Source: an optimization exercise on an open RTL-to-GDS flow (aim: small area). Production flows keep margins and buffers that such runs may drop.
At most, simulation tests tie the RTL to the original design; equivalence was not proved.
Not every run is shown, and edits may drop behaviour that the tests do not exercise.
No functional check of the RTL was part of runs 5 and 6.

File: flow/run.sh
#!/bin/bash
# synth_recipe.tcl (not shown) runs the flow's synth.tcl, then flattens the netlist and writes it again
# the make line also repeats each setting of config.mk as NAME=value (left out here)
make -C /OpenROAD-flow-scripts/flow DESIGN_CONFIG=/design/flow/config.mk WORK_HOME=/design/flow/orfs CLKGATE_MAP_FILE= SYNTH_SCRIPT=/design/flow/synth_recipe.tcl finish
File: flow/config.mk
export PLATFORM = sky130hd
export DESIGN_NAME = I2C_Master_Top
export DESIGN_NICKNAME = I2C_Master_Top
export VERILOG_FILES = /design/flow/design.v
export SDC_FILE = /design/flow/constraint.sdc
export NUM_CORES = 4
export LEC_CHECK = 0
export CAP_MARGIN = 20
export CORE_MARGIN = 2
export CORE_UTILIZATION = 45
export SLEW_MARGIN = 20
File: flow/constraint.sdc
create_clock -name core_clock -period 20.0 [get_ports {MAX10_CLK1_50}]
set_input_delay 4.0000 -clock core_clock [delete_from_list [all_inputs] [get_ports {MAX10_CLK1_50}]]
set_output_delay 4.0000 -clock core_clock [all_outputs]
set_load 0.01 [all_outputs]
File: flow/design.v
module Decoder_7seg (output wire [6:0] out, input [3:0] in );
assign out = (in == 4'h0) ? 7'b1000000 :
				 (in == 4'h1) ? 7'b1111001 :
				 (in == 4'h2) ? 7'b0100100 :
				 (in == 4'h3) ? 7'b0110000 :
				 (in == 4'h4) ? 7'b0011001 :
				 (in == 4'h5) ? 7'b0010010 :
				 (in == 4'h6) ? 7'b0000010 :
				 (in == 4'h7) ? 7'b1111000 :
				 (in == 4'h8) ? 7'b0000000 :
				 (in == 4'h9) ? 7'b0010000 :
				 (in == 4'hA) ? 7'b0001000 :
				 (in == 4'hB) ? 7'b0000011 :
				 (in == 4'hC) ? 7'b1000110 :
				 (in == 4'hD) ? 7'b0100001 :
				 (in == 4'hE) ? 7'b0000110 :
				 (in == 4'hF) ? 7'b0001110 :
				 8'bXXXX_XXXX;
endmodule
module I2C_Master (
	input Clk,
	input Reset,				 
	input Start,				 
	input Write,				 
	input [1:0] Num_Bytes,	 
	input [6:0] Address,		 
	input [7:0] Register,	 
	output reg Buff_Next,	 
	output reg DV,				 
	output reg Busy,			 
	output reg I2C_SDA_OEn,	 
	output I2C_SDA_O,			 
	input I2C_SDA_I,			 
	output reg I2C_SCL_OEn,	 
	output I2C_SCL_O,			 
	input I2C_SCL_I,			 
	input [7:0] Data_Tx,		 
	output reg [7:0] Data_Rx		 
);
localparam STATE_IDLE 				= 8'd0;
localparam STATE_START 				= 8'd1;
localparam STATE_ADDRESS 			= 8'd2;
localparam STATE_RW 					= 8'd3;
localparam STATE_ACK_ADDR	 		= 8'd4;
localparam STATE_REGISTER		 	= 8'd5;
localparam STATE_ACK_REG	 		= 8'd6;
localparam STATE_WRITE		 		= 8'd7;
localparam STATE_ACK_WR		 		= 8'd8;
localparam STATE_READ				= 8'd9;
localparam STATE_ACK_R		 		= 8'd10;
localparam STATE_NACK	 			= 8'd11;
localparam STATE_STOP		 		= 8'd12;
reg [7:0] state;
reg [7:0] next_state;
reg ack;
reg write_reg;
reg [6:0] address_reg;
reg [7:0] register_reg;
reg [7:0] data_TX_reg;
reg [16:0] clock_count;
reg drive_pulse;
reg start_stop_pulse;
reg poll_pulse;
reg case_pulse;
reg [2:0] c_start;
reg [7:0] c_bit;
reg [7:0] c_byte;
assign I2C_SDA_O = 0;
assign I2C_SCL_O = 0;
always @ (posedge Clk) begin
	if(Reset)
		state <= STATE_IDLE;
	else if(case_pulse)
		state <= next_state;  
end
always @ (*) begin	
	case(state)  
		STATE_IDLE:
		begin	
			if(Start == 1)
				next_state = STATE_START;
			else
				next_state = STATE_IDLE;
		end
		STATE_START:
		begin
			next_state = STATE_ADDRESS;
		end
		STATE_ADDRESS:
		begin
			if (c_bit == 0)
				next_state = STATE_RW;
			else
				next_state = STATE_ADDRESS;
		end
		STATE_RW:
		begin
			next_state = STATE_ACK_ADDR;
		end
		STATE_ACK_ADDR:
		begin
			if (write_reg == 0 & c_start == 2)
				next_state = STATE_READ;
			else
				next_state = STATE_REGISTER;
		end
		STATE_REGISTER:
		begin
			if (c_bit == 0)
				next_state = STATE_ACK_REG;
			else
				next_state = STATE_REGISTER;
		end
		STATE_ACK_REG:
		begin
			if(write_reg == 0)
				next_state = STATE_START;
			else
				next_state = STATE_WRITE;
		end
		STATE_WRITE:
		begin
			if (c_bit == 0)
				next_state = STATE_ACK_WR;
			else 
				next_state = STATE_WRITE;
		end
		STATE_ACK_WR:
		begin
			if (c_byte == 0)
				next_state = STATE_STOP;
			else
				next_state = STATE_WRITE;
		end
		STATE_READ:
		begin
			if (c_bit == 0) begin
				if (c_byte == 1)  
					next_state = STATE_NACK;
				else
					next_state = STATE_ACK_R;
			end
			else
				next_state = STATE_READ;
		end
		STATE_ACK_R:
		begin
			next_state = STATE_READ;
		end
		STATE_NACK:
		begin
			next_state = STATE_STOP;
		end
		STATE_STOP:
		begin
			next_state = STATE_IDLE;
		end
		default: next_state = STATE_IDLE;
	endcase
end
always @ (posedge Clk) begin
	if(Reset) begin
		ack <= 0;
		Busy <= 0;
		DV <= 0;
		Buff_Next <= 0;
		c_start <= 0;
		c_bit <= 0;
		c_byte <= 0;
		write_reg <= 0;
		address_reg <= 0;
		register_reg <= 0;
		data_TX_reg <= 0;
		I2C_SDA_OEn <= 0;
	end
	else
	case(state)
		STATE_IDLE:
		begin
			ack <= 0;
			Busy <= 0;
			c_start <= 0;
			c_byte <= Num_Bytes;
			write_reg <= Write;
			address_reg <= Address;
			register_reg <= Register;	
			I2C_SDA_OEn <= 0; 
		end
		STATE_START:
		begin
			if(start_stop_pulse) begin	
				c_bit <= 7;
				c_start <= c_start + 1;
				I2C_SDA_OEn <= 1;
				Busy <= 1;
				ack <= 0;
			end
		end
		STATE_ADDRESS:
		begin
			if(drive_pulse) begin
				if(address_reg[c_bit-1])  
					I2C_SDA_OEn <= 0;  
				else
					I2C_SDA_OEn <= 1;  
				c_bit <= c_bit - 1;
			end
		end
		STATE_RW:
		begin
			if(drive_pulse) begin
				if(write_reg) begin
					I2C_SDA_OEn <= 1;  
					Buff_Next <= 1;
					data_TX_reg <= Data_Tx;
				end
				else begin
					if(c_start == 1)
						I2C_SDA_OEn <= 1;
					else
						I2C_SDA_OEn <= 0;  
				end
			end
		end
		STATE_ACK_ADDR:
		begin
			if(drive_pulse) begin
				I2C_SDA_OEn <= 0;  
				c_bit <= 8;
			end
			if(poll_pulse) begin
				ack <= I2C_SDA_I;  
			end
		end
		STATE_REGISTER:
		begin
			if(drive_pulse) begin
				if (register_reg[c_bit-1])  
					I2C_SDA_OEn <= 0;  
				else
					I2C_SDA_OEn <= 1;  
				c_bit <= c_bit - 1;
				ack <= 0;
			end
		end
		STATE_ACK_REG:
		begin
			if(drive_pulse) begin
				I2C_SDA_OEn <= 0;  
				c_bit <= 8;
			end
			if(poll_pulse) begin
				ack <= I2C_SDA_I;  
			end
		end
		STATE_WRITE:
		begin
			if(drive_pulse) begin
				if (data_TX_reg[c_bit-1])  
					I2C_SDA_OEn <= 0;  
				else
					I2C_SDA_OEn <= 1;  
				c_bit <= c_bit - 1;
				Buff_Next <= 0;
				ack <= 0;
			end
		end
		STATE_ACK_WR:
		begin
			if(drive_pulse) begin
				if(c_byte != 0) begin
					c_byte <= c_byte - 1;
					Buff_Next <= 1;
					data_TX_reg <= Data_Tx;
				end
				I2C_SDA_OEn <= 0;  
				c_bit <= 8;
			end
			if(poll_pulse) begin
				ack <= I2C_SDA_I;  
			end
		end
		STATE_READ:
		begin
			if(drive_pulse) begin
				I2C_SDA_OEn <= 0;  
				DV <= 0;  
			end
			if(poll_pulse) begin
				Data_Rx[c_bit-1] <= I2C_SDA_I;  
				c_bit <= c_bit - 1;
			end
		end
		STATE_ACK_R:
		begin
			if(drive_pulse) begin
				DV <= 1;
				I2C_SDA_OEn <= 1;
				c_bit <= 8;
				c_byte <= c_byte - 1;
			end
		end
		STATE_NACK:
		begin
			if(drive_pulse) begin
				DV <= 1;
				I2C_SDA_OEn <= 0;
				c_byte <= c_byte - 1;
			end
		end
		STATE_STOP:
		begin
			if(drive_pulse) begin
				Buff_Next <= 0;
				DV <= 0;
				I2C_SDA_OEn <= 1;
			end
			if(start_stop_pulse)
				I2C_SDA_OEn <= 0;
		end
	endcase
end
always @ (posedge Clk) begin
	if(Reset) begin
		clock_count <= 0;
		drive_pulse <= 0;
		poll_pulse <= 0;
		start_stop_pulse <= 0;
		case_pulse <= 0;
		I2C_SCL_OEn <= 0;
	end
	else begin
	if(clock_count == 500)
		clock_count <= 1;
	else
		clock_count <= clock_count+1;
	if(clock_count == 125) begin
		drive_pulse <= 1;
	end
	else if(clock_count == 250) begin
		poll_pulse <=1;
		I2C_SCL_OEn <= 0;
	end
	else if(clock_count == 375) begin
		start_stop_pulse <= 1;
	end
	else if(clock_count == 500) begin
		case_pulse <= 1;
		I2C_SCL_OEn <= 1;
	end
	else begin
		drive_pulse <= 0;
		poll_pulse <= 0;
		start_stop_pulse <= 0;
		case_pulse <= 0;
	end	
	end
end
endmodule
module I2C_Master_Top(
	input 		          		MAX10_CLK1_50,
	input 		          		RESET,
	output		     [6:0]		HEX0,
	output		     [6:0]		HEX1,
	output		     [6:0]		HEX2,
	output		     [6:0]		HEX3,
	output		     [6:0]		HEX4,
	output		          		SDA_OEN,
	input 		          		SDA_IN,
	output		          		SCL_OEN
);
reg start;
reg write;
reg [1:0] num_bytes;
reg [6:0] address;
reg [7:0] register;
wire fifo_read;
wire dv;
wire busy;
wire sda_oen;
wire sda_o;
wire sda_i;
wire scl_oen;
wire scl_o;
wire scl_i;
reg [7:0] data_tx;
wire [7:0] data_rx;
reg [15:0] data_rx_buffer;
reg [7:0] quotient_10k, quotient_1k, quotient_100, quotient_10;
reg [15:0] remainder_10k, remainder_1k;
reg [7:0] remainder_100, remainder_10;
reg [3:0] BCD_State;
reg [19:0] BCD;
reg [7:0] state;	
reg [31:0] count;
reg [1:0] fifo_read_posedge;
reg [1:0] dv_posedge;
assign SDA_OEN = sda_oen;
assign sda_i = SDA_IN;
assign SCL_OEN = scl_oen;
assign scl_i = 1'b1;
I2C_Master i2c_controller (.Clk(MAX10_CLK1_50), .Reset(RESET), .Start(start), .Write(write), .Num_Bytes(num_bytes), .Address(address), .Register(register), .Buff_Next(fifo_read), .DV(dv), .Busy(busy), 
					 .I2C_SDA_OEn(sda_oen), .I2C_SDA_O(sda_o), .I2C_SDA_I(sda_i), .I2C_SCL_OEn(scl_oen), .I2C_SCL_O(scl_o), .I2C_SCL_I(scl_i),
					 .Data_Tx(data_tx), .Data_Rx(data_rx));
Decoder_7seg decoder_1(.out(HEX0[6:0]), .in(BCD[3:0]));
Decoder_7seg decoder_2(.out(HEX1[6:0]), .in(BCD[7:4]));
Decoder_7seg decoder_3(.out(HEX2[6:0]), .in(BCD[11:8]));
Decoder_7seg decoder_4(.out(HEX3[6:0]), .in(BCD[15:12]));
Decoder_7seg decoder_5(.out(HEX4[6:0]), .in(BCD[19:16]));
localparam STATE_INIT_WRITE		= 8'd0;
localparam STATE_WRITE 				= 8'd1;
localparam STATE_INIT_READ			= 8'd2;
localparam STATE_READ 				= 8'd3;
localparam STATE_OUTPUT				= 8'd4;
localparam STATE_DELAY 				= 8'd5;
always @ (posedge MAX10_CLK1_50) begin
	if(RESET) begin
		start <= 0;
		write <= 1;
		num_bytes <= 2;
		address <= 7'h10;
		register <= 8'h0;
		data_tx <= 8'h0;
		data_rx_buffer <= 16'd0;
		BCD_State <= 0;
		BCD <= 20'd0;
		state <= STATE_INIT_WRITE;
		count <= 0;
	end
	else
	case(state)
		STATE_INIT_WRITE: begin
			start <= 1;
			address <= 7'h10;
			register <= 8'h0;
			num_bytes <= 2;
			BCD_State <= 1;
			if(busy)
				state <= STATE_WRITE;
		end
		STATE_WRITE: begin
			start <= 0;
			BCD_State <= 2;
			if(!fifo_read_posedge[1] && fifo_read_posedge[0])
				data_tx <= 8'h13;
			if(!busy)
				state <= STATE_INIT_READ;
		end
		STATE_INIT_READ: begin
			start <= 1;
			address <= 7'h10;
			register <= 8'h4;
			num_bytes <= 2;
			BCD_State <= 3;
			write <= 0;
			if(busy)
				state <= STATE_READ;
			count <= 4;
		end
		STATE_READ: begin
			start <= 0;
			BCD_State <= 4;
			if(!dv_posedge[1] && dv_posedge[0]) begin
				data_rx_buffer[15:8] <= data_rx;
				data_rx_buffer[7:0] <= data_rx_buffer[15:8];
			end
			if(!busy)
				state <= STATE_OUTPUT;
		end	
		STATE_OUTPUT: begin
			BCD_State <= 5;
			if (count == 0) begin
				BCD[19:16] <= quotient_10k; 
				BCD[15:12] <= quotient_1k;	
				BCD[11:8] <= quotient_100;
				BCD[7:4] <= quotient_10;
				BCD[3:0] <= remainder_10;
				state <= STATE_DELAY;
			end
			else begin
				quotient_10k <= data_rx_buffer/'d10000;  
				remainder_10k <= data_rx_buffer%'d10000;
				quotient_1k <= remainder_10k/'d1000;  
				remainder_1k <= remainder_10k%'d1000;
				quotient_100 <= remainder_1k/'d100;  
				remainder_100 <= remainder_1k%'d100;
				quotient_10 <= remainder_100/'d10; 
				remainder_10 <= remainder_100%'d10;
				count <= count-1;
			end
		end
		STATE_DELAY: begin
			BCD_State <= 6;
			if(count == 25000)
				state <= STATE_INIT_READ;
			else
				count <= count+1;
		end
		default: state <= STATE_INIT_WRITE;
	endcase
end
always @ (posedge MAX10_CLK1_50) begin
	if(RESET) begin
		fifo_read_posedge <= 2'b00;
		dv_posedge <= 2'b00;
	end
	else begin
	fifo_read_posedge[1] <= fifo_read_posedge[0];
	fifo_read_posedge[0] <= fifo_read;
	dv_posedge[1] <= dv_posedge[0];
	dv_posedge[0] <= dv;
	end
end
endmodule
==> impl_metrics.yaml, run 1 <==
routing:
  dr_wl_met2_um: 16560
  top_layer: "met4"
  via_per_inst: 5.799
  num_vias: 13810
  ant_nets: 0
  met1Wirelength_um: 16580
min_path:
  min-delay-start: "remainder_10k[0]$_DFFE_PP_"
  whs_path_depth: 0
  hold_path_end: "remainder_1k[0]$_DFFE_PP_"
clocking:
  clkTransAtPathRegs_ns: 0.07
  h-tree-depth: 4
  holdBufCountCts: 0
  cts_made_buffers: 17
  cts_tree: "done"
  ctsResizeCount: 0
  cts.sink_count: 198
worst_setup_path:
  timing.rr.start: "remainder_1k[12]$_DFFE_PP_"
  endpoint: "remainder_100[6]$_DFFE_PP_"
  cp_max_fo: 14
  path_class: "flop to flop"
  r2r_cells: 25
  cp-end-kind: "flop"
  startpoint_type: "flop"
  worst_path_max_delay_cell: "edfxtp_1"
  slowest_delay_ns: 0.58
  ff2ff_setup_slack_ns: 11.46
  crit_required_ns: 20.19
  startpoint: "remainder_1k[12]$_DFFE_PP_"
  cp.arrival_ns: 8.73
logic_synthesis:
  synth_top_area_share_pct: 17.18
  muxShareOfSynthArea_pct: 4.532
  synth_top_family_by_area: "simple AND/OR/NAND/NOR gates"
  synth_cells: 1952
  ys.flop_type: "dfxtp_1"
  yosys.area_share.simple_pct: 25.15
  ys_warn_count: 2
  synthTopCellsByArea: "dfxtp_1, edfxtp_1, a21oi_1"
  synthXorXnorAreaFrac_pct: 6.589
  synth-compound-area-share_pct: 23.13
  async_flop_share_pct: 0
  syn_area_mm2: 0.01527
  synth_cell_type_count: 98
  synth_area_per_cell_um2: 7.822
  yosys.area.top_type: "dfxtp_1"
finish:
  largest_register_ffs: 32
  biggestRegsByFlops: "count: 32 flops, BCD: 19 flops, i2c_controller.clock_count: 17 flops"
  layout_common_cells: "nor2_1, nand2_1, a21oi_1"
  multi_input_gates: 1573
  multi_input_area_share_pct: 60.28
  top_register: "count"
  design_area_mm2: 0.01653
  clkCellAreaFrac_pct: 3.573
  top_area_cell_class: "multi-input combinational cells"
  areaGrowthSynthToFinish_pct: 8.244
  seq_area_mm2: 0.004634
  n_all_buffers: 52
global_route:
  use_met2_pct: 33.34
  grt.overflow.total: 0
  grt_pass1_vias: 12540
  grt_busiest_layer: "met2"
  antenna_found_initial: 0
  grt_pass1_wl_um: 58970
timing:
  period_minus_slack_ns: 8.536
  setup_violations: 0
  skew_ns: 0.01175
  setup_slack_ns: 11.46
  post-route-period-util_pct: 42.68
  rsz0062_at_grt: "false"
  fmaxAchievable_mhz: 117.1
  finalHoldViolCount: 0
  worst_pin_slew_ns: 0.8464
  setup_tns_ns: 0
  whs_ns: 0.4163
outcome:
  status: "no timing/DRC/antenna violations"
die:
  io_pins: 40
  die_area_mm2: 0.03542
  fp-row-count: 67
  start_util_pct: 45.65
  tap_cells: 448
place:
  pre_cts_ws_ns: 11.60
Figure 1. Floorplan with the power grid (run 1).
Pins as bars on the die edge. Tap cells in grey.
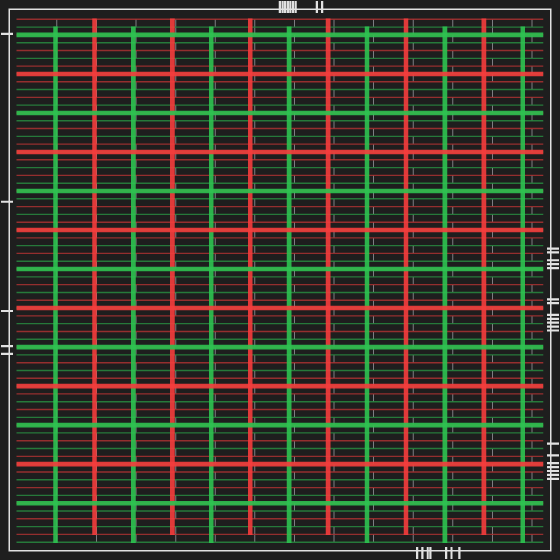
green -> VSS
red -> VDD
tap cells = 448
signal pins = 40
core area: 0.03345 mm2
Die Ht: 188.2 um
Die W: 188.2 um

Figure 2. Cells by drive strength (run 1).
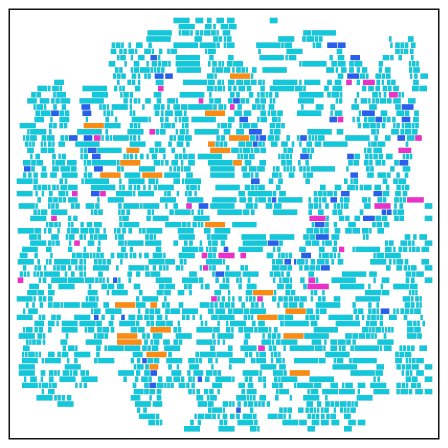
orange -> _6 and larger  # cells 24, share 1.2%, most used clkbuf_16
blue -> _2 cells  # cells 61, share 3.2%, most used mux2_2
cyan -> _0 and _1 cells  # cells 1,818, share 94%, most used nor2_1
magenta -> _3 and _4 cells  # cells 30, share 1.6%, most used buf_4

Figure 3. Routing congestion (run 1).
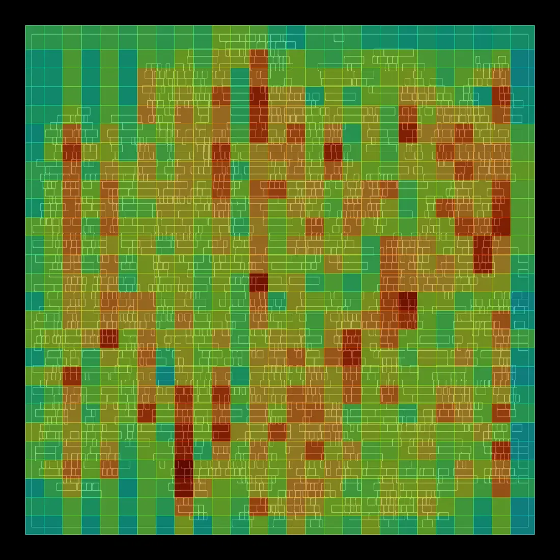
met3 usage: 2.570%
final core utilization: 49.41%

Figure 4. I/O nets highlighted (run 1).
The bar under the picture is 50 um long.
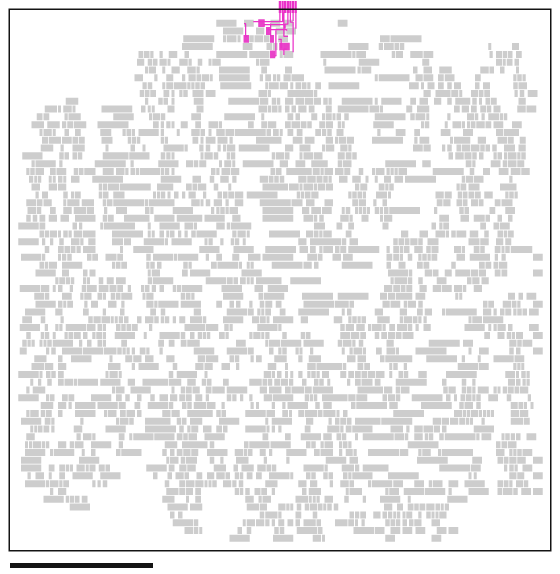

## Run 2: files that changed since run 1, shown whole
==> flow/design.v <==
module Decoder_7seg (output wire [6:0] out, input [3:0] in);
wire x3 = in[3], x2 = in[2], x1 = in[1], x0 = in[0];
assign out[0] = ~x3 & ~x1 & (x2 ^ x0);                  
assign out[1] = x2 & (x1 ^ x0);                         
assign out[2] = ~x2 & x1 & ~x0;                         
assign out[3] = x2 ? ~(x1 ^ x0) : (~x3 & ~x1 & x0);     
assign out[4] = x0 | (x2 & ~x1);                        
assign out[5] = (x1 & (x0 | ~x2)) | (~x3 & ~x2 & x0);   
assign out[6] = x2 ? (x1 & x0) : (~x3 & ~x1);           
endmodule
module I2C_Master (
	input            Clk,
	input            Reset,
	output reg       I2C_SDA_OEn,
	output           I2C_SCL_OEn,
	output           z,
	output reg [1:0] q,
	output reg [6:0] c,
	output reg       W,
	output           upd_time        
);
reg [6:0] u;
assign z = (u == 7'd21);
assign upd_time = (u == 7'd126) & (q == 2'd0);
always @(posedge Clk) begin
	if (Reset)
		u <= 7'd42;
	else
		u <= {u[5:0], u[6] ^ u[5] ^ z};
end
wire       inc = z & (q == 2'd3);
wire [7:0] cn  = {1'b0, c} + {7'd0, inc};
always @(posedge Clk) begin
	if (Reset) begin
		q <= 2'd0;
		c <= 7'd88;
		W <= 1'b1;
	end
	else begin
		q <= q + {1'b0, z};
		c <= cn[6:0] | {2'b00, cn[7], cn[7], cn[7], 1'b0, cn[7]};    
		W <= W & ~cn[7];
	end
end
reg sda_d, sda_a;
always @(*) begin
	sda_d = 1'b0;
	sda_a = 1'b0;
	if (W) begin
		case (c)
			7'd89:  sda_a = 1'b1;                                               
			7'd90, 7'd91, 7'd93, 7'd94, 7'd95, 7'd96, 7'd97,                   
			7'd99, 7'd100, 7'd101, 7'd102, 7'd103, 7'd104, 7'd105, 7'd106,     
			7'd108, 7'd109, 7'd110, 7'd111, 7'd112, 7'd113, 7'd114, 7'd115,    
			7'd117, 7'd118, 7'd119, 7'd121, 7'd122:                            
				begin sda_d = 1'b1; sda_a = 1'b1; end
			7'd126: sda_d = 1'b1;                                               
			default: ;
		endcase
	end
	else begin
		case (c)
			7'd29, 7'd48: sda_a = 1'b1;                                         
			7'd30, 7'd31, 7'd33, 7'd34, 7'd35, 7'd36, 7'd37,                   
			7'd39, 7'd40, 7'd41, 7'd42, 7'd43, 7'd45, 7'd46,                   
			7'd49, 7'd50, 7'd52, 7'd53, 7'd54, 7'd55,                          
			7'd66:                                                              
				begin sda_d = 1'b1; sda_a = 1'b1; end
			7'd76: sda_d = 1'b1;                                                
			default: ;
		endcase
	end
end
always @(posedge Clk) begin
	if (Reset)
		I2C_SDA_OEn <= 1'b0;
	else if (z & ~q[0])
		I2C_SDA_OEn <= q[1] ? sda_a : sda_d;
end
wire scl = ~q[1] & ~(q[0] & z);
assign I2C_SCL_OEn = (scl & ~(W & (c == 7'd88))) | ((q == 2'd3) & z);
endmodule
module I2C_Master_Top(
	input        MAX10_CLK1_50,
	input        RESET,
	output [6:0] HEX0,
	output [6:0] HEX1,
	output [6:0] HEX2,
	output [6:0] HEX3,
	output [6:0] HEX4,
	output       SDA_OEN,
	input        SDA_IN,
	output       SCL_OEN
);
wire       z;
wire [1:0] q;
wire [6:0] c;
wire       W;
wire       upd_time;
I2C_Master i2c_controller (
	.Clk(MAX10_CLK1_50), .Reset(RESET),
	.I2C_SDA_OEn(SDA_OEN), .I2C_SCL_OEn(SCL_OEN),
	.z(z), .q(q), .c(c), .W(W), .upd_time(upd_time));
wire poll   = z & (q == 2'd1) & ~W;
reg in_l, in_h;
always @(*) begin
	in_l = 1'b0;
	in_h = 1'b0;
	case (c)
		7'd58, 7'd59, 7'd60, 7'd61, 7'd62, 7'd63, 7'd64, 7'd65: in_l = 1'b1;    
		7'd67, 7'd68, 7'd69, 7'd70, 7'd71, 7'd72, 7'd73, 7'd74: in_h = 1'b1;    
		default: ;
	endcase
end
wire samp_l = poll & in_l;
wire samp_h = poll & in_h;
wire fstep  = z & ~W & ((c == 7'd75) | (c == 7'd76));  
wire upd    = upd_time & ~W & (c == 7'd77);
wire k2 = fstep & ~(c[0] & (q == 2'd0));
wire k3 = fstep & ~c[0] & (q != 2'd0);
reg [18:0] R;
reg [18:0] BCD;
function [3:0] dd;
	input [3:0] d;
	input       k;
	reg g;
	begin
		g = k & (d[3] | (d[2] & (d[1] | d[0])));
		dd[3] = d[3] | g;
		dd[2] = g ? (d[3] & d[0]) : d[2];
		dd[1] = g ? ((d[1] & d[0]) | (d[3] & ~d[0])) : d[1];
		dd[0] = d[0] ^ g;
	end
endfunction
wire [18:0] X = {R[18:16], dd(R[15:12], k3), dd(R[11:8], k2), dd(R[7:4], 1'b1), dd(R[3:0], 1'b1)};
always @(posedge MAX10_CLK1_50) begin
	if (samp_l | samp_h | fstep)
		R[10:0] <= samp_l ? 11'd0 : {X[9:0], samp_h ? SDA_IN : R[18]};
	if (samp_l | fstep)
		R[18:11] <= {X[17:11], samp_l ? SDA_IN : X[10]};
end
always @(posedge MAX10_CLK1_50) begin
	if (RESET | upd)
		BCD <= RESET ? 19'd0 : R;
end
Decoder_7seg decoder_1(.out(HEX0), .in(BCD[3:0]));
Decoder_7seg decoder_2(.out(HEX1), .in(BCD[7:4]));
Decoder_7seg decoder_3(.out(HEX2), .in(BCD[11:8]));
Decoder_7seg decoder_4(.out(HEX3), .in(BCD[15:12]));
Decoder_7seg decoder_5(.out(HEX4), .in({1'b0, BCD[18:16]}));
endmodule
==> flow/config.mk <==
export PLATFORM = sky130hd
export DESIGN_NAME = I2C_Master_Top
export DESIGN_NICKNAME = I2C_Master_Top
export VERILOG_FILES = /design/flow/design.v
export SDC_FILE = /design/flow/constraint.sdc
export NUM_CORES = 4
export LEC_CHECK = 0
export CAP_MARGIN = 20
export CORE_MARGIN = 2
export CORE_UTILIZATION = 45
export CTS_BUF_LIST = sky130_fd_sc_hd__clkbuf_4
export CTS_CLUSTER_SIZE = 20
export SLEW_MARGIN = 20
Figure 5. I/O nets highlighted (run 2).
The bar under the picture is 20 um long.
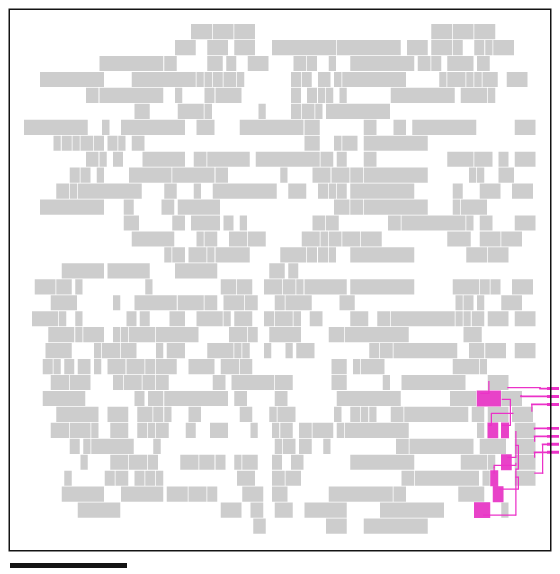
magenta -> `HEX4`  # bits 7, direction output, edge right, end cells 7, buffers 7, wire 82.2 um

Figure 6. Pin map (run 2).
Pins as bars across the die edge, other pins in grey.
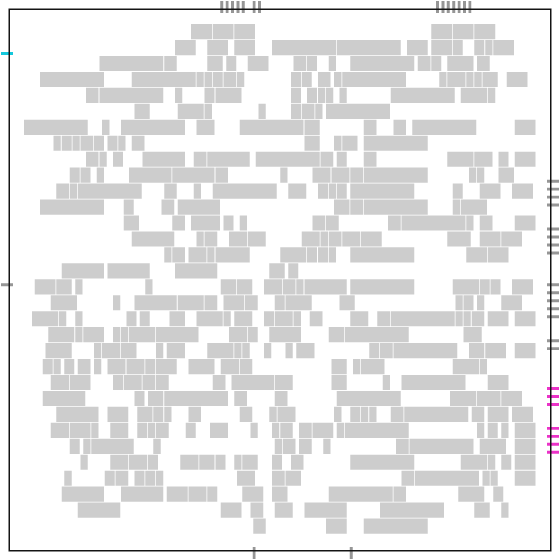
magenta -> `HEX4`  # pins 7, direction output, edge right
cyan -> `MAX10_CLK1_50`  # pins 1, direction input, edge left
Die W: 92.09 um
Die Ht: 92.09 um
Port Buf Inserts: 39

Figure 7. Routing congestion (run 2).
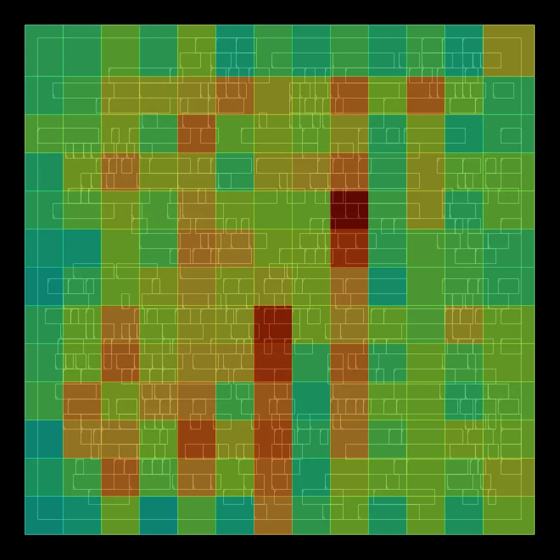
Total GRT Usage: 17.09%
grt met2 use: 28.55%

==> impl_metrics.yaml, run 2 <==
logic_synthesis:
  synth_most_common_cell: "edfxtp_1"
  yosys.area_share.simple_pct: 24.44
  synthXorXnorAreaFrac_pct: 1.505
  ys.flop_type: "edfxtp_1"
  synth_cell_type_count: 59
  synth_cells: 370
  synthTopCellsByArea: "edfxtp_1, dfxtp_1, ha_1"
  muxShareOfSynthArea_pct: 2.401
  synth_common_cells: "edfxtp_1, nor2_1, inv_1, nand2_1, nor2b_1"
  synth_edf_count: 38
  yosys.area.top_type: "edfxtp_1"
  seq_area_frac_synth_pct: 44.14
  synth_top_area_share_pct: 32.68
  synth-compound-area-share_pct: 14.48
  synth-adder-area-share_pct: 7.882
  synth_top_family_by_area: "simple AND/OR/NAND/NOR gates"
  async_flop_share_pct: 0
  syn_area_mm2: 0.003492
  ys_warn_count: 2
  yosys_register_bits: 58
  synth_area_per_cell_um2: 9.438
finish:
  fill_cells: 676
  areaGrowthSynthToFinish_pct: 16.88
  clkCellAreaFrac_pct: 3.403
  clockBufferCount: 11
  drive_above_1_share_pct: 9.091
  multi_input_gates: 265
  biggestRegsByFlops: "BCD: 19 flops, R: 19 flops"
  top_area_cell_class: "multi-input combinational cells"
  layout_commonest_cell: "clkdlybuf4s50_1"
  n_all_buffers: 40
  seq_area_mm2: 0.001541
  fin_util_pct: 53.65
  layout_common_cells: "clkdlybuf4s50_1, edfxtp_1, nor2_1"
  stdcell_count: 509
  nets: 427
  inverters: 28
  multi_input_area_mm2: 0.001770
  buffer_area_share_pct: 9.749
  diodes: 0
  multi_input_area_share_pct: 43.38
  seq_cells: 58
  seq_share_pct: 37.77
  design_area_mm2: 0.004081
die:
  io_pins: 40
  fp.coreArea_mm2: 0.007607
  start_util_pct: 45.90
  tap_cells: 102
  fp-row-count: 32
  die_area_mm2: 0.008481
routing:
  firstDrtPassIters: 4
  finalWirelength_um: 7013
  dr_wl_met2_um: 3199
  drc: 0
  ant_nets: 0
  wl_per_cell_um: 13.78
  drt_iter0_drc: 90
  via_per_inst: 5.426
  wl_met3_um: 321
  met1Wirelength_um: 3359
  top_layer: "met4"
  num_vias: 2762
clocking:
  cts_made_buffers: 9
  clk_latency_ns: 0.40
  cts.sink_count: 58
  clkTransAtPathRegs_ns: 0.10
  ctsLongestPathBuffers: 2
  h-tree-depth: 3
  ctsResizeCount: 0
  clockRootBuffer: "clkbuf_4"
  holdBufCountCts: 0
  cts_tree: "done"
  post_cts_buffers: 0
timing:
  setup_tns_ns: 0
  finalHoldViolCount: 0
  max_slew_margin_pct: 45.26
  post-route-period-util_pct: 33.39
  whs_ns: 0.4525
  skew_ns: 0.01683
  period_minus_slack_ns: 6.678
  setup_violations: 0
  setup_slack_ns: 13.32
  fmaxAchievable_mhz: 149.7
  rsz0062_at_grt: "false"
  slew_viol_final: 0
  worst_pin_slew_ns: 0.8200
worst_setup_path:
  crit_required_ns: 16.00
  timing.rr.start: "i2c_controller.u[1]$_SDFF_PP1_"
  r2r_cells: 14
  crit_top_cell: "ha_1"
  cp.arrival_ns: 2.68
  startpoint: "i2c_controller.u[1]$_SDFF_PP1_"
  crit_chain: "or4b_4 -> nor3_4 -> ha_1 -> inv_1 -> ha_1 -> o41ai_1 -> nand2b_1 -> clkdlybuf4s50_1"
  endpoint: "SCL_OEN"
  cp_max_fo: 9
  slowest_delay_ns: 0.56
  startpoint_type: "flop"
  ff2ff_setup_slack_ns: 15.98
  cp-end-kind: "output pin"
  critPathBufInv: 2
  worst_path_max_delay_cell: "or4b_4"
  crit_cells: 8
  crit_family: "simple AND/OR/NAND/NOR gates"
  path_class: "flop to output pin"
global_route:
  grt.overflow.total: 0
  grt_busiest_layer: "met2"
  met3_usage_pct: 3.040
  grt_max_degree: 45
  grt_pass1_vias: 2562
  grtUsageMet1_pct: 21.86
  antenna_found_initial: 0
  grt_pass1_wl_um: 11650
place:
  pre_cts_ws_ns: 13.66
  placed_area_mm2: 0.003943
  post-dp-hpwl_um: 4837
  dp_cells: 493
  place.gp.congestion: 0.7803
min_path:
  min-delay-start: "i2c_controller.u[4]$_SDFF_PP0_"
  hold_path_end: "i2c_controller.u[5]$_SDFF_PP1_"
  whs_path_depth: 1
  hp-class: "flop to flop"
run:
  drv_cap: 0
outcome:
  status: "no timing/DRC/antenna violations"
Figure 8. Cells by drive strength (run 2).
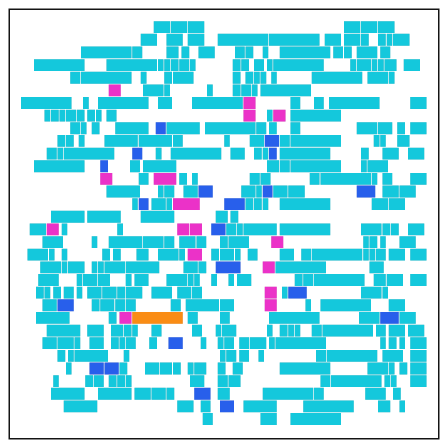

==> inputs of run 3 (changes only) <==
--- a/flow/config.mk
+++ b/flow/config.mk
@@ -9,5 +9,3 @@
 export CORE_MARGIN = 2
 export CORE_UTILIZATION = 45
-export CTS_BUF_LIST = sky130_fd_sc_hd__clkbuf_4
-export CTS_CLUSTER_SIZE = 20
 export SLEW_MARGIN = 20
Figure 9. Cells by drive strength (run 3).
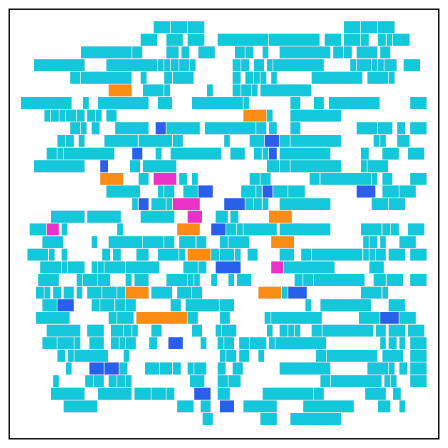
design area: 0.004130 mm2
Final WS setup: 13.40 ns
Area Growth Syn to Fin: 18.27%
Non-Clock Buffer Count: 40

Figure 10. Floorplan with the power grid (run 3).
Pins as bars on the die edge. Tap cells in grey.
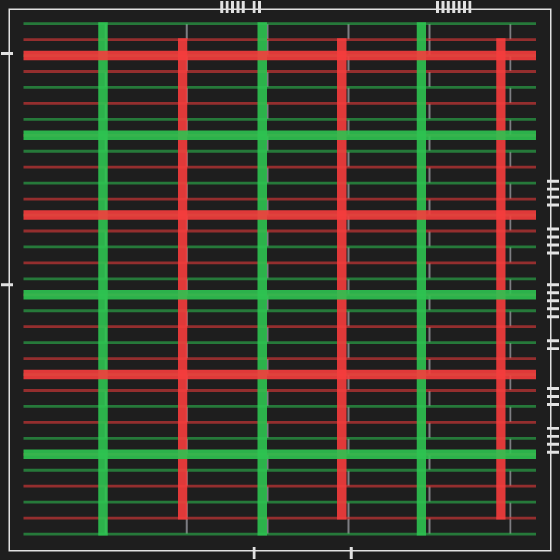
core area: 0.007607 mm2

==> impl_metrics.yaml, run 3 <==
timing:
  worst_pin_slew_ns: 0.7990
  rsz0062_at_grt: "false"
  finalHoldViolCount: 0
  period_minus_slack_ns: 6.595
  whs_ns: 0.4437
  setup_tns_ns: 0
  skew_ns: 0.01244
  fmaxAchievable_mhz: 151.6
  max_slew_margin_pct: 46.66
worst_setup_path:
  worst_path_max_delay_cell: "or4b_4"
  cp-end-kind: "output pin"
  startpoint_type: "flop"
  startpoint: "i2c_controller.u[1]$_SDFF_PP1_"
  critPathBufInv: 2
  crit_top_cell: "ha_1"
  ff2ff_setup_slack_ns: 15.98
  crit_cells: 8
  r2r_cells: 14
  cp.arrival_ns: 2.60
  path_class: "flop to output pin"
  timing.rr.start: "i2c_controller.u[1]$_SDFF_PP1_"
  cp_max_fo: 9
  crit_required_ns: 16.00
  crit_chain: "or4b_4 -> nor3_4 -> ha_1 -> inv_1 -> ha_1 -> o41ai_1 -> nand2b_1 -> clkdlybuf4s50_1"
logic_synthesis:
  yosys.area.top_type: "edfxtp_1"
  ys_warn_count: 2
  synth_edf_count: 38
  async_flop_share_pct: 0
  synthTopCellsByArea: "edfxtp_1, dfxtp_1, ha_1"
  synth_area_per_cell_um2: 9.438
  synth_cells: 370
  ys.flop_type: "edfxtp_1"
  synthXorXnorAreaFrac_pct: 1.505
  synth-compound-area-share_pct: 14.48
  syn_area_mm2: 0.003492
  muxShareOfSynthArea_pct: 2.401
  synth_common_cells: "edfxtp_1, nor2_1, inv_1, nand2_1, nor2b_1"
  yosys.area_share.simple_pct: 24.44
  synth_top_area_share_pct: 32.68
  synth_cell_type_count: 59
global_route:
  antenna_found_initial: 0
  grt_pass1_vias: 2567
  grt.overflow.total: 0
  grt_max_degree: 45
  grt_busiest_layer: "met2"
  grt_pass1_wl_um: 11740
routing:
  firstDrtPassIters: 4
  via_per_inst: 5.393
  num_vias: 2745
  drc: 0
  ant_nets: 0
  dr_wl_met2_um: 3306
  top_layer: "met4"
  met1Wirelength_um: 3360
  finalWirelength_um: 6995
  drt_iter0_drc: 91
min_path:
  min-delay-start: "i2c_controller.u[4]$_SDFF_PP0_"
  hold_path_end: "i2c_controller.u[5]$_SDFF_PP1_"
  whs_path_depth: 1
  hp-class: "flop to flop"
place:
  post-dp-hpwl_um: 4837
  portBuffers: 39
  dp_cells: 493
  pre_cts_ws_ns: 13.66
  place.gp.congestion: 0.7803
  placed_area_mm2: 0.003943
clocking:
  clk_latency_ns: 0.33
  post_cts_buffers: 0
  cts_tree: "done"
  clockRootBuffer: "clkbuf_8"
  clkTransAtPathRegs_ns: 0.07
  cts.sink_count: 58
  cts_made_buffers: 9
  holdBufCountCts: 0
  ctsLongestPathBuffers: 2
finish:
  fill_cells: 673
  clkCellAreaFrac_pct: 4.544
  multi_input_area_mm2: 0.001770
  diodes: 0
  top_area_cell_class: "multi-input combinational cells"
  inverters: 28
  layout_common_cells: "clkdlybuf4s50_1, edfxtp_1, nor2_1"
  layout_commonest_cell: "clkdlybuf4s50_1"
  buffer_area_share_pct: 9.633
  nets: 427
  drive_above_1_share_pct: 8.600
  multi_input_gates: 265
  fin_util_pct: 54.29
  seq_area_mm2: 0.001541
  multi_input_area_share_pct: 42.87
  seq_cells: 58
  biggestRegsByFlops: "BCD: 19 flops, R: 19 flops"
die:
  fp-row-count: 32
  io_pins: 40
  die_h_um: 92.09
  tap_cells: 102
run:
  drv_cap: 0
outcome:
  status: "no timing/DRC/antenna violations"
Figure 11. Routing congestion (run 3).
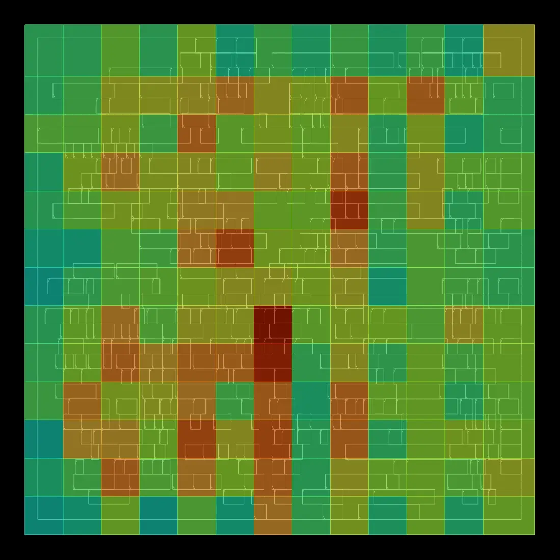
met3 usage: 4.355%
M1 GR Usage: 22.07%
grt met2 use: 28.43%
Total GRT Usage: 17.17%

==> inputs of run 4 (changes only) <==
--- a/flow/config.mk
+++ b/flow/config.mk
@@ -9,3 +9,6 @@
 export CORE_MARGIN = 2
 export CORE_UTILIZATION = 45
+export CTS_BUF_LIST = sky130_fd_sc_hd__clkbuf_8
+export CTS_CLUSTER_DIAMETER = 100
+export CTS_CLUSTER_SIZE = 30
 export SLEW_MARGIN = 20
Figure 12. Pin map (run 4).
Pins as bars across the die edge, other pins in grey.
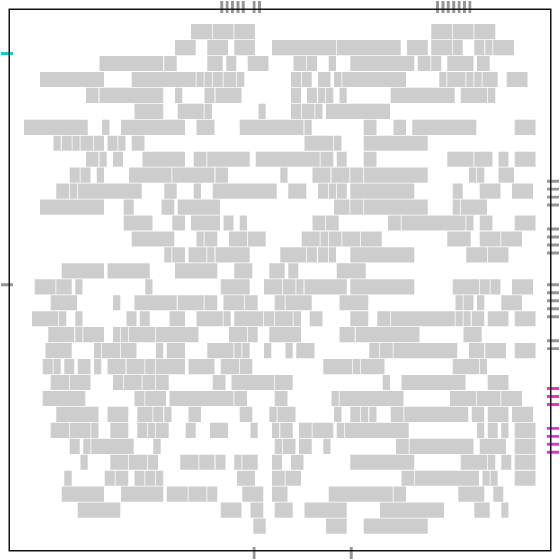
magenta -> `HEX4`  # pins 7, direction output, edge right
cyan -> `MAX10_CLK1_50`  # pins 1, direction input, edge left
all pins by edge = 22 right, 14 top, 2 left, 2 bottom

Figure 13. I/O nets highlighted (run 4).
The bar under the picture is 20 um long.
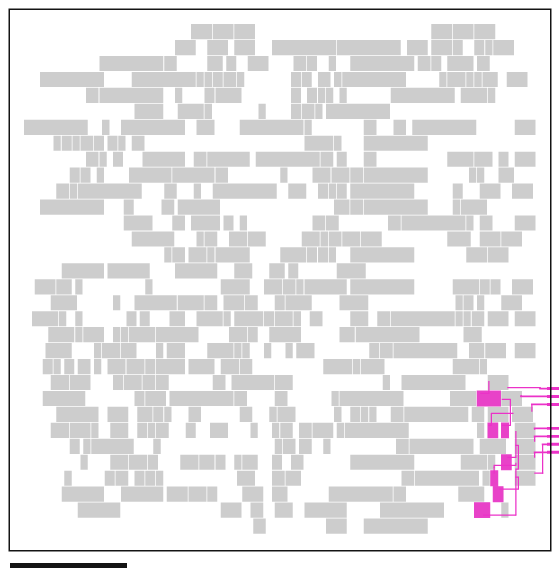
magenta -> `HEX4`  # bits 7, direction output, edge right, end cells 7, buffers 7, wire 82.2 um

==> impl_metrics.yaml, run 4 <==
outcome:
  status: "no timing/DRC/antenna violations"
worst_setup_path:
  cp-end-kind: "output pin"
  ff2ff_setup_slack_ns: 15.97
  path_class: "flop to output pin"
  crit_family: "simple AND/OR/NAND/NOR gates"
  crit_cells: 8
  slowest_delay_ns: 0.56
  crit_chain: "or4b_4 -> nor3_4 -> ha_1 -> inv_1 -> ha_1 -> o41ai_1 -> nand2b_1 -> clkdlybuf4s50_1"
  cp_max_fo: 9
  crit_required_ns: 16.00
  startpoint_type: "flop"
  critPathBufInv: 2
  endpoint: "SCL_OEN"
  startpoint: "i2c_controller.u[1]$_SDFF_PP1_"
  worst_path_max_delay_cell: "or4b_4"
  r2r_cells: 14
  cp.arrival_ns: 2.60
  timing.rr.start: "i2c_controller.u[1]$_SDFF_PP1_"
  crit_top_cell: "ha_1"
routing:
  via_per_inst: 5.391
  wl_per_cell_um: 13.77
  num_vias: 2744
  wl_met3_um: 268
  drt_iter0_drc: 89
  dr_wl_met2_um: 3302
  finalWirelength_um: 7009
  firstDrtPassIters: 4
  drc: 0
  met1Wirelength_um: 3387
  top_layer: "met4"
  ant_nets: 0
global_route:
  grt_pass1_vias: 2567
  grt_pass1_wl_um: 11740
  grtUsageMet1_pct: 22.07
  grt_busiest_layer: "met2"
  use_met2_pct: 28.43
  grt_max_degree: 45
  met3_usage_pct: 4.355
  track_usage_pct: 17.17
  grt.overflow.total: 0
  antenna_found_initial: 0
timing:
  rsz0062_at_grt: "false"
  setup_violations: 0
  finalHoldViolCount: 0
  skew_ns: 0.01201
  setup_tns_ns: 0
  post-route-period-util_pct: 32.98
  period_minus_slack_ns: 6.596
  worst_pin_slew_ns: 0.7998
  fmaxAchievable_mhz: 151.6
  slew_viol_final: 0
  whs_ns: 0.4436
  max_slew_margin_pct: 46.61
  setup_slack_ns: 13.40
finish:
  stdcell_count: 509
  top_area_cell_class: "multi-input combinational cells"
  fin_util_pct: 54.29
  design_area_mm2: 0.004130
  multi_input_gates: 265
  areaGrowthSynthToFinish_pct: 18.27
  diodes: 0
  nets: 427
  multi_input_area_share_pct: 42.87
  biggestRegsByFlops: "BCD: 19 flops, R: 19 flops"
  drive_above_1_share_pct: 8.600
  seq_area_mm2: 0.001541
  clockBufferCount: 9
  fill_cells: 673
  buffer_area_share_pct: 9.633
  layout_commonest_cell: "clkdlybuf4s50_1"
  layout_common_cells: "clkdlybuf4s50_1, edfxtp_1, nor2_1"
  inverters: 28
  clkCellAreaFrac_pct: 4.544
  n_all_buffers: 40
  seq_cells: 58
  seq_share_pct: 37.32
  multi_input_area_mm2: 0.001770
clocking:
  h-tree-depth: 3
  cts_tree: "done"
  cts.sink_count: 58
  post_cts_buffers: 0
  clkTransAtPathRegs_ns: 0.07
  holdBufCountCts: 0
  clockRootBuffer: "clkbuf_8"
  ctsResizeCount: 0
  cts_made_buffers: 9
  clk_latency_ns: 0.33
  ctsLongestPathBuffers: 2
place:
  place.gp.congestion: 0.7803
  pre_cts_ws_ns: 13.66
  post-dp-hpwl_um: 4837
  portBuffers: 39
  dp_cells: 493
  placed_area_mm2: 0.003943
logic_synthesis:
  muxShareOfSynthArea_pct: 2.401
  synthTopCellsByArea: "edfxtp_1, dfxtp_1, ha_1"
  synth-compound-area-share_pct: 14.48
  yosys_register_bits: 58
  synth_cell_type_count: 59
  synth_common_cells: "edfxtp_1, nor2_1, inv_1, nand2_1, nor2b_1"
  syn_area_mm2: 0.003492
  synth-adder-area-share_pct: 7.882
  synth_top_area_share_pct: 32.68
  seq_area_frac_synth_pct: 44.14
  synth_area_per_cell_um2: 9.438
  synth_most_common_cell: "edfxtp_1"
  synthXorXnorAreaFrac_pct: 1.505
  ys.flop_type: "edfxtp_1"
  ys_warn_count: 2
  synth_cells: 370
  synth_top_family_by_area: "simple AND/OR/NAND/NOR gates"
  synth_edf_count: 38
  yosys.area.top_type: "edfxtp_1"
  async_flop_share_pct: 0
  yosys.area_share.simple_pct: 24.44
die:
  start_util_pct: 45.90
  die_area_mm2: 0.008481
  die_w_um: 92.09
  io_pins: 40
  fp-row-count: 32
  fp.coreArea_mm2: 0.007607
  die_h_um: 92.09
  tap_cells: 102
min_path:
  hp-class: "flop to flop"
  min-delay-start: "R[16]$_DFFE_PP_"
  whs_path_depth: 0
  hold_path_end: "R[17]$_DFFE_PP_"
run:
  drv_cap: 0
==> run 5: a larger rewrite; changed files in full <==
==> flow/design.v <==
module Decoder_7seg (output [6:0] out, input [3:0] in);
assign out[0] = (in == 4'd1) | (in == 4'd4);
assign out[1] = (in == 4'd5) | (in == 4'd6) | (in == 4'd13) | (in == 4'd14);
assign out[2] = (in == 4'd2) | (in == 4'd10) | (in == 4'd11) | (in == 4'd14) | (in == 4'd15);
assign out[3] = (in == 4'd1) | (in == 4'd4) | (in == 4'd7);
assign out[4] = (in == 4'd1) | (in == 4'd3) | (in == 4'd4) | (in == 4'd5) | (in == 4'd7) | (in == 4'd9) | (in == 4'd11) | (in == 4'd12) | (in == 4'd13) | (in == 4'd15);
assign out[5] = (in == 4'd1) | (in == 4'd2) | (in == 4'd3) | (in == 4'd7) | (in == 4'd11) | (in == 4'd15);
assign out[6] = (in == 4'd0) | (in == 4'd1) | (in == 4'd7) | (in == 4'd15);
endmodule
module Decoder_7seg_top (output [6:0] out, input [2:0] in);
assign out[0] = (in == 3'd1) | (in == 3'd4);
assign out[1] = (in == 3'd5) | (in == 3'd6) | (in == 3'd7);
assign out[2] = (in == 3'd2);
assign out[3] = (in == 3'd1) | (in == 3'd4);
assign out[4] = (in == 3'd1) | (in == 3'd3) | (in == 3'd4) | (in == 3'd5) | (in == 3'd7);
assign out[5] = (in == 3'd1) | (in == 3'd2) | (in == 3'd3);
assign out[6] = (in == 3'd0) | (in == 3'd1);
endmodule
module I2C_Master (
	input            Clk,
	input            Reset,
	output           I2C_SDA_OEn,
	output           I2C_SCL_OEn,
	output           z,
	output reg [1:0] q,
	output reg [6:0] c,
	output reg       W,
	output           upd_time        
);
reg [6:0] u;
assign z = (u == 7'd21);
assign upd_time = (u == 7'd126) & (q == 2'd0);
always @(posedge Clk) begin
	if (Reset)
		u <= 7'd42;
	else
		u <= {u[5:0], u[6] ^ u[5] ^ z};
end
wire       inc = z & (q == 2'd0);
wire [7:0] cn  = {1'b0, c} + {7'd0, inc};
always @(posedge Clk) begin
	if (Reset) begin
		q <= 2'd0;
		c <= 7'd87;
		W <= 1'b1;
	end
	else begin
		q <= q + {1'b0, z};
		c <= cn[6:0] | {2'b00, cn[7], cn[7], cn[7], 1'b0, cn[7]};    
		W <= W & ~cn[7];
	end
end
wire sda_bits = W ? ((c == 7'd90) | (c == 7'd91) | (c == 7'd93) | (c == 7'd94) | (c == 7'd95) | (c == 7'd96) | (c == 7'd97) | (c == 7'd99) | (c == 7'd100) | (c == 7'd101) | (c == 7'd102) | (c == 7'd103) | (c == 7'd104) | (c == 7'd105) | (c == 7'd106) | (c == 7'd108) | (c == 7'd109) | (c == 7'd110) | (c == 7'd111) | (c == 7'd112) | (c == 7'd113) | (c == 7'd114) | (c == 7'd115) | (c == 7'd117) | (c == 7'd118) | (c == 7'd119) | (c == 7'd121) | (c == 7'd122))
                  : ((c == 7'd30) | (c == 7'd31) | (c == 7'd33) | (c == 7'd34) | (c == 7'd35) | (c == 7'd36) | (c == 7'd37) | (c == 7'd39) | (c == 7'd40) | (c == 7'd41) | (c == 7'd42) | (c == 7'd43) | (c == 7'd45) | (c == 7'd46) | (c == 7'd49) | (c == 7'd50) | (c == 7'd52) | (c == 7'd53) | (c == 7'd54) | (c == 7'd55) | (c == 7'd66));
wire sda_d = sda_bits | (W ? (c == 7'd126) : (c == 7'd76));
wire sda_a = sda_bits | (c == 7'd29) | (~W & (c == 7'd48)) | (W & (c == 7'd89));
assign I2C_SDA_OEn = (q[0] ^ q[1]) ? sda_d : sda_a;
wire scl = ~q[1] & ~(q[0] & z);
assign I2C_SCL_OEn = (scl & ~(W & ((c == 7'd87) | ((c == 7'd88) & q[0])))) | ((q == 2'd3) & z);
endmodule
module I2C_Master_Top(
	input        MAX10_CLK1_50,
	input        RESET,
	output [6:0] HEX0,
	output [6:0] HEX1,
	output [6:0] HEX2,
	output [6:0] HEX3,
	output [6:0] HEX4,
	output       SDA_OEN,
	input        SDA_IN,
	output       SCL_OEN
);
wire       z;
wire [1:0] q;
wire [6:0] c;
wire       W;
wire       upd_time;
I2C_Master i2c_controller (
	.Clk(MAX10_CLK1_50), .Reset(RESET),
	.I2C_SDA_OEn(SDA_OEN), .I2C_SCL_OEn(SCL_OEN),
	.z(z), .q(q), .c(c), .W(W), .upd_time(upd_time));
wire poll   = z & (q == 2'd1) & ~W;
wire in_l = (c == 7'd58) | (c == 7'd59) | (c == 7'd60) | (c == 7'd61) | (c == 7'd62) | (c == 7'd63) | (c == 7'd64) | (c == 7'd65);    
wire in_h = (c == 7'd67) | (c == 7'd68) | (c == 7'd69) | (c == 7'd70) | (c == 7'd71) | (c == 7'd72) | (c == 7'd73) | (c == 7'd74);    
wire samp_l = poll & in_l;
wire samp_h = poll & in_h;
wire fstep  = z & ~W & (((c == 7'd74) & (q != 2'd1)) | (c == 7'd75) | ((c == 7'd76) & (q == 2'd1)));
wire upd    = upd_time & ~W & (c == 7'd76);
wire k2 = fstep & ~((c == 7'd74) & (q == 2'd2));
wire k3 = fstep & ((c == 7'd76) | ((c == 7'd75) & q[1] & q[0]) | ((c == 7'd75) & (q == 2'd0)));
reg [18:0] R;
reg [18:0] BCD;
function [3:0] dd;
	input [3:0] d;
	input       k;
	reg g;
	begin
		g = k & (d[3] | (d[2] & (d[1] | d[0])));
		dd[3] = d[3] | g;
		dd[2] = g ? (d[3] & d[0]) : d[2];
		dd[1] = g ? ((d[1] & d[0]) | (d[3] & ~d[0])) : d[1];
		dd[0] = d[0] ^ g;
	end
endfunction
wire [18:0] X = {R[18:16], dd(R[15:12], k3), dd(R[11:8], k2), dd(R[7:4], 1'b1), dd(R[3:0], 1'b1)};
always @(posedge MAX10_CLK1_50) begin
	if (samp_l | samp_h | fstep)
		R[10:0] <= samp_l ? 11'd0 : {X[9:0], samp_h ? SDA_IN : R[18]};
	if (samp_l | fstep)
		R[18:11] <= {X[17:11], samp_l ? SDA_IN : X[10]};
end
always @(posedge MAX10_CLK1_50) begin
	if (RESET | upd)
		BCD <= RESET ? 19'd0 : R;
end
Decoder_7seg decoder_1(.out(HEX0), .in(BCD[3:0]));
Decoder_7seg decoder_2(.out(HEX1), .in(BCD[7:4]));
Decoder_7seg decoder_3(.out(HEX2), .in(BCD[11:8]));
Decoder_7seg decoder_4(.out(HEX3), .in(BCD[15:12]));
Decoder_7seg_top decoder_5(.out(HEX4), .in(BCD[18:16]));
endmodule
==> flow/config.mk <==
export PLATFORM = sky130hd
export DESIGN_NAME = I2C_Master_Top
export DESIGN_NICKNAME = I2C_Master_Top
export VERILOG_FILES = /design/flow/design.v
export SDC_FILE = /design/flow/constraint.sdc
export NUM_CORES = 4
export LEC_CHECK = 0
export CAP_MARGIN = 20
export CORE_MARGIN = 2
export CORE_UTILIZATION = 45
export SLEW_MARGIN = 20
Figure 14. Cells by drive strength (run 5).
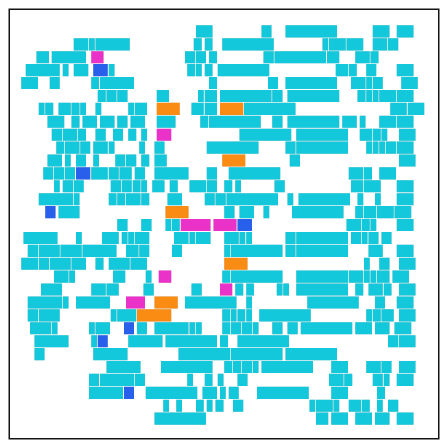
magenta -> _3 and _4 cells  # cells 7, share 1.8%, most used buf_4
blue -> _2 cells  # cells 7, share 1.8%, most used or2_2
cyan -> _0 and _1 cells  # cells 360, share 94%, most used nor2_1
orange -> _6 and larger  # cells 7, share 1.8%, most used clkbuf_8

Figure 15. Routing congestion (run 5).
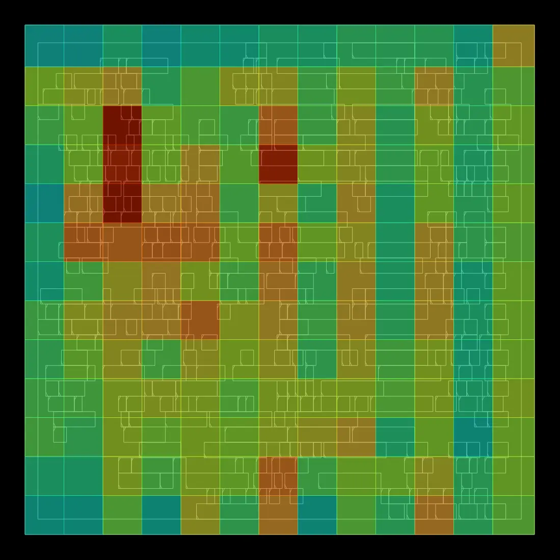
Routed WL per cell: 12.69 um
grt met2 use: 27.07%
met3 usage: 2.263%
final core utilization: 53.38%
Total GRT Usage: 15.37%

Figure 16. Pin map (run 5).
Pins as bars across the die edge, other pins in grey.
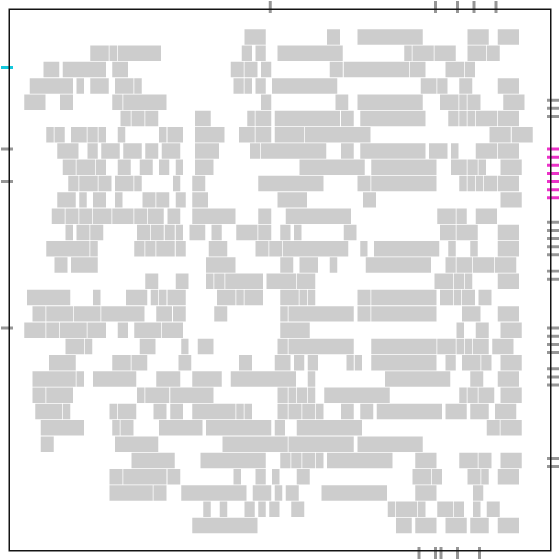
cyan -> `MAX10_CLK1_50`  # pins 1, direction input, edge left
magenta -> `HEX4`  # pins 7, direction output, edge right

==> impl_metrics.yaml, run 5 <==
die:
  die_area_mm2: 0.008135
  tap_cells: 99
  die_w_um: 90.20
  die_h_um: 90.20
  fp-row-count: 31
worst_setup_path:
  worst_path_max_delay_cell: "clkdlybuf4s50_1"
  cp.arrival_ns: 2.45
  startpoint: "i2c_controller.c[3]$_SDFF_PP0_"
  crit_required_ns: 16.00
  crit_family: "buffers and inverters"
  r2r_cells: 5
  crit_chain: "inv_1 -> or3_1 -> nor3_1 -> a21oi_1 -> o221ai_1 -> clkdlybuf4s50_1"
routing:
  firstDrtPassIters: 4
  drc: 0
  via_per_inst: 5.258
  wl_met3_um: 211
  num_vias: 2524
  top_layer: "met4"
  met1Wirelength_um: 2860
  finalWirelength_um: 6093
clocking:
  post_cts_buffers: 0
  cts.sink_count: 55
  holdBufCountCts: 0
  ctsLongestPathBuffers: 2
  h-tree-depth: 2
  cts_tree: "done"
finish:
  areaGrowthSynthToFinish_pct: 15.19
  drive_above_1_share_pct: 5.512
  fill_cells: 686
  seq_share_pct: 38.47
  top_area_cell_class: "multi-input combinational cells"
  seq_area_mm2: 0.001481
  inverters: 13
  layout_common_cells: "nor2_1, clkdlybuf4s50_1, edfxtp_1"
logic_synthesis:
  synth-adder-area-share_pct: 4.192
  yosys.area_share.simple_pct: 27.43
  ys_warn_count: 2
  synth_top_area_share_pct: 34.13
  synth_top_family_by_area: "simple AND/OR/NAND/NOR gates"
  synthTopCellsByArea: "edfxtp_1, dfxtp_1, nor2b_1"
  seq_area_frac_synth_pct: 44.31
timing:
  max_slew_margin_pct: 50.96
  setup_tns_ns: 0
  worst_pin_slew_ns: 0.7256
  rsz0062_at_grt: "false"
  setup_slack_ns: 13.55
  fmaxAchievable_mhz: 155.1
global_route:
  grt_pass1_wl_um: 10540
  grt_busiest_layer: "met2"
min_path:
  whs_path_depth: 0
  hp-class: "flop to flop"
place:
  placed_area_mm2: 0.003752
  pre_cts_ws_ns: 13.92
outcome:
  status: "no timing/DRC/antenna violations"
Figure 17. I/O nets highlighted (run 5).
The bar under the picture is 20 um long.
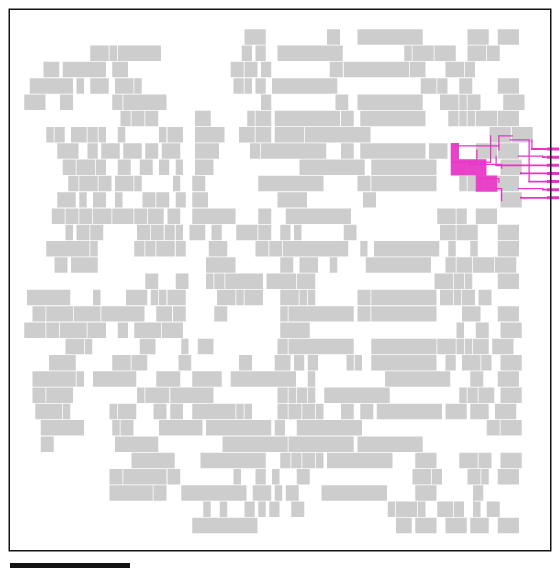

==> inputs of run 6 (changes only) <==
==> flow/flow/run.sh (new file) <==
#!/bin/bash
# The standard layout (standard.sh: ORFS with the standard synthesis),
# with two placement/CTS arguments changed:
#  - port buffers use the smallest buffer cell instead of the resizer's pick
#  - clock tree buffers are clkbuf_2 and CTS inserts no dummy loads
# Each ORFS step's full output is in orfs/logs/; make's own output is in
# flow_make.log.
set -euo pipefail
cd "$(dirname "$0")/.."
export BUFFER_PORTS_ARGS="-buffer_cell sky130_fd_sc_hd__buf_1"
export CTS_ARGS="-sink_clustering_enable -repair_clock_nets -dont_use_dummy_load -buf_list sky130_fd_sc_hd__clkbuf_8"
bash standard.sh > flow_make.log 2>&1
==> flow/standard.sh (new file) <==
#!/bin/bash
# synth_recipe.tcl (not shown) runs the flow's synth.tcl, then flattens the netlist and writes it again
# the make line also repeats each setting of config.mk as NAME=value (left out here)
make -C /OpenROAD-flow-scripts/flow DESIGN_CONFIG=/design/flow/config.mk WORK_HOME=/design/flow/orfs CLKGATE_MAP_FILE= SYNTH_SCRIPT=/design/flow/synth_recipe.tcl "${@:-finish}"
removed: flow/run.sh
Figure 18. I/O nets highlighted (run 6).
The bar under the picture is 20 um long.
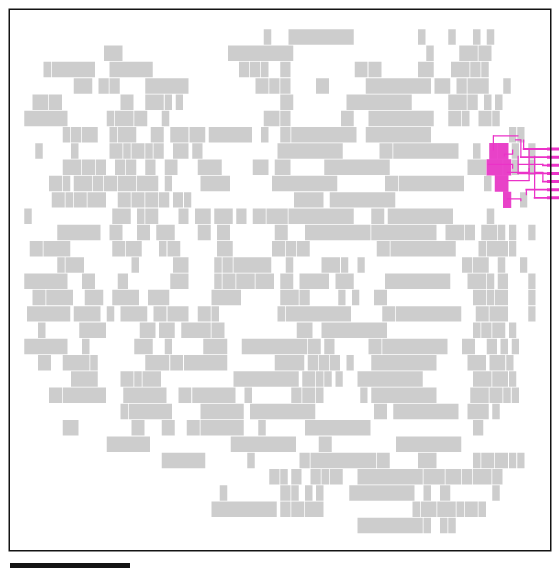
magenta -> `HEX4`  # bits 7, direction output, edge right, end cells 6, buffers 7, wire 72.8 um

Figure 19. Pin map (run 6).
Pins as bars across the die edge, other pins in grey.
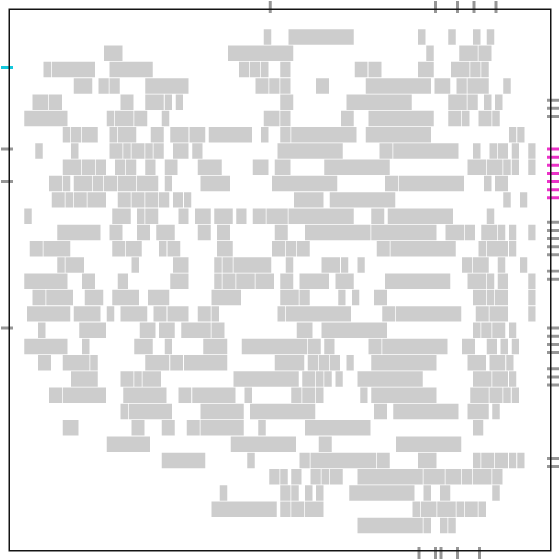
magenta -> `HEX4`  # pins 7, direction output, edge right
cyan -> `MAX10_CLK1_50`  # pins 1, direction input, edge left
all pins by edge = 26 right, 5 bottom, 5 top, 4 left

==> impl_metrics.yaml, run 6 <==
die:
  start_util_pct: 46.34
  fp.coreArea_mm2: 0.007214
  tap_cells: 99
  die_area_mm2: 0.008135
  die_w_um: 90.20
  die_h_um: 90.20
  fp-row-count: 31
  io_pins: 40
min_path:
  min-delay-start: "R[16]$_DFFE_PP_"
  hold_path_end: "R[17]$_DFFE_PP_"
  whs_path_depth: 0
  hp-class: "flop to flop"
finish:
  nets: 391
  areaGrowthSynthToFinish_pct: 6.998
  buffer_area_share_pct: 4.512
  seq_area_mm2: 0.001481
  multi_input_area_share_pct: 47.32
  design_area_mm2: 0.003577
  top_area_cell_class: "multi-input combinational cells"
  seq_share_pct: 41.41
  multi_input_gates: 264
  multi_input_area_mm2: 0.001693
  inverters: 13
  drive_above_1_share_pct: 4.762
  layout_commonest_cell: "nor2_1"
  layout_common_cells: "nor2_1, buf_1, edfxtp_1"
  stdcell_count: 477
  fill_cells: 714
  clockBufferCount: 5
  diodes: 0
  biggestRegsByFlops: "BCD: 19 flops, R: 19 flops"
  seq_cells: 55
  clkCellAreaFrac_pct: 1.924
  n_all_buffers: 41
timing:
  rsz0062_at_grt: "false"
  slew_viol_final: 0
  period_minus_slack_ns: 6.083
  whs_ns: 0.4412
  finalHoldViolCount: 0
  setup_slack_ns: 13.92
  worst_pin_slew_ns: 0.7619
  fmaxAchievable_mhz: 164.4
  setup_tns_ns: 0
  post-route-period-util_pct: 30.42
  setup_violations: 0
  max_slew_margin_pct: 48.52
  skew_ns: 0.02030
logic_synthesis:
  synthXorXnorAreaFrac_pct: 5.501
  synth_most_common_cell: "nor2_1"
  yosys.area_share.simple_pct: 27.43
  muxShareOfSynthArea_pct: 0.2994
  yosys.area.top_type: "edfxtp_1"
  yosys_register_bits: 55
  async_flop_share_pct: 0
  synth_cells: 361
  synth_edf_count: 38
  synthTopCellsByArea: "edfxtp_1, dfxtp_1, nor2b_1"
  ys_warn_count: 2
  syn_area_mm2: 0.003343
  synth_top_family_by_area: "simple AND/OR/NAND/NOR gates"
  synth_common_cells: "nor2_1, edfxtp_1, nor2b_1"
  ys.flop_type: "edfxtp_1"
  synth_top_area_share_pct: 34.13
  synth-adder-area-share_pct: 4.192
  synth_cell_type_count: 60
  synth_area_per_cell_um2: 9.261
  seq_area_frac_synth_pct: 44.31
  synth-compound-area-share_pct: 13.21
worst_setup_path:
  endpoint: "SDA_OEN"
  crit_family: "flip-flops"
  r2r_end: "R[7]$_SDFFCE_PP0P_"
  startpoint_type: "flop"
  crit_required_ns: 16.00
  slowest_delay_ns: 0.76
  timing.rr.start: "i2c_controller.c[1]$_SDFF_PP1_"
  crit_cells: 6
  worst_path_max_delay_cell: "dfxtp_1"
  path_class: "flop to output pin"
  cp-end-kind: "output pin"
  cp_max_fo: 21
  critPathBufInv: 1
  cp.arrival_ns: 2.08
  crit_chain: "nor2b_1 -> xnor2_1 -> a21oi_1 -> a311oi_1 -> o221ai_1 -> buf_1"
  startpoint: "i2c_controller.c[1]$_SDFF_PP1_"
  r2r_cells: 5
  ff2ff_setup_slack_ns: 16.99
global_route:
  antenna_found_initial: 0
  met3_usage_pct: 2.347
  grt_pass1_vias: 2215
  track_usage_pct: 15.05
  grt_pass1_wl_um: 10320
  grt_max_degree: 25
  grt.overflow.total: 0
  grt_busiest_layer: "met2"
routing:
  met1Wirelength_um: 2920
  drc: 0
  ant_nets: 0
  top_layer: "met4"
  wl_per_cell_um: 12.77
  finalWirelength_um: 6093
  via_per_inst: 5.184
  num_vias: 2473
  wl_met3_um: 251
  dr_wl_met2_um: 2844
  firstDrtPassIters: 4
  drt_iter0_drc: 75
clocking:
  clkTransAtPathRegs_ns: 0.09
  cts_made_buffers: 5
  ctsLongestPathBuffers: 2
  cts_tree: "done"
  cts.sink_count: 55
  h-tree-depth: 2
  post_cts_buffers: 0
  holdBufCountCts: 0
  ctsResizeCount: 0
  clk_latency_ns: 0.30
  clockRootBuffer: "clkbuf_8"
place:
  placed_area_mm2: 0.003508
  portBuffers: 39
  place.gp.congestion: 0.8764
  pre_cts_ws_ns: 14.26
  post-dp-hpwl_um: 4403
  dp_cells: 472
outcome:
  status: "no timing/DRC/antenna violations"
run:
  drv_cap: 0
Figure 20. Routing congestion (run 6).
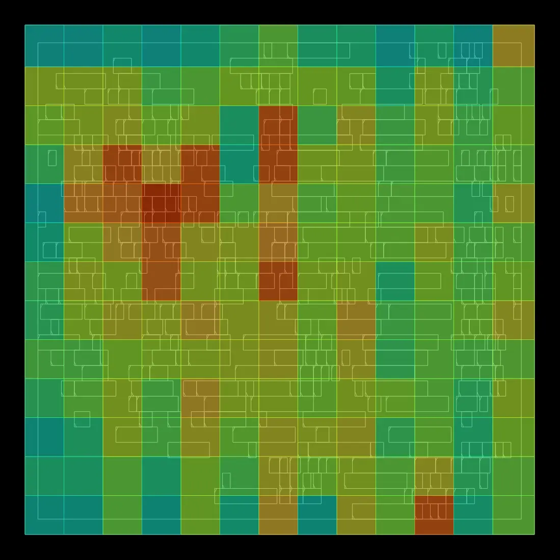
grt met2 use: 26.07%
final core utilization: 49.58%
M1 GR Usage: 19.68%

Figure 21. Floorplan with the power grid (run 6).
Pins as bars on the die edge. Tap cells in grey.
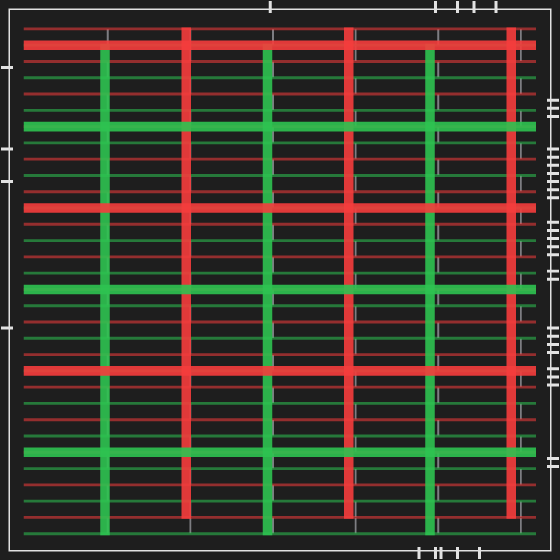

--- run 7 (changed files replaced; the others as in run 6) ---
==> flow/design.v <==
module Decoder_7seg (output wire [6:0] out, input [3:0] in);
wire x3 = in[3], x2 = in[2], x1 = in[1], x0 = in[0];
assign out[0] = ~x3 & ~x1 & (x2 ^ x0);                  
assign out[1] = x2 & (x1 ^ x0);                         
assign out[2] = ~x2 & x1 & ~x0;                         
assign out[3] = x2 ? ~(x1 ^ x0) : (~x3 & ~x1 & x0);     
assign out[4] = x0 | (x2 & ~x1);                        
assign out[5] = (x1 & (x0 | ~x2)) | (~x3 & ~x2 & x0);   
assign out[6] = x2 ? (x1 & x0) : (~x3 & ~x1);           
endmodule
module Decoder_7seg_top (output wire [6:0] out, input [2:0] in);
wire x2 = in[2], x1 = in[1], x0 = in[0];
assign out[0] = ~x1 & (x2 ^ x0);                        
assign out[1] = x2 & (x1 | x0);                         
assign out[2] = ~x2 & x1 & ~x0;                         
assign out[3] = out[0];                                 
assign out[4] = x0 | (x2 & ~x1);                        
assign out[5] = ~x2 & (x1 | x0);                        
assign out[6] = ~x2 & ~x1;                              
endmodule
module I2C_Master (
	input            Clk,
	input            Reset,
	output           I2C_SDA_OEn,
	output           I2C_SCL_OEn,
	output           z,
	output reg [1:0] q,
	output reg [6:0] c,
	output reg       W,
	output           upd_time        
);
reg [6:0] u;
assign z = (u == 7'd21);
assign upd_time = (u == 7'd126) & (q == 2'd0);
always @(posedge Clk) begin
	if (Reset)
		u <= 7'd42;
	else
		u <= {u[5:0], u[6] ^ u[5] ^ z};
end
wire       inc = z & (q == 2'd0);
wire [7:0] cn  = {1'b0, c} + {7'd0, inc};
always @(posedge Clk) begin
	if (Reset) begin
		q <= 2'd0;
		c <= 7'd87;
		W <= 1'b1;
	end
	else begin
		q <= q + {1'b0, z};
		c <= cn[6:0] | {2'b00, cn[7], cn[7], cn[7], 1'b0, cn[7]};    
		W <= W & ~cn[7];
	end
end
wire sda_bits = W ? ((c == 7'd90) | (c == 7'd91) | (c == 7'd93) | (c == 7'd94) | (c == 7'd95) | (c == 7'd96) | (c == 7'd97) | (c == 7'd99) | (c == 7'd100) | (c == 7'd101) | (c == 7'd102) | (c == 7'd103) | (c == 7'd104) | (c == 7'd105) | (c == 7'd106) | (c == 7'd108) | (c == 7'd109) | (c == 7'd110) | (c == 7'd111) | (c == 7'd112) | (c == 7'd113) | (c == 7'd114) | (c == 7'd115) | (c == 7'd117) | (c == 7'd118) | (c == 7'd119) | (c == 7'd121) | (c == 7'd122))
                  : ((c == 7'd30) | (c == 7'd31) | (c == 7'd33) | (c == 7'd34) | (c == 7'd35) | (c == 7'd36) | (c == 7'd37) | (c == 7'd39) | (c == 7'd40) | (c == 7'd41) | (c == 7'd42) | (c == 7'd43) | (c == 7'd45) | (c == 7'd46) | (c == 7'd49) | (c == 7'd50) | (c == 7'd52) | (c == 7'd53) | (c == 7'd54) | (c == 7'd55) | (c == 7'd66));
wire sda_d = sda_bits | (W ? (c == 7'd126) : (c == 7'd76));
wire sda_a = sda_bits | (c == 7'd29) | (~W & (c == 7'd48)) | (W & (c == 7'd89));
assign I2C_SDA_OEn = (q[0] ^ q[1]) ? sda_d : sda_a;
wire scl = ~q[1] & ~(q[0] & z);
assign I2C_SCL_OEn = (scl & ~(W & ((c == 7'd87) | ((c == 7'd88) & q[0])))) | ((q == 2'd3) & z);
endmodule
module I2C_Master_Top(
	input        MAX10_CLK1_50,
	input        RESET,
	output [6:0] HEX0,
	output [6:0] HEX1,
	output [6:0] HEX2,
	output [6:0] HEX3,
	output [6:0] HEX4,
	output       SDA_OEN,
	input        SDA_IN,
	output       SCL_OEN
);
wire       z;
wire [1:0] q;
wire [6:0] c;
wire       W;
wire       upd_time;
I2C_Master i2c_controller (
	.Clk(MAX10_CLK1_50), .Reset(RESET),
	.I2C_SDA_OEn(SDA_OEN), .I2C_SCL_OEn(SCL_OEN),
	.z(z), .q(q), .c(c), .W(W), .upd_time(upd_time));
wire poll   = z & (q == 2'd1) & ~W;
wire in_l = (c == 7'd58) | (c == 7'd59) | (c == 7'd60) | (c == 7'd61) | (c == 7'd62) | (c == 7'd63) | (c == 7'd64) | (c == 7'd65);    
wire in_h = (c == 7'd67) | (c == 7'd68) | (c == 7'd69) | (c == 7'd70) | (c == 7'd71) | (c == 7'd72) | (c == 7'd73) | (c == 7'd74);    
wire samp_l = poll & in_l;
wire samp_h = poll & in_h;
wire fstep  = z & ~W & (((c == 7'd74) & (q != 2'd1)) | (c == 7'd75) | ((c == 7'd76) & (q == 2'd1)));
wire upd    = upd_time & ~W & (c == 7'd76);
wire k01 = ~samp_l;
wire k2  = fstep & ~((c == 7'd74) & (q == 2'd2));
wire k3  = fstep & ((c == 7'd76) | ((c == 7'd75) & q[1] & q[0]) | ((c == 7'd75) & (q == 2'd0)));
reg  [18:0] Rn;
wire [18:0] R = ~Rn;
reg  [18:0] BCD;
function [3:0] dd;
	input [3:0] d;
	input       k;
	reg g;
	begin
		g = k & (d[3] | (d[2] & (d[1] | d[0])));
		dd[3] = d[3] | g;
		dd[2] = g ? (d[3] & d[0]) : d[2];
		dd[1] = g ? ((d[1] & d[0]) | (d[3] & ~d[0])) : d[1];
		dd[0] = d[0] ^ g;
	end
endfunction
wire [18:0] X = {R[18:16], dd(R[15:12], k3), dd(R[11:8], k2), dd(R[7:4], k01), dd(R[3:0], k01)};
always @(posedge MAX10_CLK1_50) begin
	if (samp_l | samp_h | fstep)
		Rn[10:0] <= ~{X[9:0], samp_h ? SDA_IN : (fstep & R[18])};
	if (samp_l | fstep)
		Rn[18:11] <= ~{X[17:11], samp_l ? SDA_IN : X[10]};
end
always @(posedge MAX10_CLK1_50) begin
	if (RESET | upd)
		BCD <= RESET ? 19'd0 : R;
end
Decoder_7seg decoder_1(.out(HEX0), .in(BCD[3:0]));
Decoder_7seg decoder_2(.out(HEX1), .in(BCD[7:4]));
Decoder_7seg decoder_3(.out(HEX2), .in(BCD[11:8]));
Decoder_7seg decoder_4(.out(HEX3), .in(BCD[15:12]));
Decoder_7seg_top decoder_5(.out(HEX4), .in(BCD[18:16]));
endmodule
==> flow/flow/run.sh <==
#!/bin/bash
# Layout flow: the standard layout (standard.sh, ORFS), with these changes:
#  - synthesis: flow/synth.tcl, the standard synthesis with an area-oriented
#    ABC script, and without Yosys's adder extraction (ADDER_MAP_FILE empty),
#    which otherwise fixes XOR gates as half-adder cells before ABC runs;
#  - port buffers use the smallest buffer cell (buf_1);
#  - clock tree: CTS inserts no dummy loads.
# Each ORFS step's full output is in orfs/logs/; make's own output is in
# flow_make.log.
set -euo pipefail
cd "$(dirname "$0")/.."
work=$(pwd)
sed -e "s|SYNTH_SCRIPT=[^ ]*|SYNTH_SCRIPT=$work/flow/synth.tcl ADDER_MAP_FILE=|" standard.sh > flow_standard.sh
export BUFFER_PORTS_ARGS="-buffer_cell sky130_fd_sc_hd__buf_1"
export CTS_ARGS="-sink_clustering_enable -repair_clock_nets -dont_use_dummy_load -buf_list sky130_fd_sc_hd__clkbuf_8"
bash flow_standard.sh > flow_make.log 2>&1
==> flow/flow/abc_area.script <==
&get -n
&st
&dch
&nf
&st
&syn2
&if -g -K 6
&synch2
&nf
&st
&syn2
&if -g -K 6
&synch2
&nf
&put
==> flow/flow/synth.tcl <==
# The standard synthesis (synth_recipe.tcl in the work folder, which sources
# ORFS's synth.tcl), with one change: ABC maps the logic with abc_area.script
# (the mapping passes of ORFS's abc_speed.script without its buffering and
# gate up-sizing, which only add area at this clock period).
# Registers are mapped before ABC runs, so they are the standard synthesis's.
set ::my_flow_dir [file dirname [file normalize [info script]]]
proc ::use_area_abc_script {name1 name2 op} {
	set i [lsearch -exact $::abc_args -script]
	if {$i >= 0} {
		lset ::abc_args [expr {$i + 1}] [file join $::my_flow_dir abc_area.script]
	}
}
trace add variable ::abc_args write ::use_area_abc_script
source [file join [file dirname $::my_flow_dir] synth_recipe.tcl]
Figure 22. Floorplan with the power grid (run 7).
Pins as bars on the die edge. Tap cells in grey.
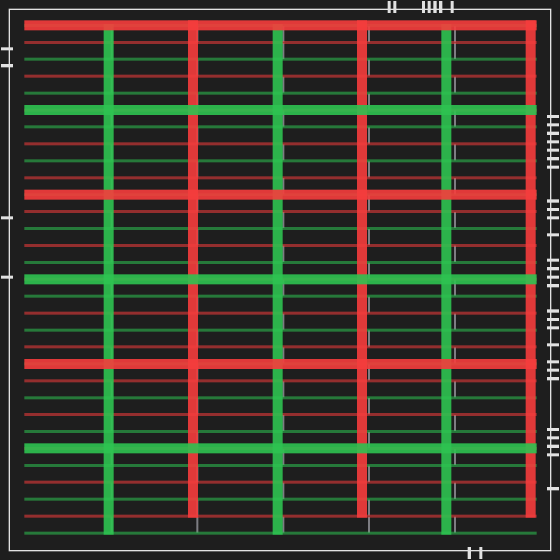
red -> VDD
green -> VSS
tap cells = 80
met5 straps = 6
met4 straps = 6
signal pins = 40

Figure 23. Routing congestion (run 7).
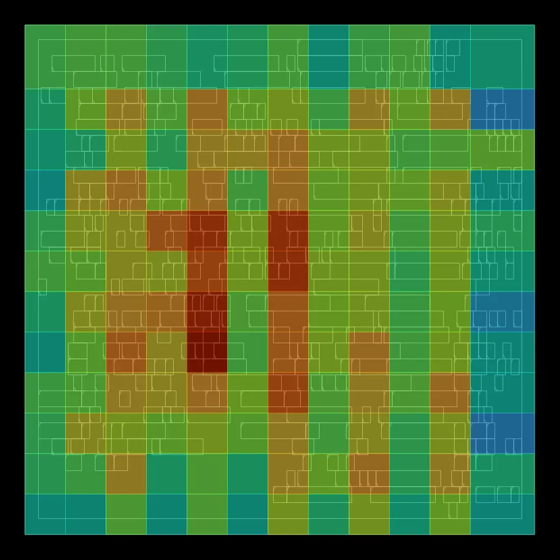
final core utilization: 50.84%
Routed WL per cell: 13.70 um
M1 GR Usage: 23.00%

==> impl_metrics.yaml, run 7 <==
routing:
  wl_met3_um: 241
  met1Wirelength_um: 3021
  drc: 0
  firstDrtPassIters: 4
timing:
  post-route-period-util_pct: 31.69
  setup_tns_ns: 0
  period_minus_slack_ns: 6.337
  fmaxAchievable_mhz: 157.8
  skew_ns: 0.01380
  rsz0062_at_grt: "false"
  whs_ns: 0.4705
global_route:
  grt_pass1_wl_um: 10360
  grt.overflow.total: 0
  grt_pass1_vias: 2233
  grt_busiest_layer: "met2"
  grt_max_degree: 38
clocking:
  holdBufCountCts: 0
  cts_made_buffers: 5
  ctsResizeCount: 0
  post_cts_buffers: 0
  clk_latency_ns: 0.30
  cts.sink_count: 55
finish:
  n_all_buffers: 42
  multi_input_area_share_pct: 45.20
  biggestRegsByFlops: "BCD: 19 flops, Rn: 19 flops"
  areaGrowthSynthToFinish_pct: 10.71
  layout_commonest_cell: "buf_1"
  inverters: 14
  nets: 378
  buffer_area_share_pct: 4.945
  seq_area_mm2: 0.001481
  clockBufferCount: 5
logic_synthesis:
  synth-compound-area-share_pct: 18.09
  synth-adder-area-share_pct: 0.3244
  muxShareOfSynthArea_pct: 1.379
  synth_common_cells: "edfxtp_1, nor2_1, nand2_1"
  yosys.area.top_type: "edfxtp_1"
  yosys.area_share.simple_pct: 25.99
  ys_warn_count: 2
  synthXorXnorAreaFrac_pct: 4.258
min_path:
  hp-class: "flop to flop"
  min-delay-start: "Rn[17]$_DFFE_PP_"
  hold_path_end: "Rn[18]$_DFFE_PP_"
place:
  place.gp.congestion: 0.9171
worst_setup_path:
  cp-end-kind: "output pin"
  r2r_cells: 5
  cp_max_fo: 21
  r2r_end: "Rn[3]$_DFFE_PP_"
  crit_required_ns: 16.00
  worst_path_max_delay_cell: "dfxtp_1"
  crit_cells: 5
  endpoint: "SDA_OEN"
  critPathBufInv: 2
outcome:
  status: "no timing/DRC/antenna violations"
run:
  drv_cap: 0
die:
  io_pins: 40
  die_h_um: 86.81
  start_util_pct: 45.92
  die_w_um: 86.81
  die_area_mm2: 0.007535
Figure 24. Pin map (run 7).
Pins as bars across the die edge, other pins in grey.
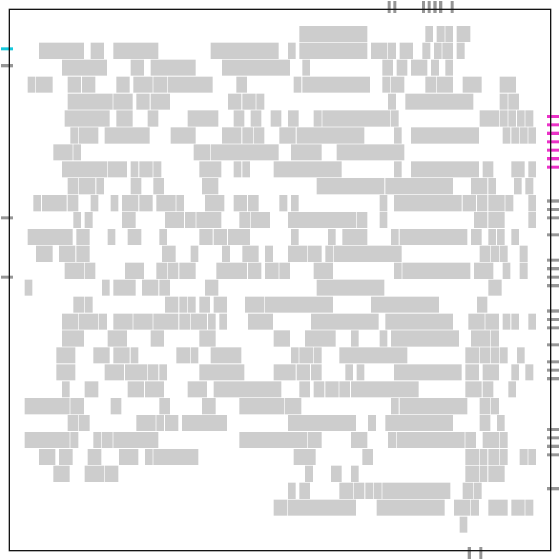
magenta -> `HEX4`  # pins 7, direction output, edge right
cyan -> `MAX10_CLK1_50`  # pins 1, direction input, edge left

Figure 25. I/O nets highlighted (run 7).
The bar under the picture is 20 um long.
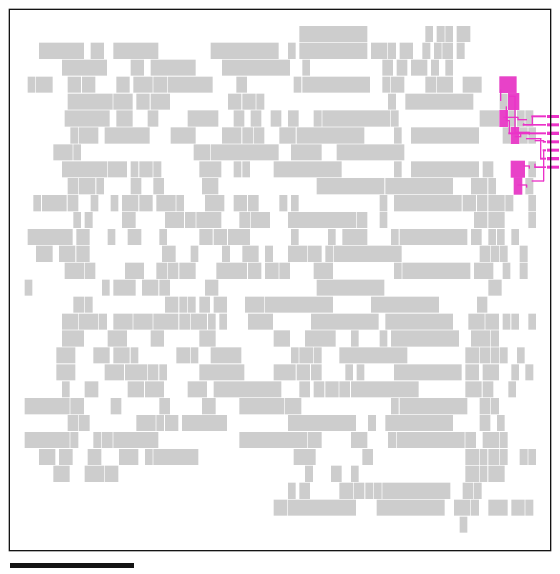

==> inputs of run 8 (changes only) <==
--- a/flow/flow/run.sh
+++ b/flow/flow/run.sh
@@ -13,4 +13,4 @@
 sed -e "s|SYNTH_SCRIPT=[^ ]*|SYNTH_SCRIPT=$work/flow/synth.tcl ADDER_MAP_FILE=|" standard.sh > flow_standard.sh
 export BUFFER_PORTS_ARGS="-buffer_cell sky130_fd_sc_hd__buf_1"
-export CTS_ARGS="-sink_clustering_enable -repair_clock_nets -dont_use_dummy_load -buf_list sky130_fd_sc_hd__clkbuf_8"
+export CTS_ARGS="-sink_clustering_enable -repair_clock_nets -dont_use_dummy_load -buf_list sky130_fd_sc_hd__clkbuf_16"
 bash flow_standard.sh > flow_make.log 2>&1
==> flow/flow/abc_area.script (replaced) <==
&get -n
&st
&dch -x
&nf -R 1000 -p
&st
&dch -x
&nf -R 1000 -p
&put
--- a/flow/flow/synth.tcl
+++ b/flow/flow/synth.tcl
@@ -1,6 +1,6 @@
 # The standard synthesis (synth_recipe.tcl in the work folder, which sources
 # ORFS's synth.tcl), with one change: ABC maps the logic with abc_area.script
-# (the mapping passes of ORFS's abc_speed.script without its buffering and
-# gate up-sizing, which only add area at this clock period).
+# (choice computation and area-recovering mapping, twice, without the buffering
+# and gate up-sizing of abc_speed.script, which only add area at this period).
 # Registers are mapped before ABC runs, so they are the standard synthesis's.
 set ::my_flow_dir [file dirname [file normalize [info script]]]
Figure 26. I/O nets highlighted (run 8).
The bar under the picture is 20 um long.
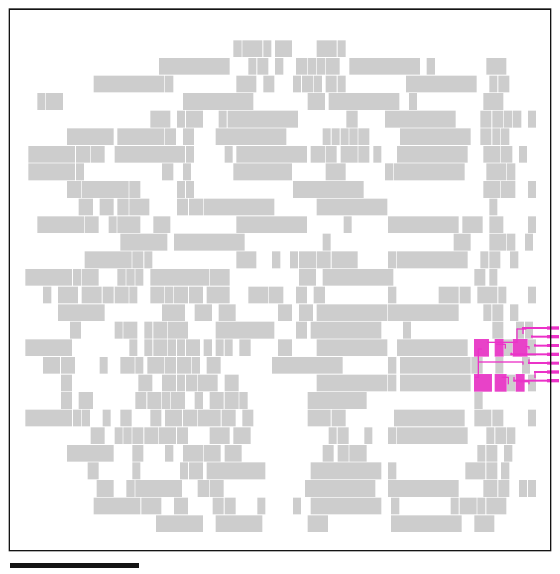
magenta -> `HEX4`  # bits 7, direction output, edge right, end cells 6, buffers 7, wire 54.9 um
# IOs: 40

Figure 27. Cells by drive strength (run 8).
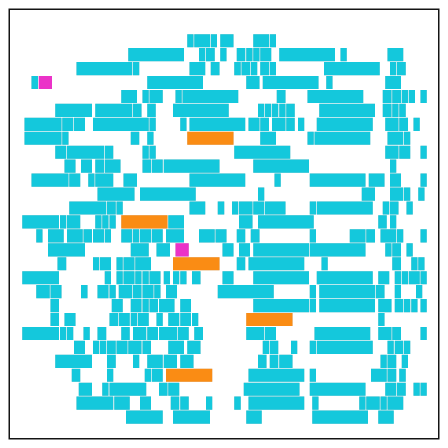
Final WS setup: 13.76 ns
Non-Clock Buffer Count: 41
Area Growth Syn to Fin: 13.10%

==> impl_metrics.yaml, run 8 <==
place:
  dp_cells: 412
  pre_cts_ws_ns: 14.10
  place.gp.congestion: 0.8462
worst_setup_path:
  startpoint_type: "flop"
  critPathBufInv: 1
  startpoint: "i2c_controller.u[5]$_SDFF_PP1_"
  path_class: "flop to output pin"
  ff2ff_setup_slack_ns: 16.68
  r2r_cells: 7
  worst_path_max_delay_cell: "nor4bb_1"
  slowest_delay_ns: 0.76
  cp_max_fo: 6
  endpoint: "SCL_OEN"
  crit_required_ns: 16.00
  r2r_end: "Rn[9]$_DFFE_PP_"
  crit_cells: 6
  cp-end-kind: "output pin"
  crit_family: "simple AND/OR/NAND/NOR gates"
clocking:
  h-tree-depth: 2
  clk_latency_ns: 0.28
  cts_tree: "done"
  cts_made_buffers: 5
  holdBufCountCts: 0
  clockRootBuffer: "clkbuf_16"
  post_cts_buffers: 0
  cts.sink_count: 55
  ctsResizeCount: 0
logic_synthesis:
  synthXorXnorAreaFrac_pct: 4.925
  ys_warn_count: 2
  synth_common_cells: "nor2_1, edfxtp_1, nand2_1"
  synth-adder-area-share_pct: 0
  synth_top_area_share_pct: 40.11
  yosys.area.top_type: "edfxtp_1"
  ys.flop_type: "edfxtp_1"
  yosys_register_bits: 55
  synth_cell_type_count: 39
  synth-compound-area-share_pct: 16.45
  yosys.area_share.simple_pct: 25.11
  muxShareOfSynthArea_pct: 0.3958
routing:
  ant_nets: 0
  drc: 0
  dr_wl_met2_um: 2312
  wl_per_cell_um: 12.27
  wl_met3_um: 225
  firstDrtPassIters: 5
  num_vias: 2240
  drt_iter0_drc: 94
  met1Wirelength_um: 2478
timing:
  worst_pin_slew_ns: 0.8439
  fmaxAchievable_mhz: 160.4
  setup_violations: 0
  rsz0062_at_grt: "false"
  post-route-period-util_pct: 31.18
  whs_ns: 0.4470
  period_minus_slack_ns: 6.236
  finalHoldViolCount: 0
  slew_viol_final: 0
  setup_tns_ns: 0
  skew_ns: 0.01075
global_route:
  antenna_found_initial: 0
  grt_pass1_wl_um: 8804
  grt_max_degree: 36
  grt_pass1_vias: 1979
  grtUsageMet1_pct: 20.15
  grt_busiest_layer: "met2"
  grt.overflow.total: 0
finish:
  nets: 347
  multi_input_gates: 235
  buffer_area_share_pct: 5.016
  stdcell_count: 417
  seq_area_mm2: 0.001481
  biggestRegsByFlops: "BCD: 19 flops, Rn: 19 flops"
  fin_util_pct: 53.41
  design_area_mm2: 0.003218
  multi_input_area_share_pct: 41.45
  layout_commonest_cell: "nor2_1"
  inverters: 6
  clockBufferCount: 5
  drive_above_1_share_pct: 2.047
  layout_common_cells: "nor2_1, buf_1, edfxtp_1"
outcome:
  status: "no timing/DRC/antenna violations"
min_path:
  hp-class: "flop to flop"
  whs_path_depth: 1
  min-delay-start: "i2c_controller.u[4]$_SDFF_PP0_"
  hold_path_end: "i2c_controller.u[5]$_SDFF_PP1_"
run:
  drv_cap: 0
die:
  tap_cells: 75
  start_util_pct: 47.22
  die_w_um: 83.52
  die_h_um: 83.52
  die_area_mm2: 0.006975
Figure 28. Pin map (run 8).
Pins as bars across the die edge, other pins in grey.
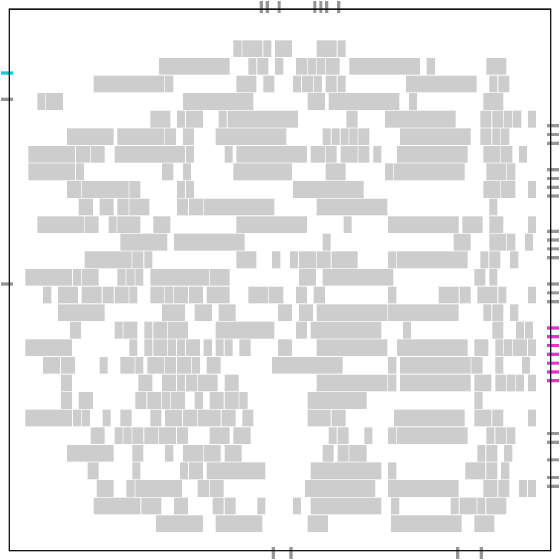
magenta -> `HEX4`  # pins 7, direction output, edge right
cyan -> `MAX10_CLK1_50`  # pins 1, direction input, edge left
all pins by edge = 26 right, 7 top, 4 bottom, 3 left

==> inputs of run 9 (changes only) <==
--- a/flow/flow/run.sh
+++ b/flow/flow/run.sh
@@ -13,4 +13,4 @@
 sed -e "s|SYNTH_SCRIPT=[^ ]*|SYNTH_SCRIPT=$work/flow/synth.tcl ADDER_MAP_FILE=|" standard.sh > flow_standard.sh
 export BUFFER_PORTS_ARGS="-buffer_cell sky130_fd_sc_hd__buf_1"
-export CTS_ARGS="-sink_clustering_enable -repair_clock_nets -dont_use_dummy_load -buf_list sky130_fd_sc_hd__clkbuf_16"
+export CTS_ARGS="-sink_clustering_enable -repair_clock_nets -dont_use_dummy_load -buf_list sky130_fd_sc_hd__clkbuf_8 -sink_buffer_max_cap_derate 3.0"
 bash flow_standard.sh > flow_make.log 2>&1
==> impl_metrics.yaml, run 9 <==
place:
  place.gp.congestion: 0.8462
  dp_cells: 412
  pre_cts_ws_ns: 14.10
  post-dp-hpwl_um: 3694
  portBuffers: 39
  placed_area_mm2: 0.003093
logic_synthesis:
  synth_most_common_cell: "nor2_1"
  syn_area_mm2: 0.002845
  synth_top_family_by_area: "simple AND/OR/NAND/NOR gates"
  ys.flop_type: "edfxtp_1"
  synthTopCellsByArea: "edfxtp_1, dfxtp_1, nor2_1"
  synth_common_cells: "nor2_1, edfxtp_1, nand2_1"
  seq_area_frac_synth_pct: 52.07
  synth_top_area_share_pct: 40.11
  yosys_register_bits: 55
  synthXorXnorAreaFrac_pct: 4.925
  synth_cell_type_count: 39
  synth_area_per_cell_um2: 9.580
  synth_edf_count: 38
  ys_warn_count: 2
  async_flop_share_pct: 0
  synth-compound-area-share_pct: 16.45
  synth-adder-area-share_pct: 0
  yosys.area.top_type: "edfxtp_1"
  yosys.area_share.simple_pct: 25.11
  synth_cells: 297
  muxShareOfSynthArea_pct: 0.3958
outcome:
  lastStage: "clock tree synthesis"
  error_message: "[ERROR CTS-0109] sink_buffer_max_cap_derate needs to be between 0 and 1.0."
  status: "stopped before the end"
die:
  die_w_um: 83.52
  io_pins: 40
  start_util_pct: 47.22
  die_h_um: 83.52
  fp-row-count: 28
==> inputs of run 10 (changes only) <==
--- a/flow/flow/run.sh
+++ b/flow/flow/run.sh
@@ -13,4 +13,4 @@
 sed -e "s|SYNTH_SCRIPT=[^ ]*|SYNTH_SCRIPT=$work/flow/synth.tcl ADDER_MAP_FILE=|" standard.sh > flow_standard.sh
 export BUFFER_PORTS_ARGS="-buffer_cell sky130_fd_sc_hd__buf_1"
-export CTS_ARGS="-sink_clustering_enable -repair_clock_nets -dont_use_dummy_load -buf_list sky130_fd_sc_hd__clkbuf_8 -sink_buffer_max_cap_derate 3.0"
+export CTS_ARGS="-repair_clock_nets -dont_use_dummy_load -buf_list sky130_fd_sc_hd__clkbuf_8"
 bash flow_standard.sh > flow_make.log 2>&1
Figure 29. Routing congestion (run 10).
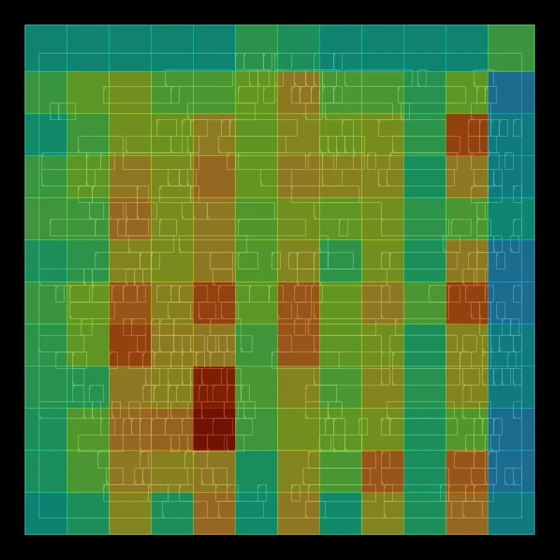
Total GRT Usage: 15.16%
M1 GR Usage: 20.54%

Figure 30. Pin map (run 10).
Pins as bars across the die edge, other pins in grey.
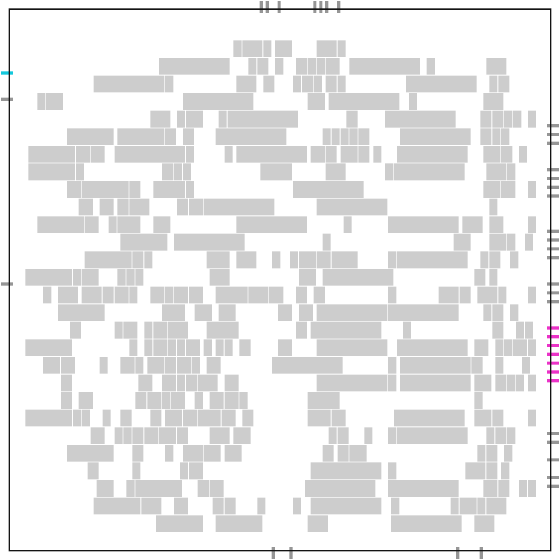
cyan -> `MAX10_CLK1_50`  # pins 1, direction input, edge left
magenta -> `HEX4`  # pins 7, direction output, edge right

==> impl_metrics.yaml, run 10 <==
place:
  portBuffers: 39
  pre_cts_ws_ns: 14.10
  place.gp.congestion: 0.8462
  placed_area_mm2: 0.003093
  dp_cells: 412
  post-dp-hpwl_um: 3694
logic_synthesis:
  ys.flop_type: "edfxtp_1"
  synth_edf_count: 38
  synth_top_family_by_area: "simple AND/OR/NAND/NOR gates"
  yosys.area_share.simple_pct: 25.11
  synth_most_common_cell: "nor2_1"
  synth_cells: 297
  async_flop_share_pct: 0
  synth_common_cells: "nor2_1, edfxtp_1, nand2_1"
  synth_cell_type_count: 39
  synthTopCellsByArea: "edfxtp_1, dfxtp_1, nor2_1"
  ys_warn_count: 2
  yosys.area.top_type: "edfxtp_1"
  synth-compound-area-share_pct: 16.45
  synth-adder-area-share_pct: 0
  seq_area_frac_synth_pct: 52.07
  muxShareOfSynthArea_pct: 0.3958
  yosys_register_bits: 55
  syn_area_mm2: 0.002845
  synth_area_per_cell_um2: 9.580
  synth_top_area_share_pct: 40.11
  synthXorXnorAreaFrac_pct: 4.925
routing:
  drt_iter0_drc: 102
  drc: 0
finish:
  design_area_mm2: 0.003162
  diodes: 0
  multi_input_area_mm2: 0.001334
  fin_util_pct: 52.47
die:
  start_util_pct: 47.22
  die_area_mm2: 0.006975
  die_h_um: 83.52
  die_w_um: 83.52
  fp-row-count: 28
  io_pins: 40
clocking:
  clockRootBuffer: "clkbuf_8"
  clk_latency_ns: 0.29
min_path:
  whs_path_depth: 1
  min-delay-start: "i2c_controller.u[4]$_SDFF_PP0_"
worst_setup_path:
  startpoint_type: "flop"
  critPathBufInv: 1
  cp.arrival_ns: 2.25
  slowest_delay_ns: 0.75
  cp-end-kind: "output pin"
global_route:
  grt_max_degree: 36
  antenna_found_initial: 0
timing:
  post-route-period-util_pct: 31.25
  whs_ns: 0.4514
  slew_viol_final: 0
  max_slew_margin_pct: 43.39
  setup_slack_ns: 13.75
outcome:
  status: "no timing/DRC/antenna violations"
Figure 31. I/O nets highlighted (run 10).
The bar under the picture is 20 um long.
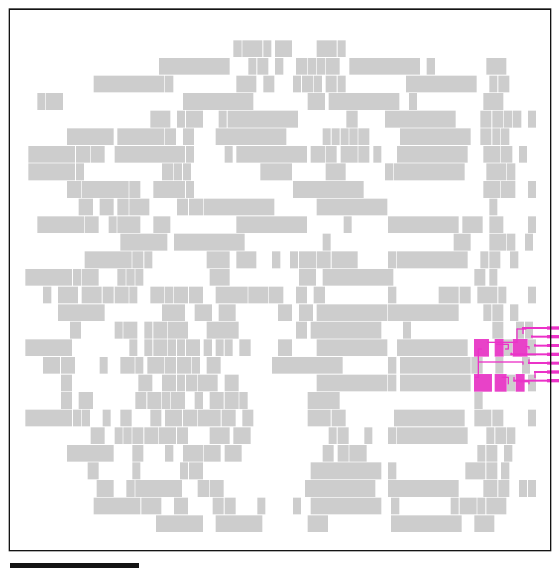

==> inputs of run 11 (changes only) <==
--- a/flow/flow/run.sh
+++ b/flow/flow/run.sh
@@ -13,4 +13,4 @@
 sed -e "s|SYNTH_SCRIPT=[^ ]*|SYNTH_SCRIPT=$work/flow/synth.tcl ADDER_MAP_FILE=|" standard.sh > flow_standard.sh
 export BUFFER_PORTS_ARGS="-buffer_cell sky130_fd_sc_hd__buf_1"
-export CTS_ARGS="-repair_clock_nets -dont_use_dummy_load -buf_list sky130_fd_sc_hd__clkbuf_8"
+export CTS_ARGS="-sink_clustering_enable -sink_clustering_size 60 -sink_clustering_max_diameter 300 -repair_clock_nets -dont_use_dummy_load -buf_list sky130_fd_sc_hd__clkbuf_16"
 bash flow_standard.sh > flow_make.log 2>&1
Figure 32. Routing congestion (run 11).
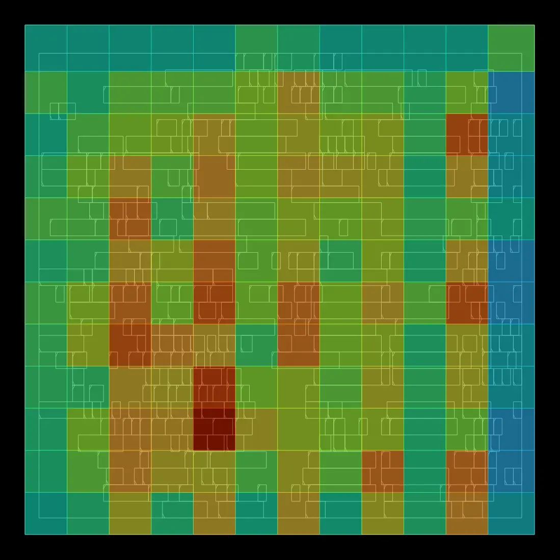
grt met2 use: 24.85%
met3 usage: 2.671%

==> impl_metrics.yaml, run 11 <==
outcome:
  status: "no timing/DRC/antenna violations"
finish:
  buffer_area_share_pct: 5.016
  inverters: 6
  stdcell_count: 417
  multi_input_area_share_pct: 41.45
  fill_cells: 572
  top_area_cell_class: "sequential cells"
  n_all_buffers: 41
  drive_above_1_share_pct: 2.047
  multi_input_area_mm2: 0.001334
  multi_input_gates: 235
  layout_commonest_cell: "nor2_1"
  clockBufferCount: 5
  areaGrowthSynthToFinish_pct: 13.10
  fin_util_pct: 53.41
  diodes: 0
  clkCellAreaFrac_pct: 3.888
  layout_common_cells: "nor2_1, buf_1, edfxtp_1"
  seq_cells: 55
  seq_area_mm2: 0.001481
  design_area_mm2: 0.003218
  seq_share_pct: 46.03
  nets: 347
  biggestRegsByFlops: "BCD: 19 flops, Rn: 19 flops"
logic_synthesis:
  synth_area_per_cell_um2: 9.580
  ys.flop_type: "edfxtp_1"
  synth_cell_type_count: 39
  ys_warn_count: 2
  yosys.area.top_type: "edfxtp_1"
  synth_top_area_share_pct: 40.11
  synthTopCellsByArea: "edfxtp_1, dfxtp_1, nor2_1"
  yosys_register_bits: 55
  yosys.area_share.simple_pct: 25.11
  async_flop_share_pct: 0
  synth_edf_count: 38
  seq_area_frac_synth_pct: 52.07
  synth-adder-area-share_pct: 0
  syn_area_mm2: 0.002845
  muxShareOfSynthArea_pct: 0.3958
  synth_most_common_cell: "nor2_1"
  synth_cells: 297
  synthXorXnorAreaFrac_pct: 4.925
  synth_top_family_by_area: "simple AND/OR/NAND/NOR gates"
  synth_common_cells: "nor2_1, edfxtp_1, nand2_1"
  synth-compound-area-share_pct: 16.45
global_route:
  grt_pass1_vias: 1979
  grt_busiest_layer: "met2"
  grt.overflow.total: 0
  grtUsageMet1_pct: 20.15
  grt_pass1_wl_um: 8804
  antenna_found_initial: 0
  track_usage_pct: 15.24
  grt_max_degree: 36
worst_setup_path:
  r2r_end: "Rn[9]$_DFFE_PP_"
  slowest_delay_ns: 0.76
  endpoint: "SCL_OEN"
  critPathBufInv: 1
  startpoint: "i2c_controller.u[5]$_SDFF_PP1_"
  path_class: "flop to output pin"
  crit_required_ns: 16.00
  crit_family: "simple AND/OR/NAND/NOR gates"
  startpoint_type: "flop"
  timing.rr.start: "i2c_controller.u[5]$_SDFF_PP1_"
  worst_path_max_delay_cell: "nor4bb_1"
  cp_max_fo: 6
  cp.arrival_ns: 2.24
  crit_cells: 6
  ff2ff_setup_slack_ns: 16.68
  crit_chain: "nor3_1 -> nor4bb_1 -> nand2_1 -> xor2_1 -> o31a_1 -> buf_1"
  r2r_cells: 7
  cp-end-kind: "output pin"
min_path:
  whs_path_depth: 1
  min-delay-start: "i2c_controller.u[4]$_SDFF_PP0_"
  hp-class: "flop to flop"
  hold_path_end: "i2c_controller.u[5]$_SDFF_PP1_"
clocking:
  h-tree-depth: 2
  holdBufCountCts: 0
  ctsLongestPathBuffers: 2
  clkTransAtPathRegs_ns: 0.06
  clk_latency_ns: 0.28
  post_cts_buffers: 0
  cts.sink_count: 55
  cts_made_buffers: 5
  ctsResizeCount: 0
  cts_tree: "done"
  clockRootBuffer: "clkbuf_16"
die:
  fp-row-count: 28
  io_pins: 40
  start_util_pct: 47.22
  fp.coreArea_mm2: 0.006026
  die_area_mm2: 0.006975
  tap_cells: 75
timing:
  rsz0062_at_grt: "false"
  max_slew_margin_pct: 42.98
  setup_slack_ns: 13.76
  worst_pin_slew_ns: 0.8439
  period_minus_slack_ns: 6.236
  skew_ns: 0.01075
  post-route-period-util_pct: 31.18
  whs_ns: 0.4470
  setup_violations: 0
  setup_tns_ns: 0
  finalHoldViolCount: 0
  slew_viol_final: 0
  fmaxAchievable_mhz: 160.4
place:
  place.gp.congestion: 0.8462
  portBuffers: 39
  placed_area_mm2: 0.003093
  pre_cts_ws_ns: 14.10
  post-dp-hpwl_um: 3694
  dp_cells: 412
routing:
  firstDrtPassIters: 5
  via_per_inst: 5.372
  ant_nets: 0
  met1Wirelength_um: 2478
  wl_per_cell_um: 12.27
  num_vias: 2240
  top_layer: "met4"
  finalWirelength_um: 5117
  drc: 0
  dr_wl_met2_um: 2312
  wl_met3_um: 225
  drt_iter0_drc: 94
run:
  drv_cap: 0
Figure 33. Floorplan with the power grid (run 11).
Pins as bars on the die edge. Tap cells in grey.
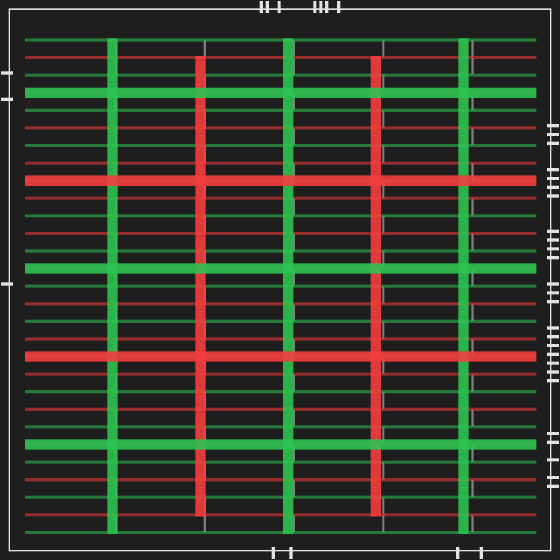
Die W: 83.52 um
Die Ht: 83.52 um

==> inputs of run 12 (changes only) <==
--- a/flow/flow/run.sh
+++ b/flow/flow/run.sh
@@ -13,4 +13,4 @@
 sed -e "s|SYNTH_SCRIPT=[^ ]*|SYNTH_SCRIPT=$work/flow/synth.tcl ADDER_MAP_FILE=|" standard.sh > flow_standard.sh
 export BUFFER_PORTS_ARGS="-buffer_cell sky130_fd_sc_hd__buf_1"
-export CTS_ARGS="-sink_clustering_enable -sink_clustering_size 60 -sink_clustering_max_diameter 300 -repair_clock_nets -dont_use_dummy_load -buf_list sky130_fd_sc_hd__clkbuf_16"
+export CTS_ARGS="-sink_clustering_enable -repair_clock_nets -dont_use_dummy_load -buf_list sky130_fd_sc_hd__clkbuf_8"
 bash flow_standard.sh > flow_make.log 2>&1
Figure 34. Cells by drive strength (run 12).
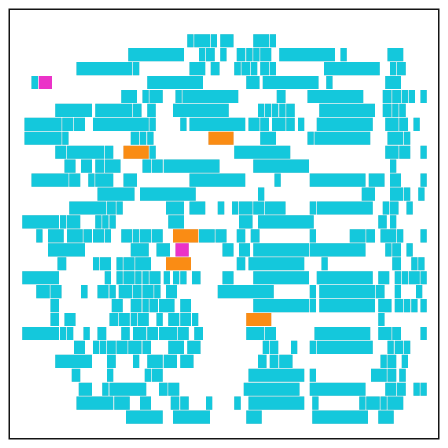
Final WS setup: 13.75 ns
Area Growth Syn to Fin: 11.13%

==> impl_metrics.yaml, run 12 <==
finish:
  multi_input_area_share_pct: 42.18
  buffer_area_share_pct: 5.105
  diodes: 0
  layout_common_cells: "nor2_1, buf_1, edfxtp_1"
  seq_area_mm2: 0.001481
  layout_commonest_cell: "nor2_1"
  top_area_cell_class: "sequential cells"
  fill_cells: 575
  seq_cells: 55
  fin_util_pct: 52.47
  biggestRegsByFlops: "BCD: 19 flops, Rn: 19 flops"
  clkCellAreaFrac_pct: 2.176
  multi_input_gates: 235
  clockBufferCount: 5
  n_all_buffers: 41
  stdcell_count: 417
  drive_above_1_share_pct: 2.047
  nets: 347
  multi_input_area_mm2: 0.001334
  inverters: 6
  seq_share_pct: 46.85
logic_synthesis:
  seq_area_frac_synth_pct: 52.07
  ys_warn_count: 2
  muxShareOfSynthArea_pct: 0.3958
  yosys_register_bits: 55
  synth-adder-area-share_pct: 0
  synth_common_cells: "nor2_1, edfxtp_1, nand2_1"
  synthXorXnorAreaFrac_pct: 4.925
  synth_edf_count: 38
  yosys.area_share.simple_pct: 25.11
  synth_top_family_by_area: "simple AND/OR/NAND/NOR gates"
  synth-compound-area-share_pct: 16.45
  synth_area_per_cell_um2: 9.580
  yosys.area.top_type: "edfxtp_1"
  synth_cell_type_count: 39
  synth_cells: 297
  synth_top_area_share_pct: 40.11
  synth_most_common_cell: "nor2_1"
  synthTopCellsByArea: "edfxtp_1, dfxtp_1, nor2_1"
  ys.flop_type: "edfxtp_1"
  async_flop_share_pct: 0
  syn_area_mm2: 0.002845
clocking:
  clkTransAtPathRegs_ns: 0.09
  cts_tree: "done"
  holdBufCountCts: 0
  post_cts_buffers: 0
  clockRootBuffer: "clkbuf_8"
  cts.sink_count: 55
  clk_latency_ns: 0.29
  ctsLongestPathBuffers: 2
  ctsResizeCount: 0
  cts_made_buffers: 5
timing:
  setup_violations: 0
  max_slew_margin_pct: 43.39
  slew_viol_final: 0
  rsz0062_at_grt: "false"
  whs_ns: 0.4514
  fmaxAchievable_mhz: 160.0
  setup_tns_ns: 0
  period_minus_slack_ns: 6.251
  worst_pin_slew_ns: 0.8378
  post-route-period-util_pct: 31.25
  skew_ns: 0.01128
  finalHoldViolCount: 0
worst_setup_path:
  r2r_end: "Rn[9]$_DFFE_PP_"
  startpoint_type: "flop"
  startpoint: "i2c_controller.u[5]$_SDFF_PP1_"
  ff2ff_setup_slack_ns: 16.70
  path_class: "flop to output pin"
  crit_family: "simple AND/OR/NAND/NOR gates"
  worst_path_max_delay_cell: "nor4bb_1"
  cp.arrival_ns: 2.25
  slowest_delay_ns: 0.75
  critPathBufInv: 1
  timing.rr.start: "i2c_controller.u[5]$_SDFF_PP1_"
  endpoint: "SCL_OEN"
  crit_cells: 6
  cp-end-kind: "output pin"
  r2r_cells: 7
  cp_max_fo: 6
die:
  fp.coreArea_mm2: 0.006026
  fp-row-count: 28
  start_util_pct: 47.22
  die_area_mm2: 0.006975
  die_h_um: 83.52
  die_w_um: 83.52
  tap_cells: 75
  io_pins: 40
place:
  post-dp-hpwl_um: 3694
  portBuffers: 39
  placed_area_mm2: 0.003093
  place.gp.congestion: 0.8462
  pre_cts_ws_ns: 14.10
min_path:
  whs_path_depth: 1
  hold_path_end: "i2c_controller.u[5]$_SDFF_PP1_"
  hp-class: "flop to flop"
  min-delay-start: "i2c_controller.u[4]$_SDFF_PP0_"
global_route:
  track_usage_pct: 15.16
  grt_busiest_layer: "met2"
  grt_pass1_vias: 1975
  met3_usage_pct: 2.572
  antenna_found_initial: 0
  grtUsageMet1_pct: 20.54
  grt_max_degree: 36
  grt.overflow.total: 0
  grt_pass1_wl_um: 8811
  use_met2_pct: 24.56
routing:
  dr_wl_met2_um: 2317
  via_per_inst: 5.405
  num_vias: 2254
  met1Wirelength_um: 2462
  finalWirelength_um: 5151
  drc: 0
  firstDrtPassIters: 5
  ant_nets: 0
  drt_iter0_drc: 102
  top_layer: "met4"
  wl_met3_um: 257
  wl_per_cell_um: 12.35
run:
  drv_cap: 0
outcome:
  status: "no timing/DRC/antenna violations"

[port drivers added, routing unchanged]
The flow's constraints put no driver on any port. The routed layouts listed below were extracted and timed again, unchanged, in two steps. Step 1, drivers: a clkbuf_16 drives MAX10_CLK1_50 and a buf_2 each remaining input, both assumed. Step 2 adds t to the input delays and takes it off the output delays; t is the mean of the earliest and latest rising clock arrival at the registers after step 1. Input paths then give back, and output paths get back, about the clock's delay inside the block. Three values: no drivers, after step 1, after step 2; two values: the first two.
| run | t, ns | setup WS [ns] | clock arrival spread, ns |
|---|---|---|---|
| run 1 | 0.480 | 11.464 / 11.464 / 11.464 | 0.013 / 0.012 |
| run 2 | 0.421 | 13.322 / 13.295 / 13.639 | 0.017 / 0.016 |
| run 3 | 0.352 | 13.405 / 13.376 / 13.632 | 0.012 / 0.013 |
| run 4 | 0.352 | 13.404 / 13.375 / 13.631 | 0.012 / 0.012 |
| run 5 | 0.327 | 13.551 / 13.522 / 13.849 | 0.005 / 0.006 |
| run 6 | 0.322 | 13.917 / 13.886 / 14.208 | 0.020 / 0.021 |
| run 7 | 0.324 | 13.663 / 13.634 / 13.958 | 0.014 / 0.014 |
| run 8 | 0.312 | 13.764 / 13.731 / 14.043 | 0.011 / 0.010 |
| run 10 | 0.318 | 13.749 / 13.721 / 14.039 | 0.012 / 0.012 |
| run 11 | 0.312 | 13.764 / 13.731 / 14.043 | 0.011 / 0.010 |
| run 12 | 0.318 | 13.749 / 13.721 / 14.039 | 0.012 / 0.012 |
After both steps setup and hold are still met in every run listed.
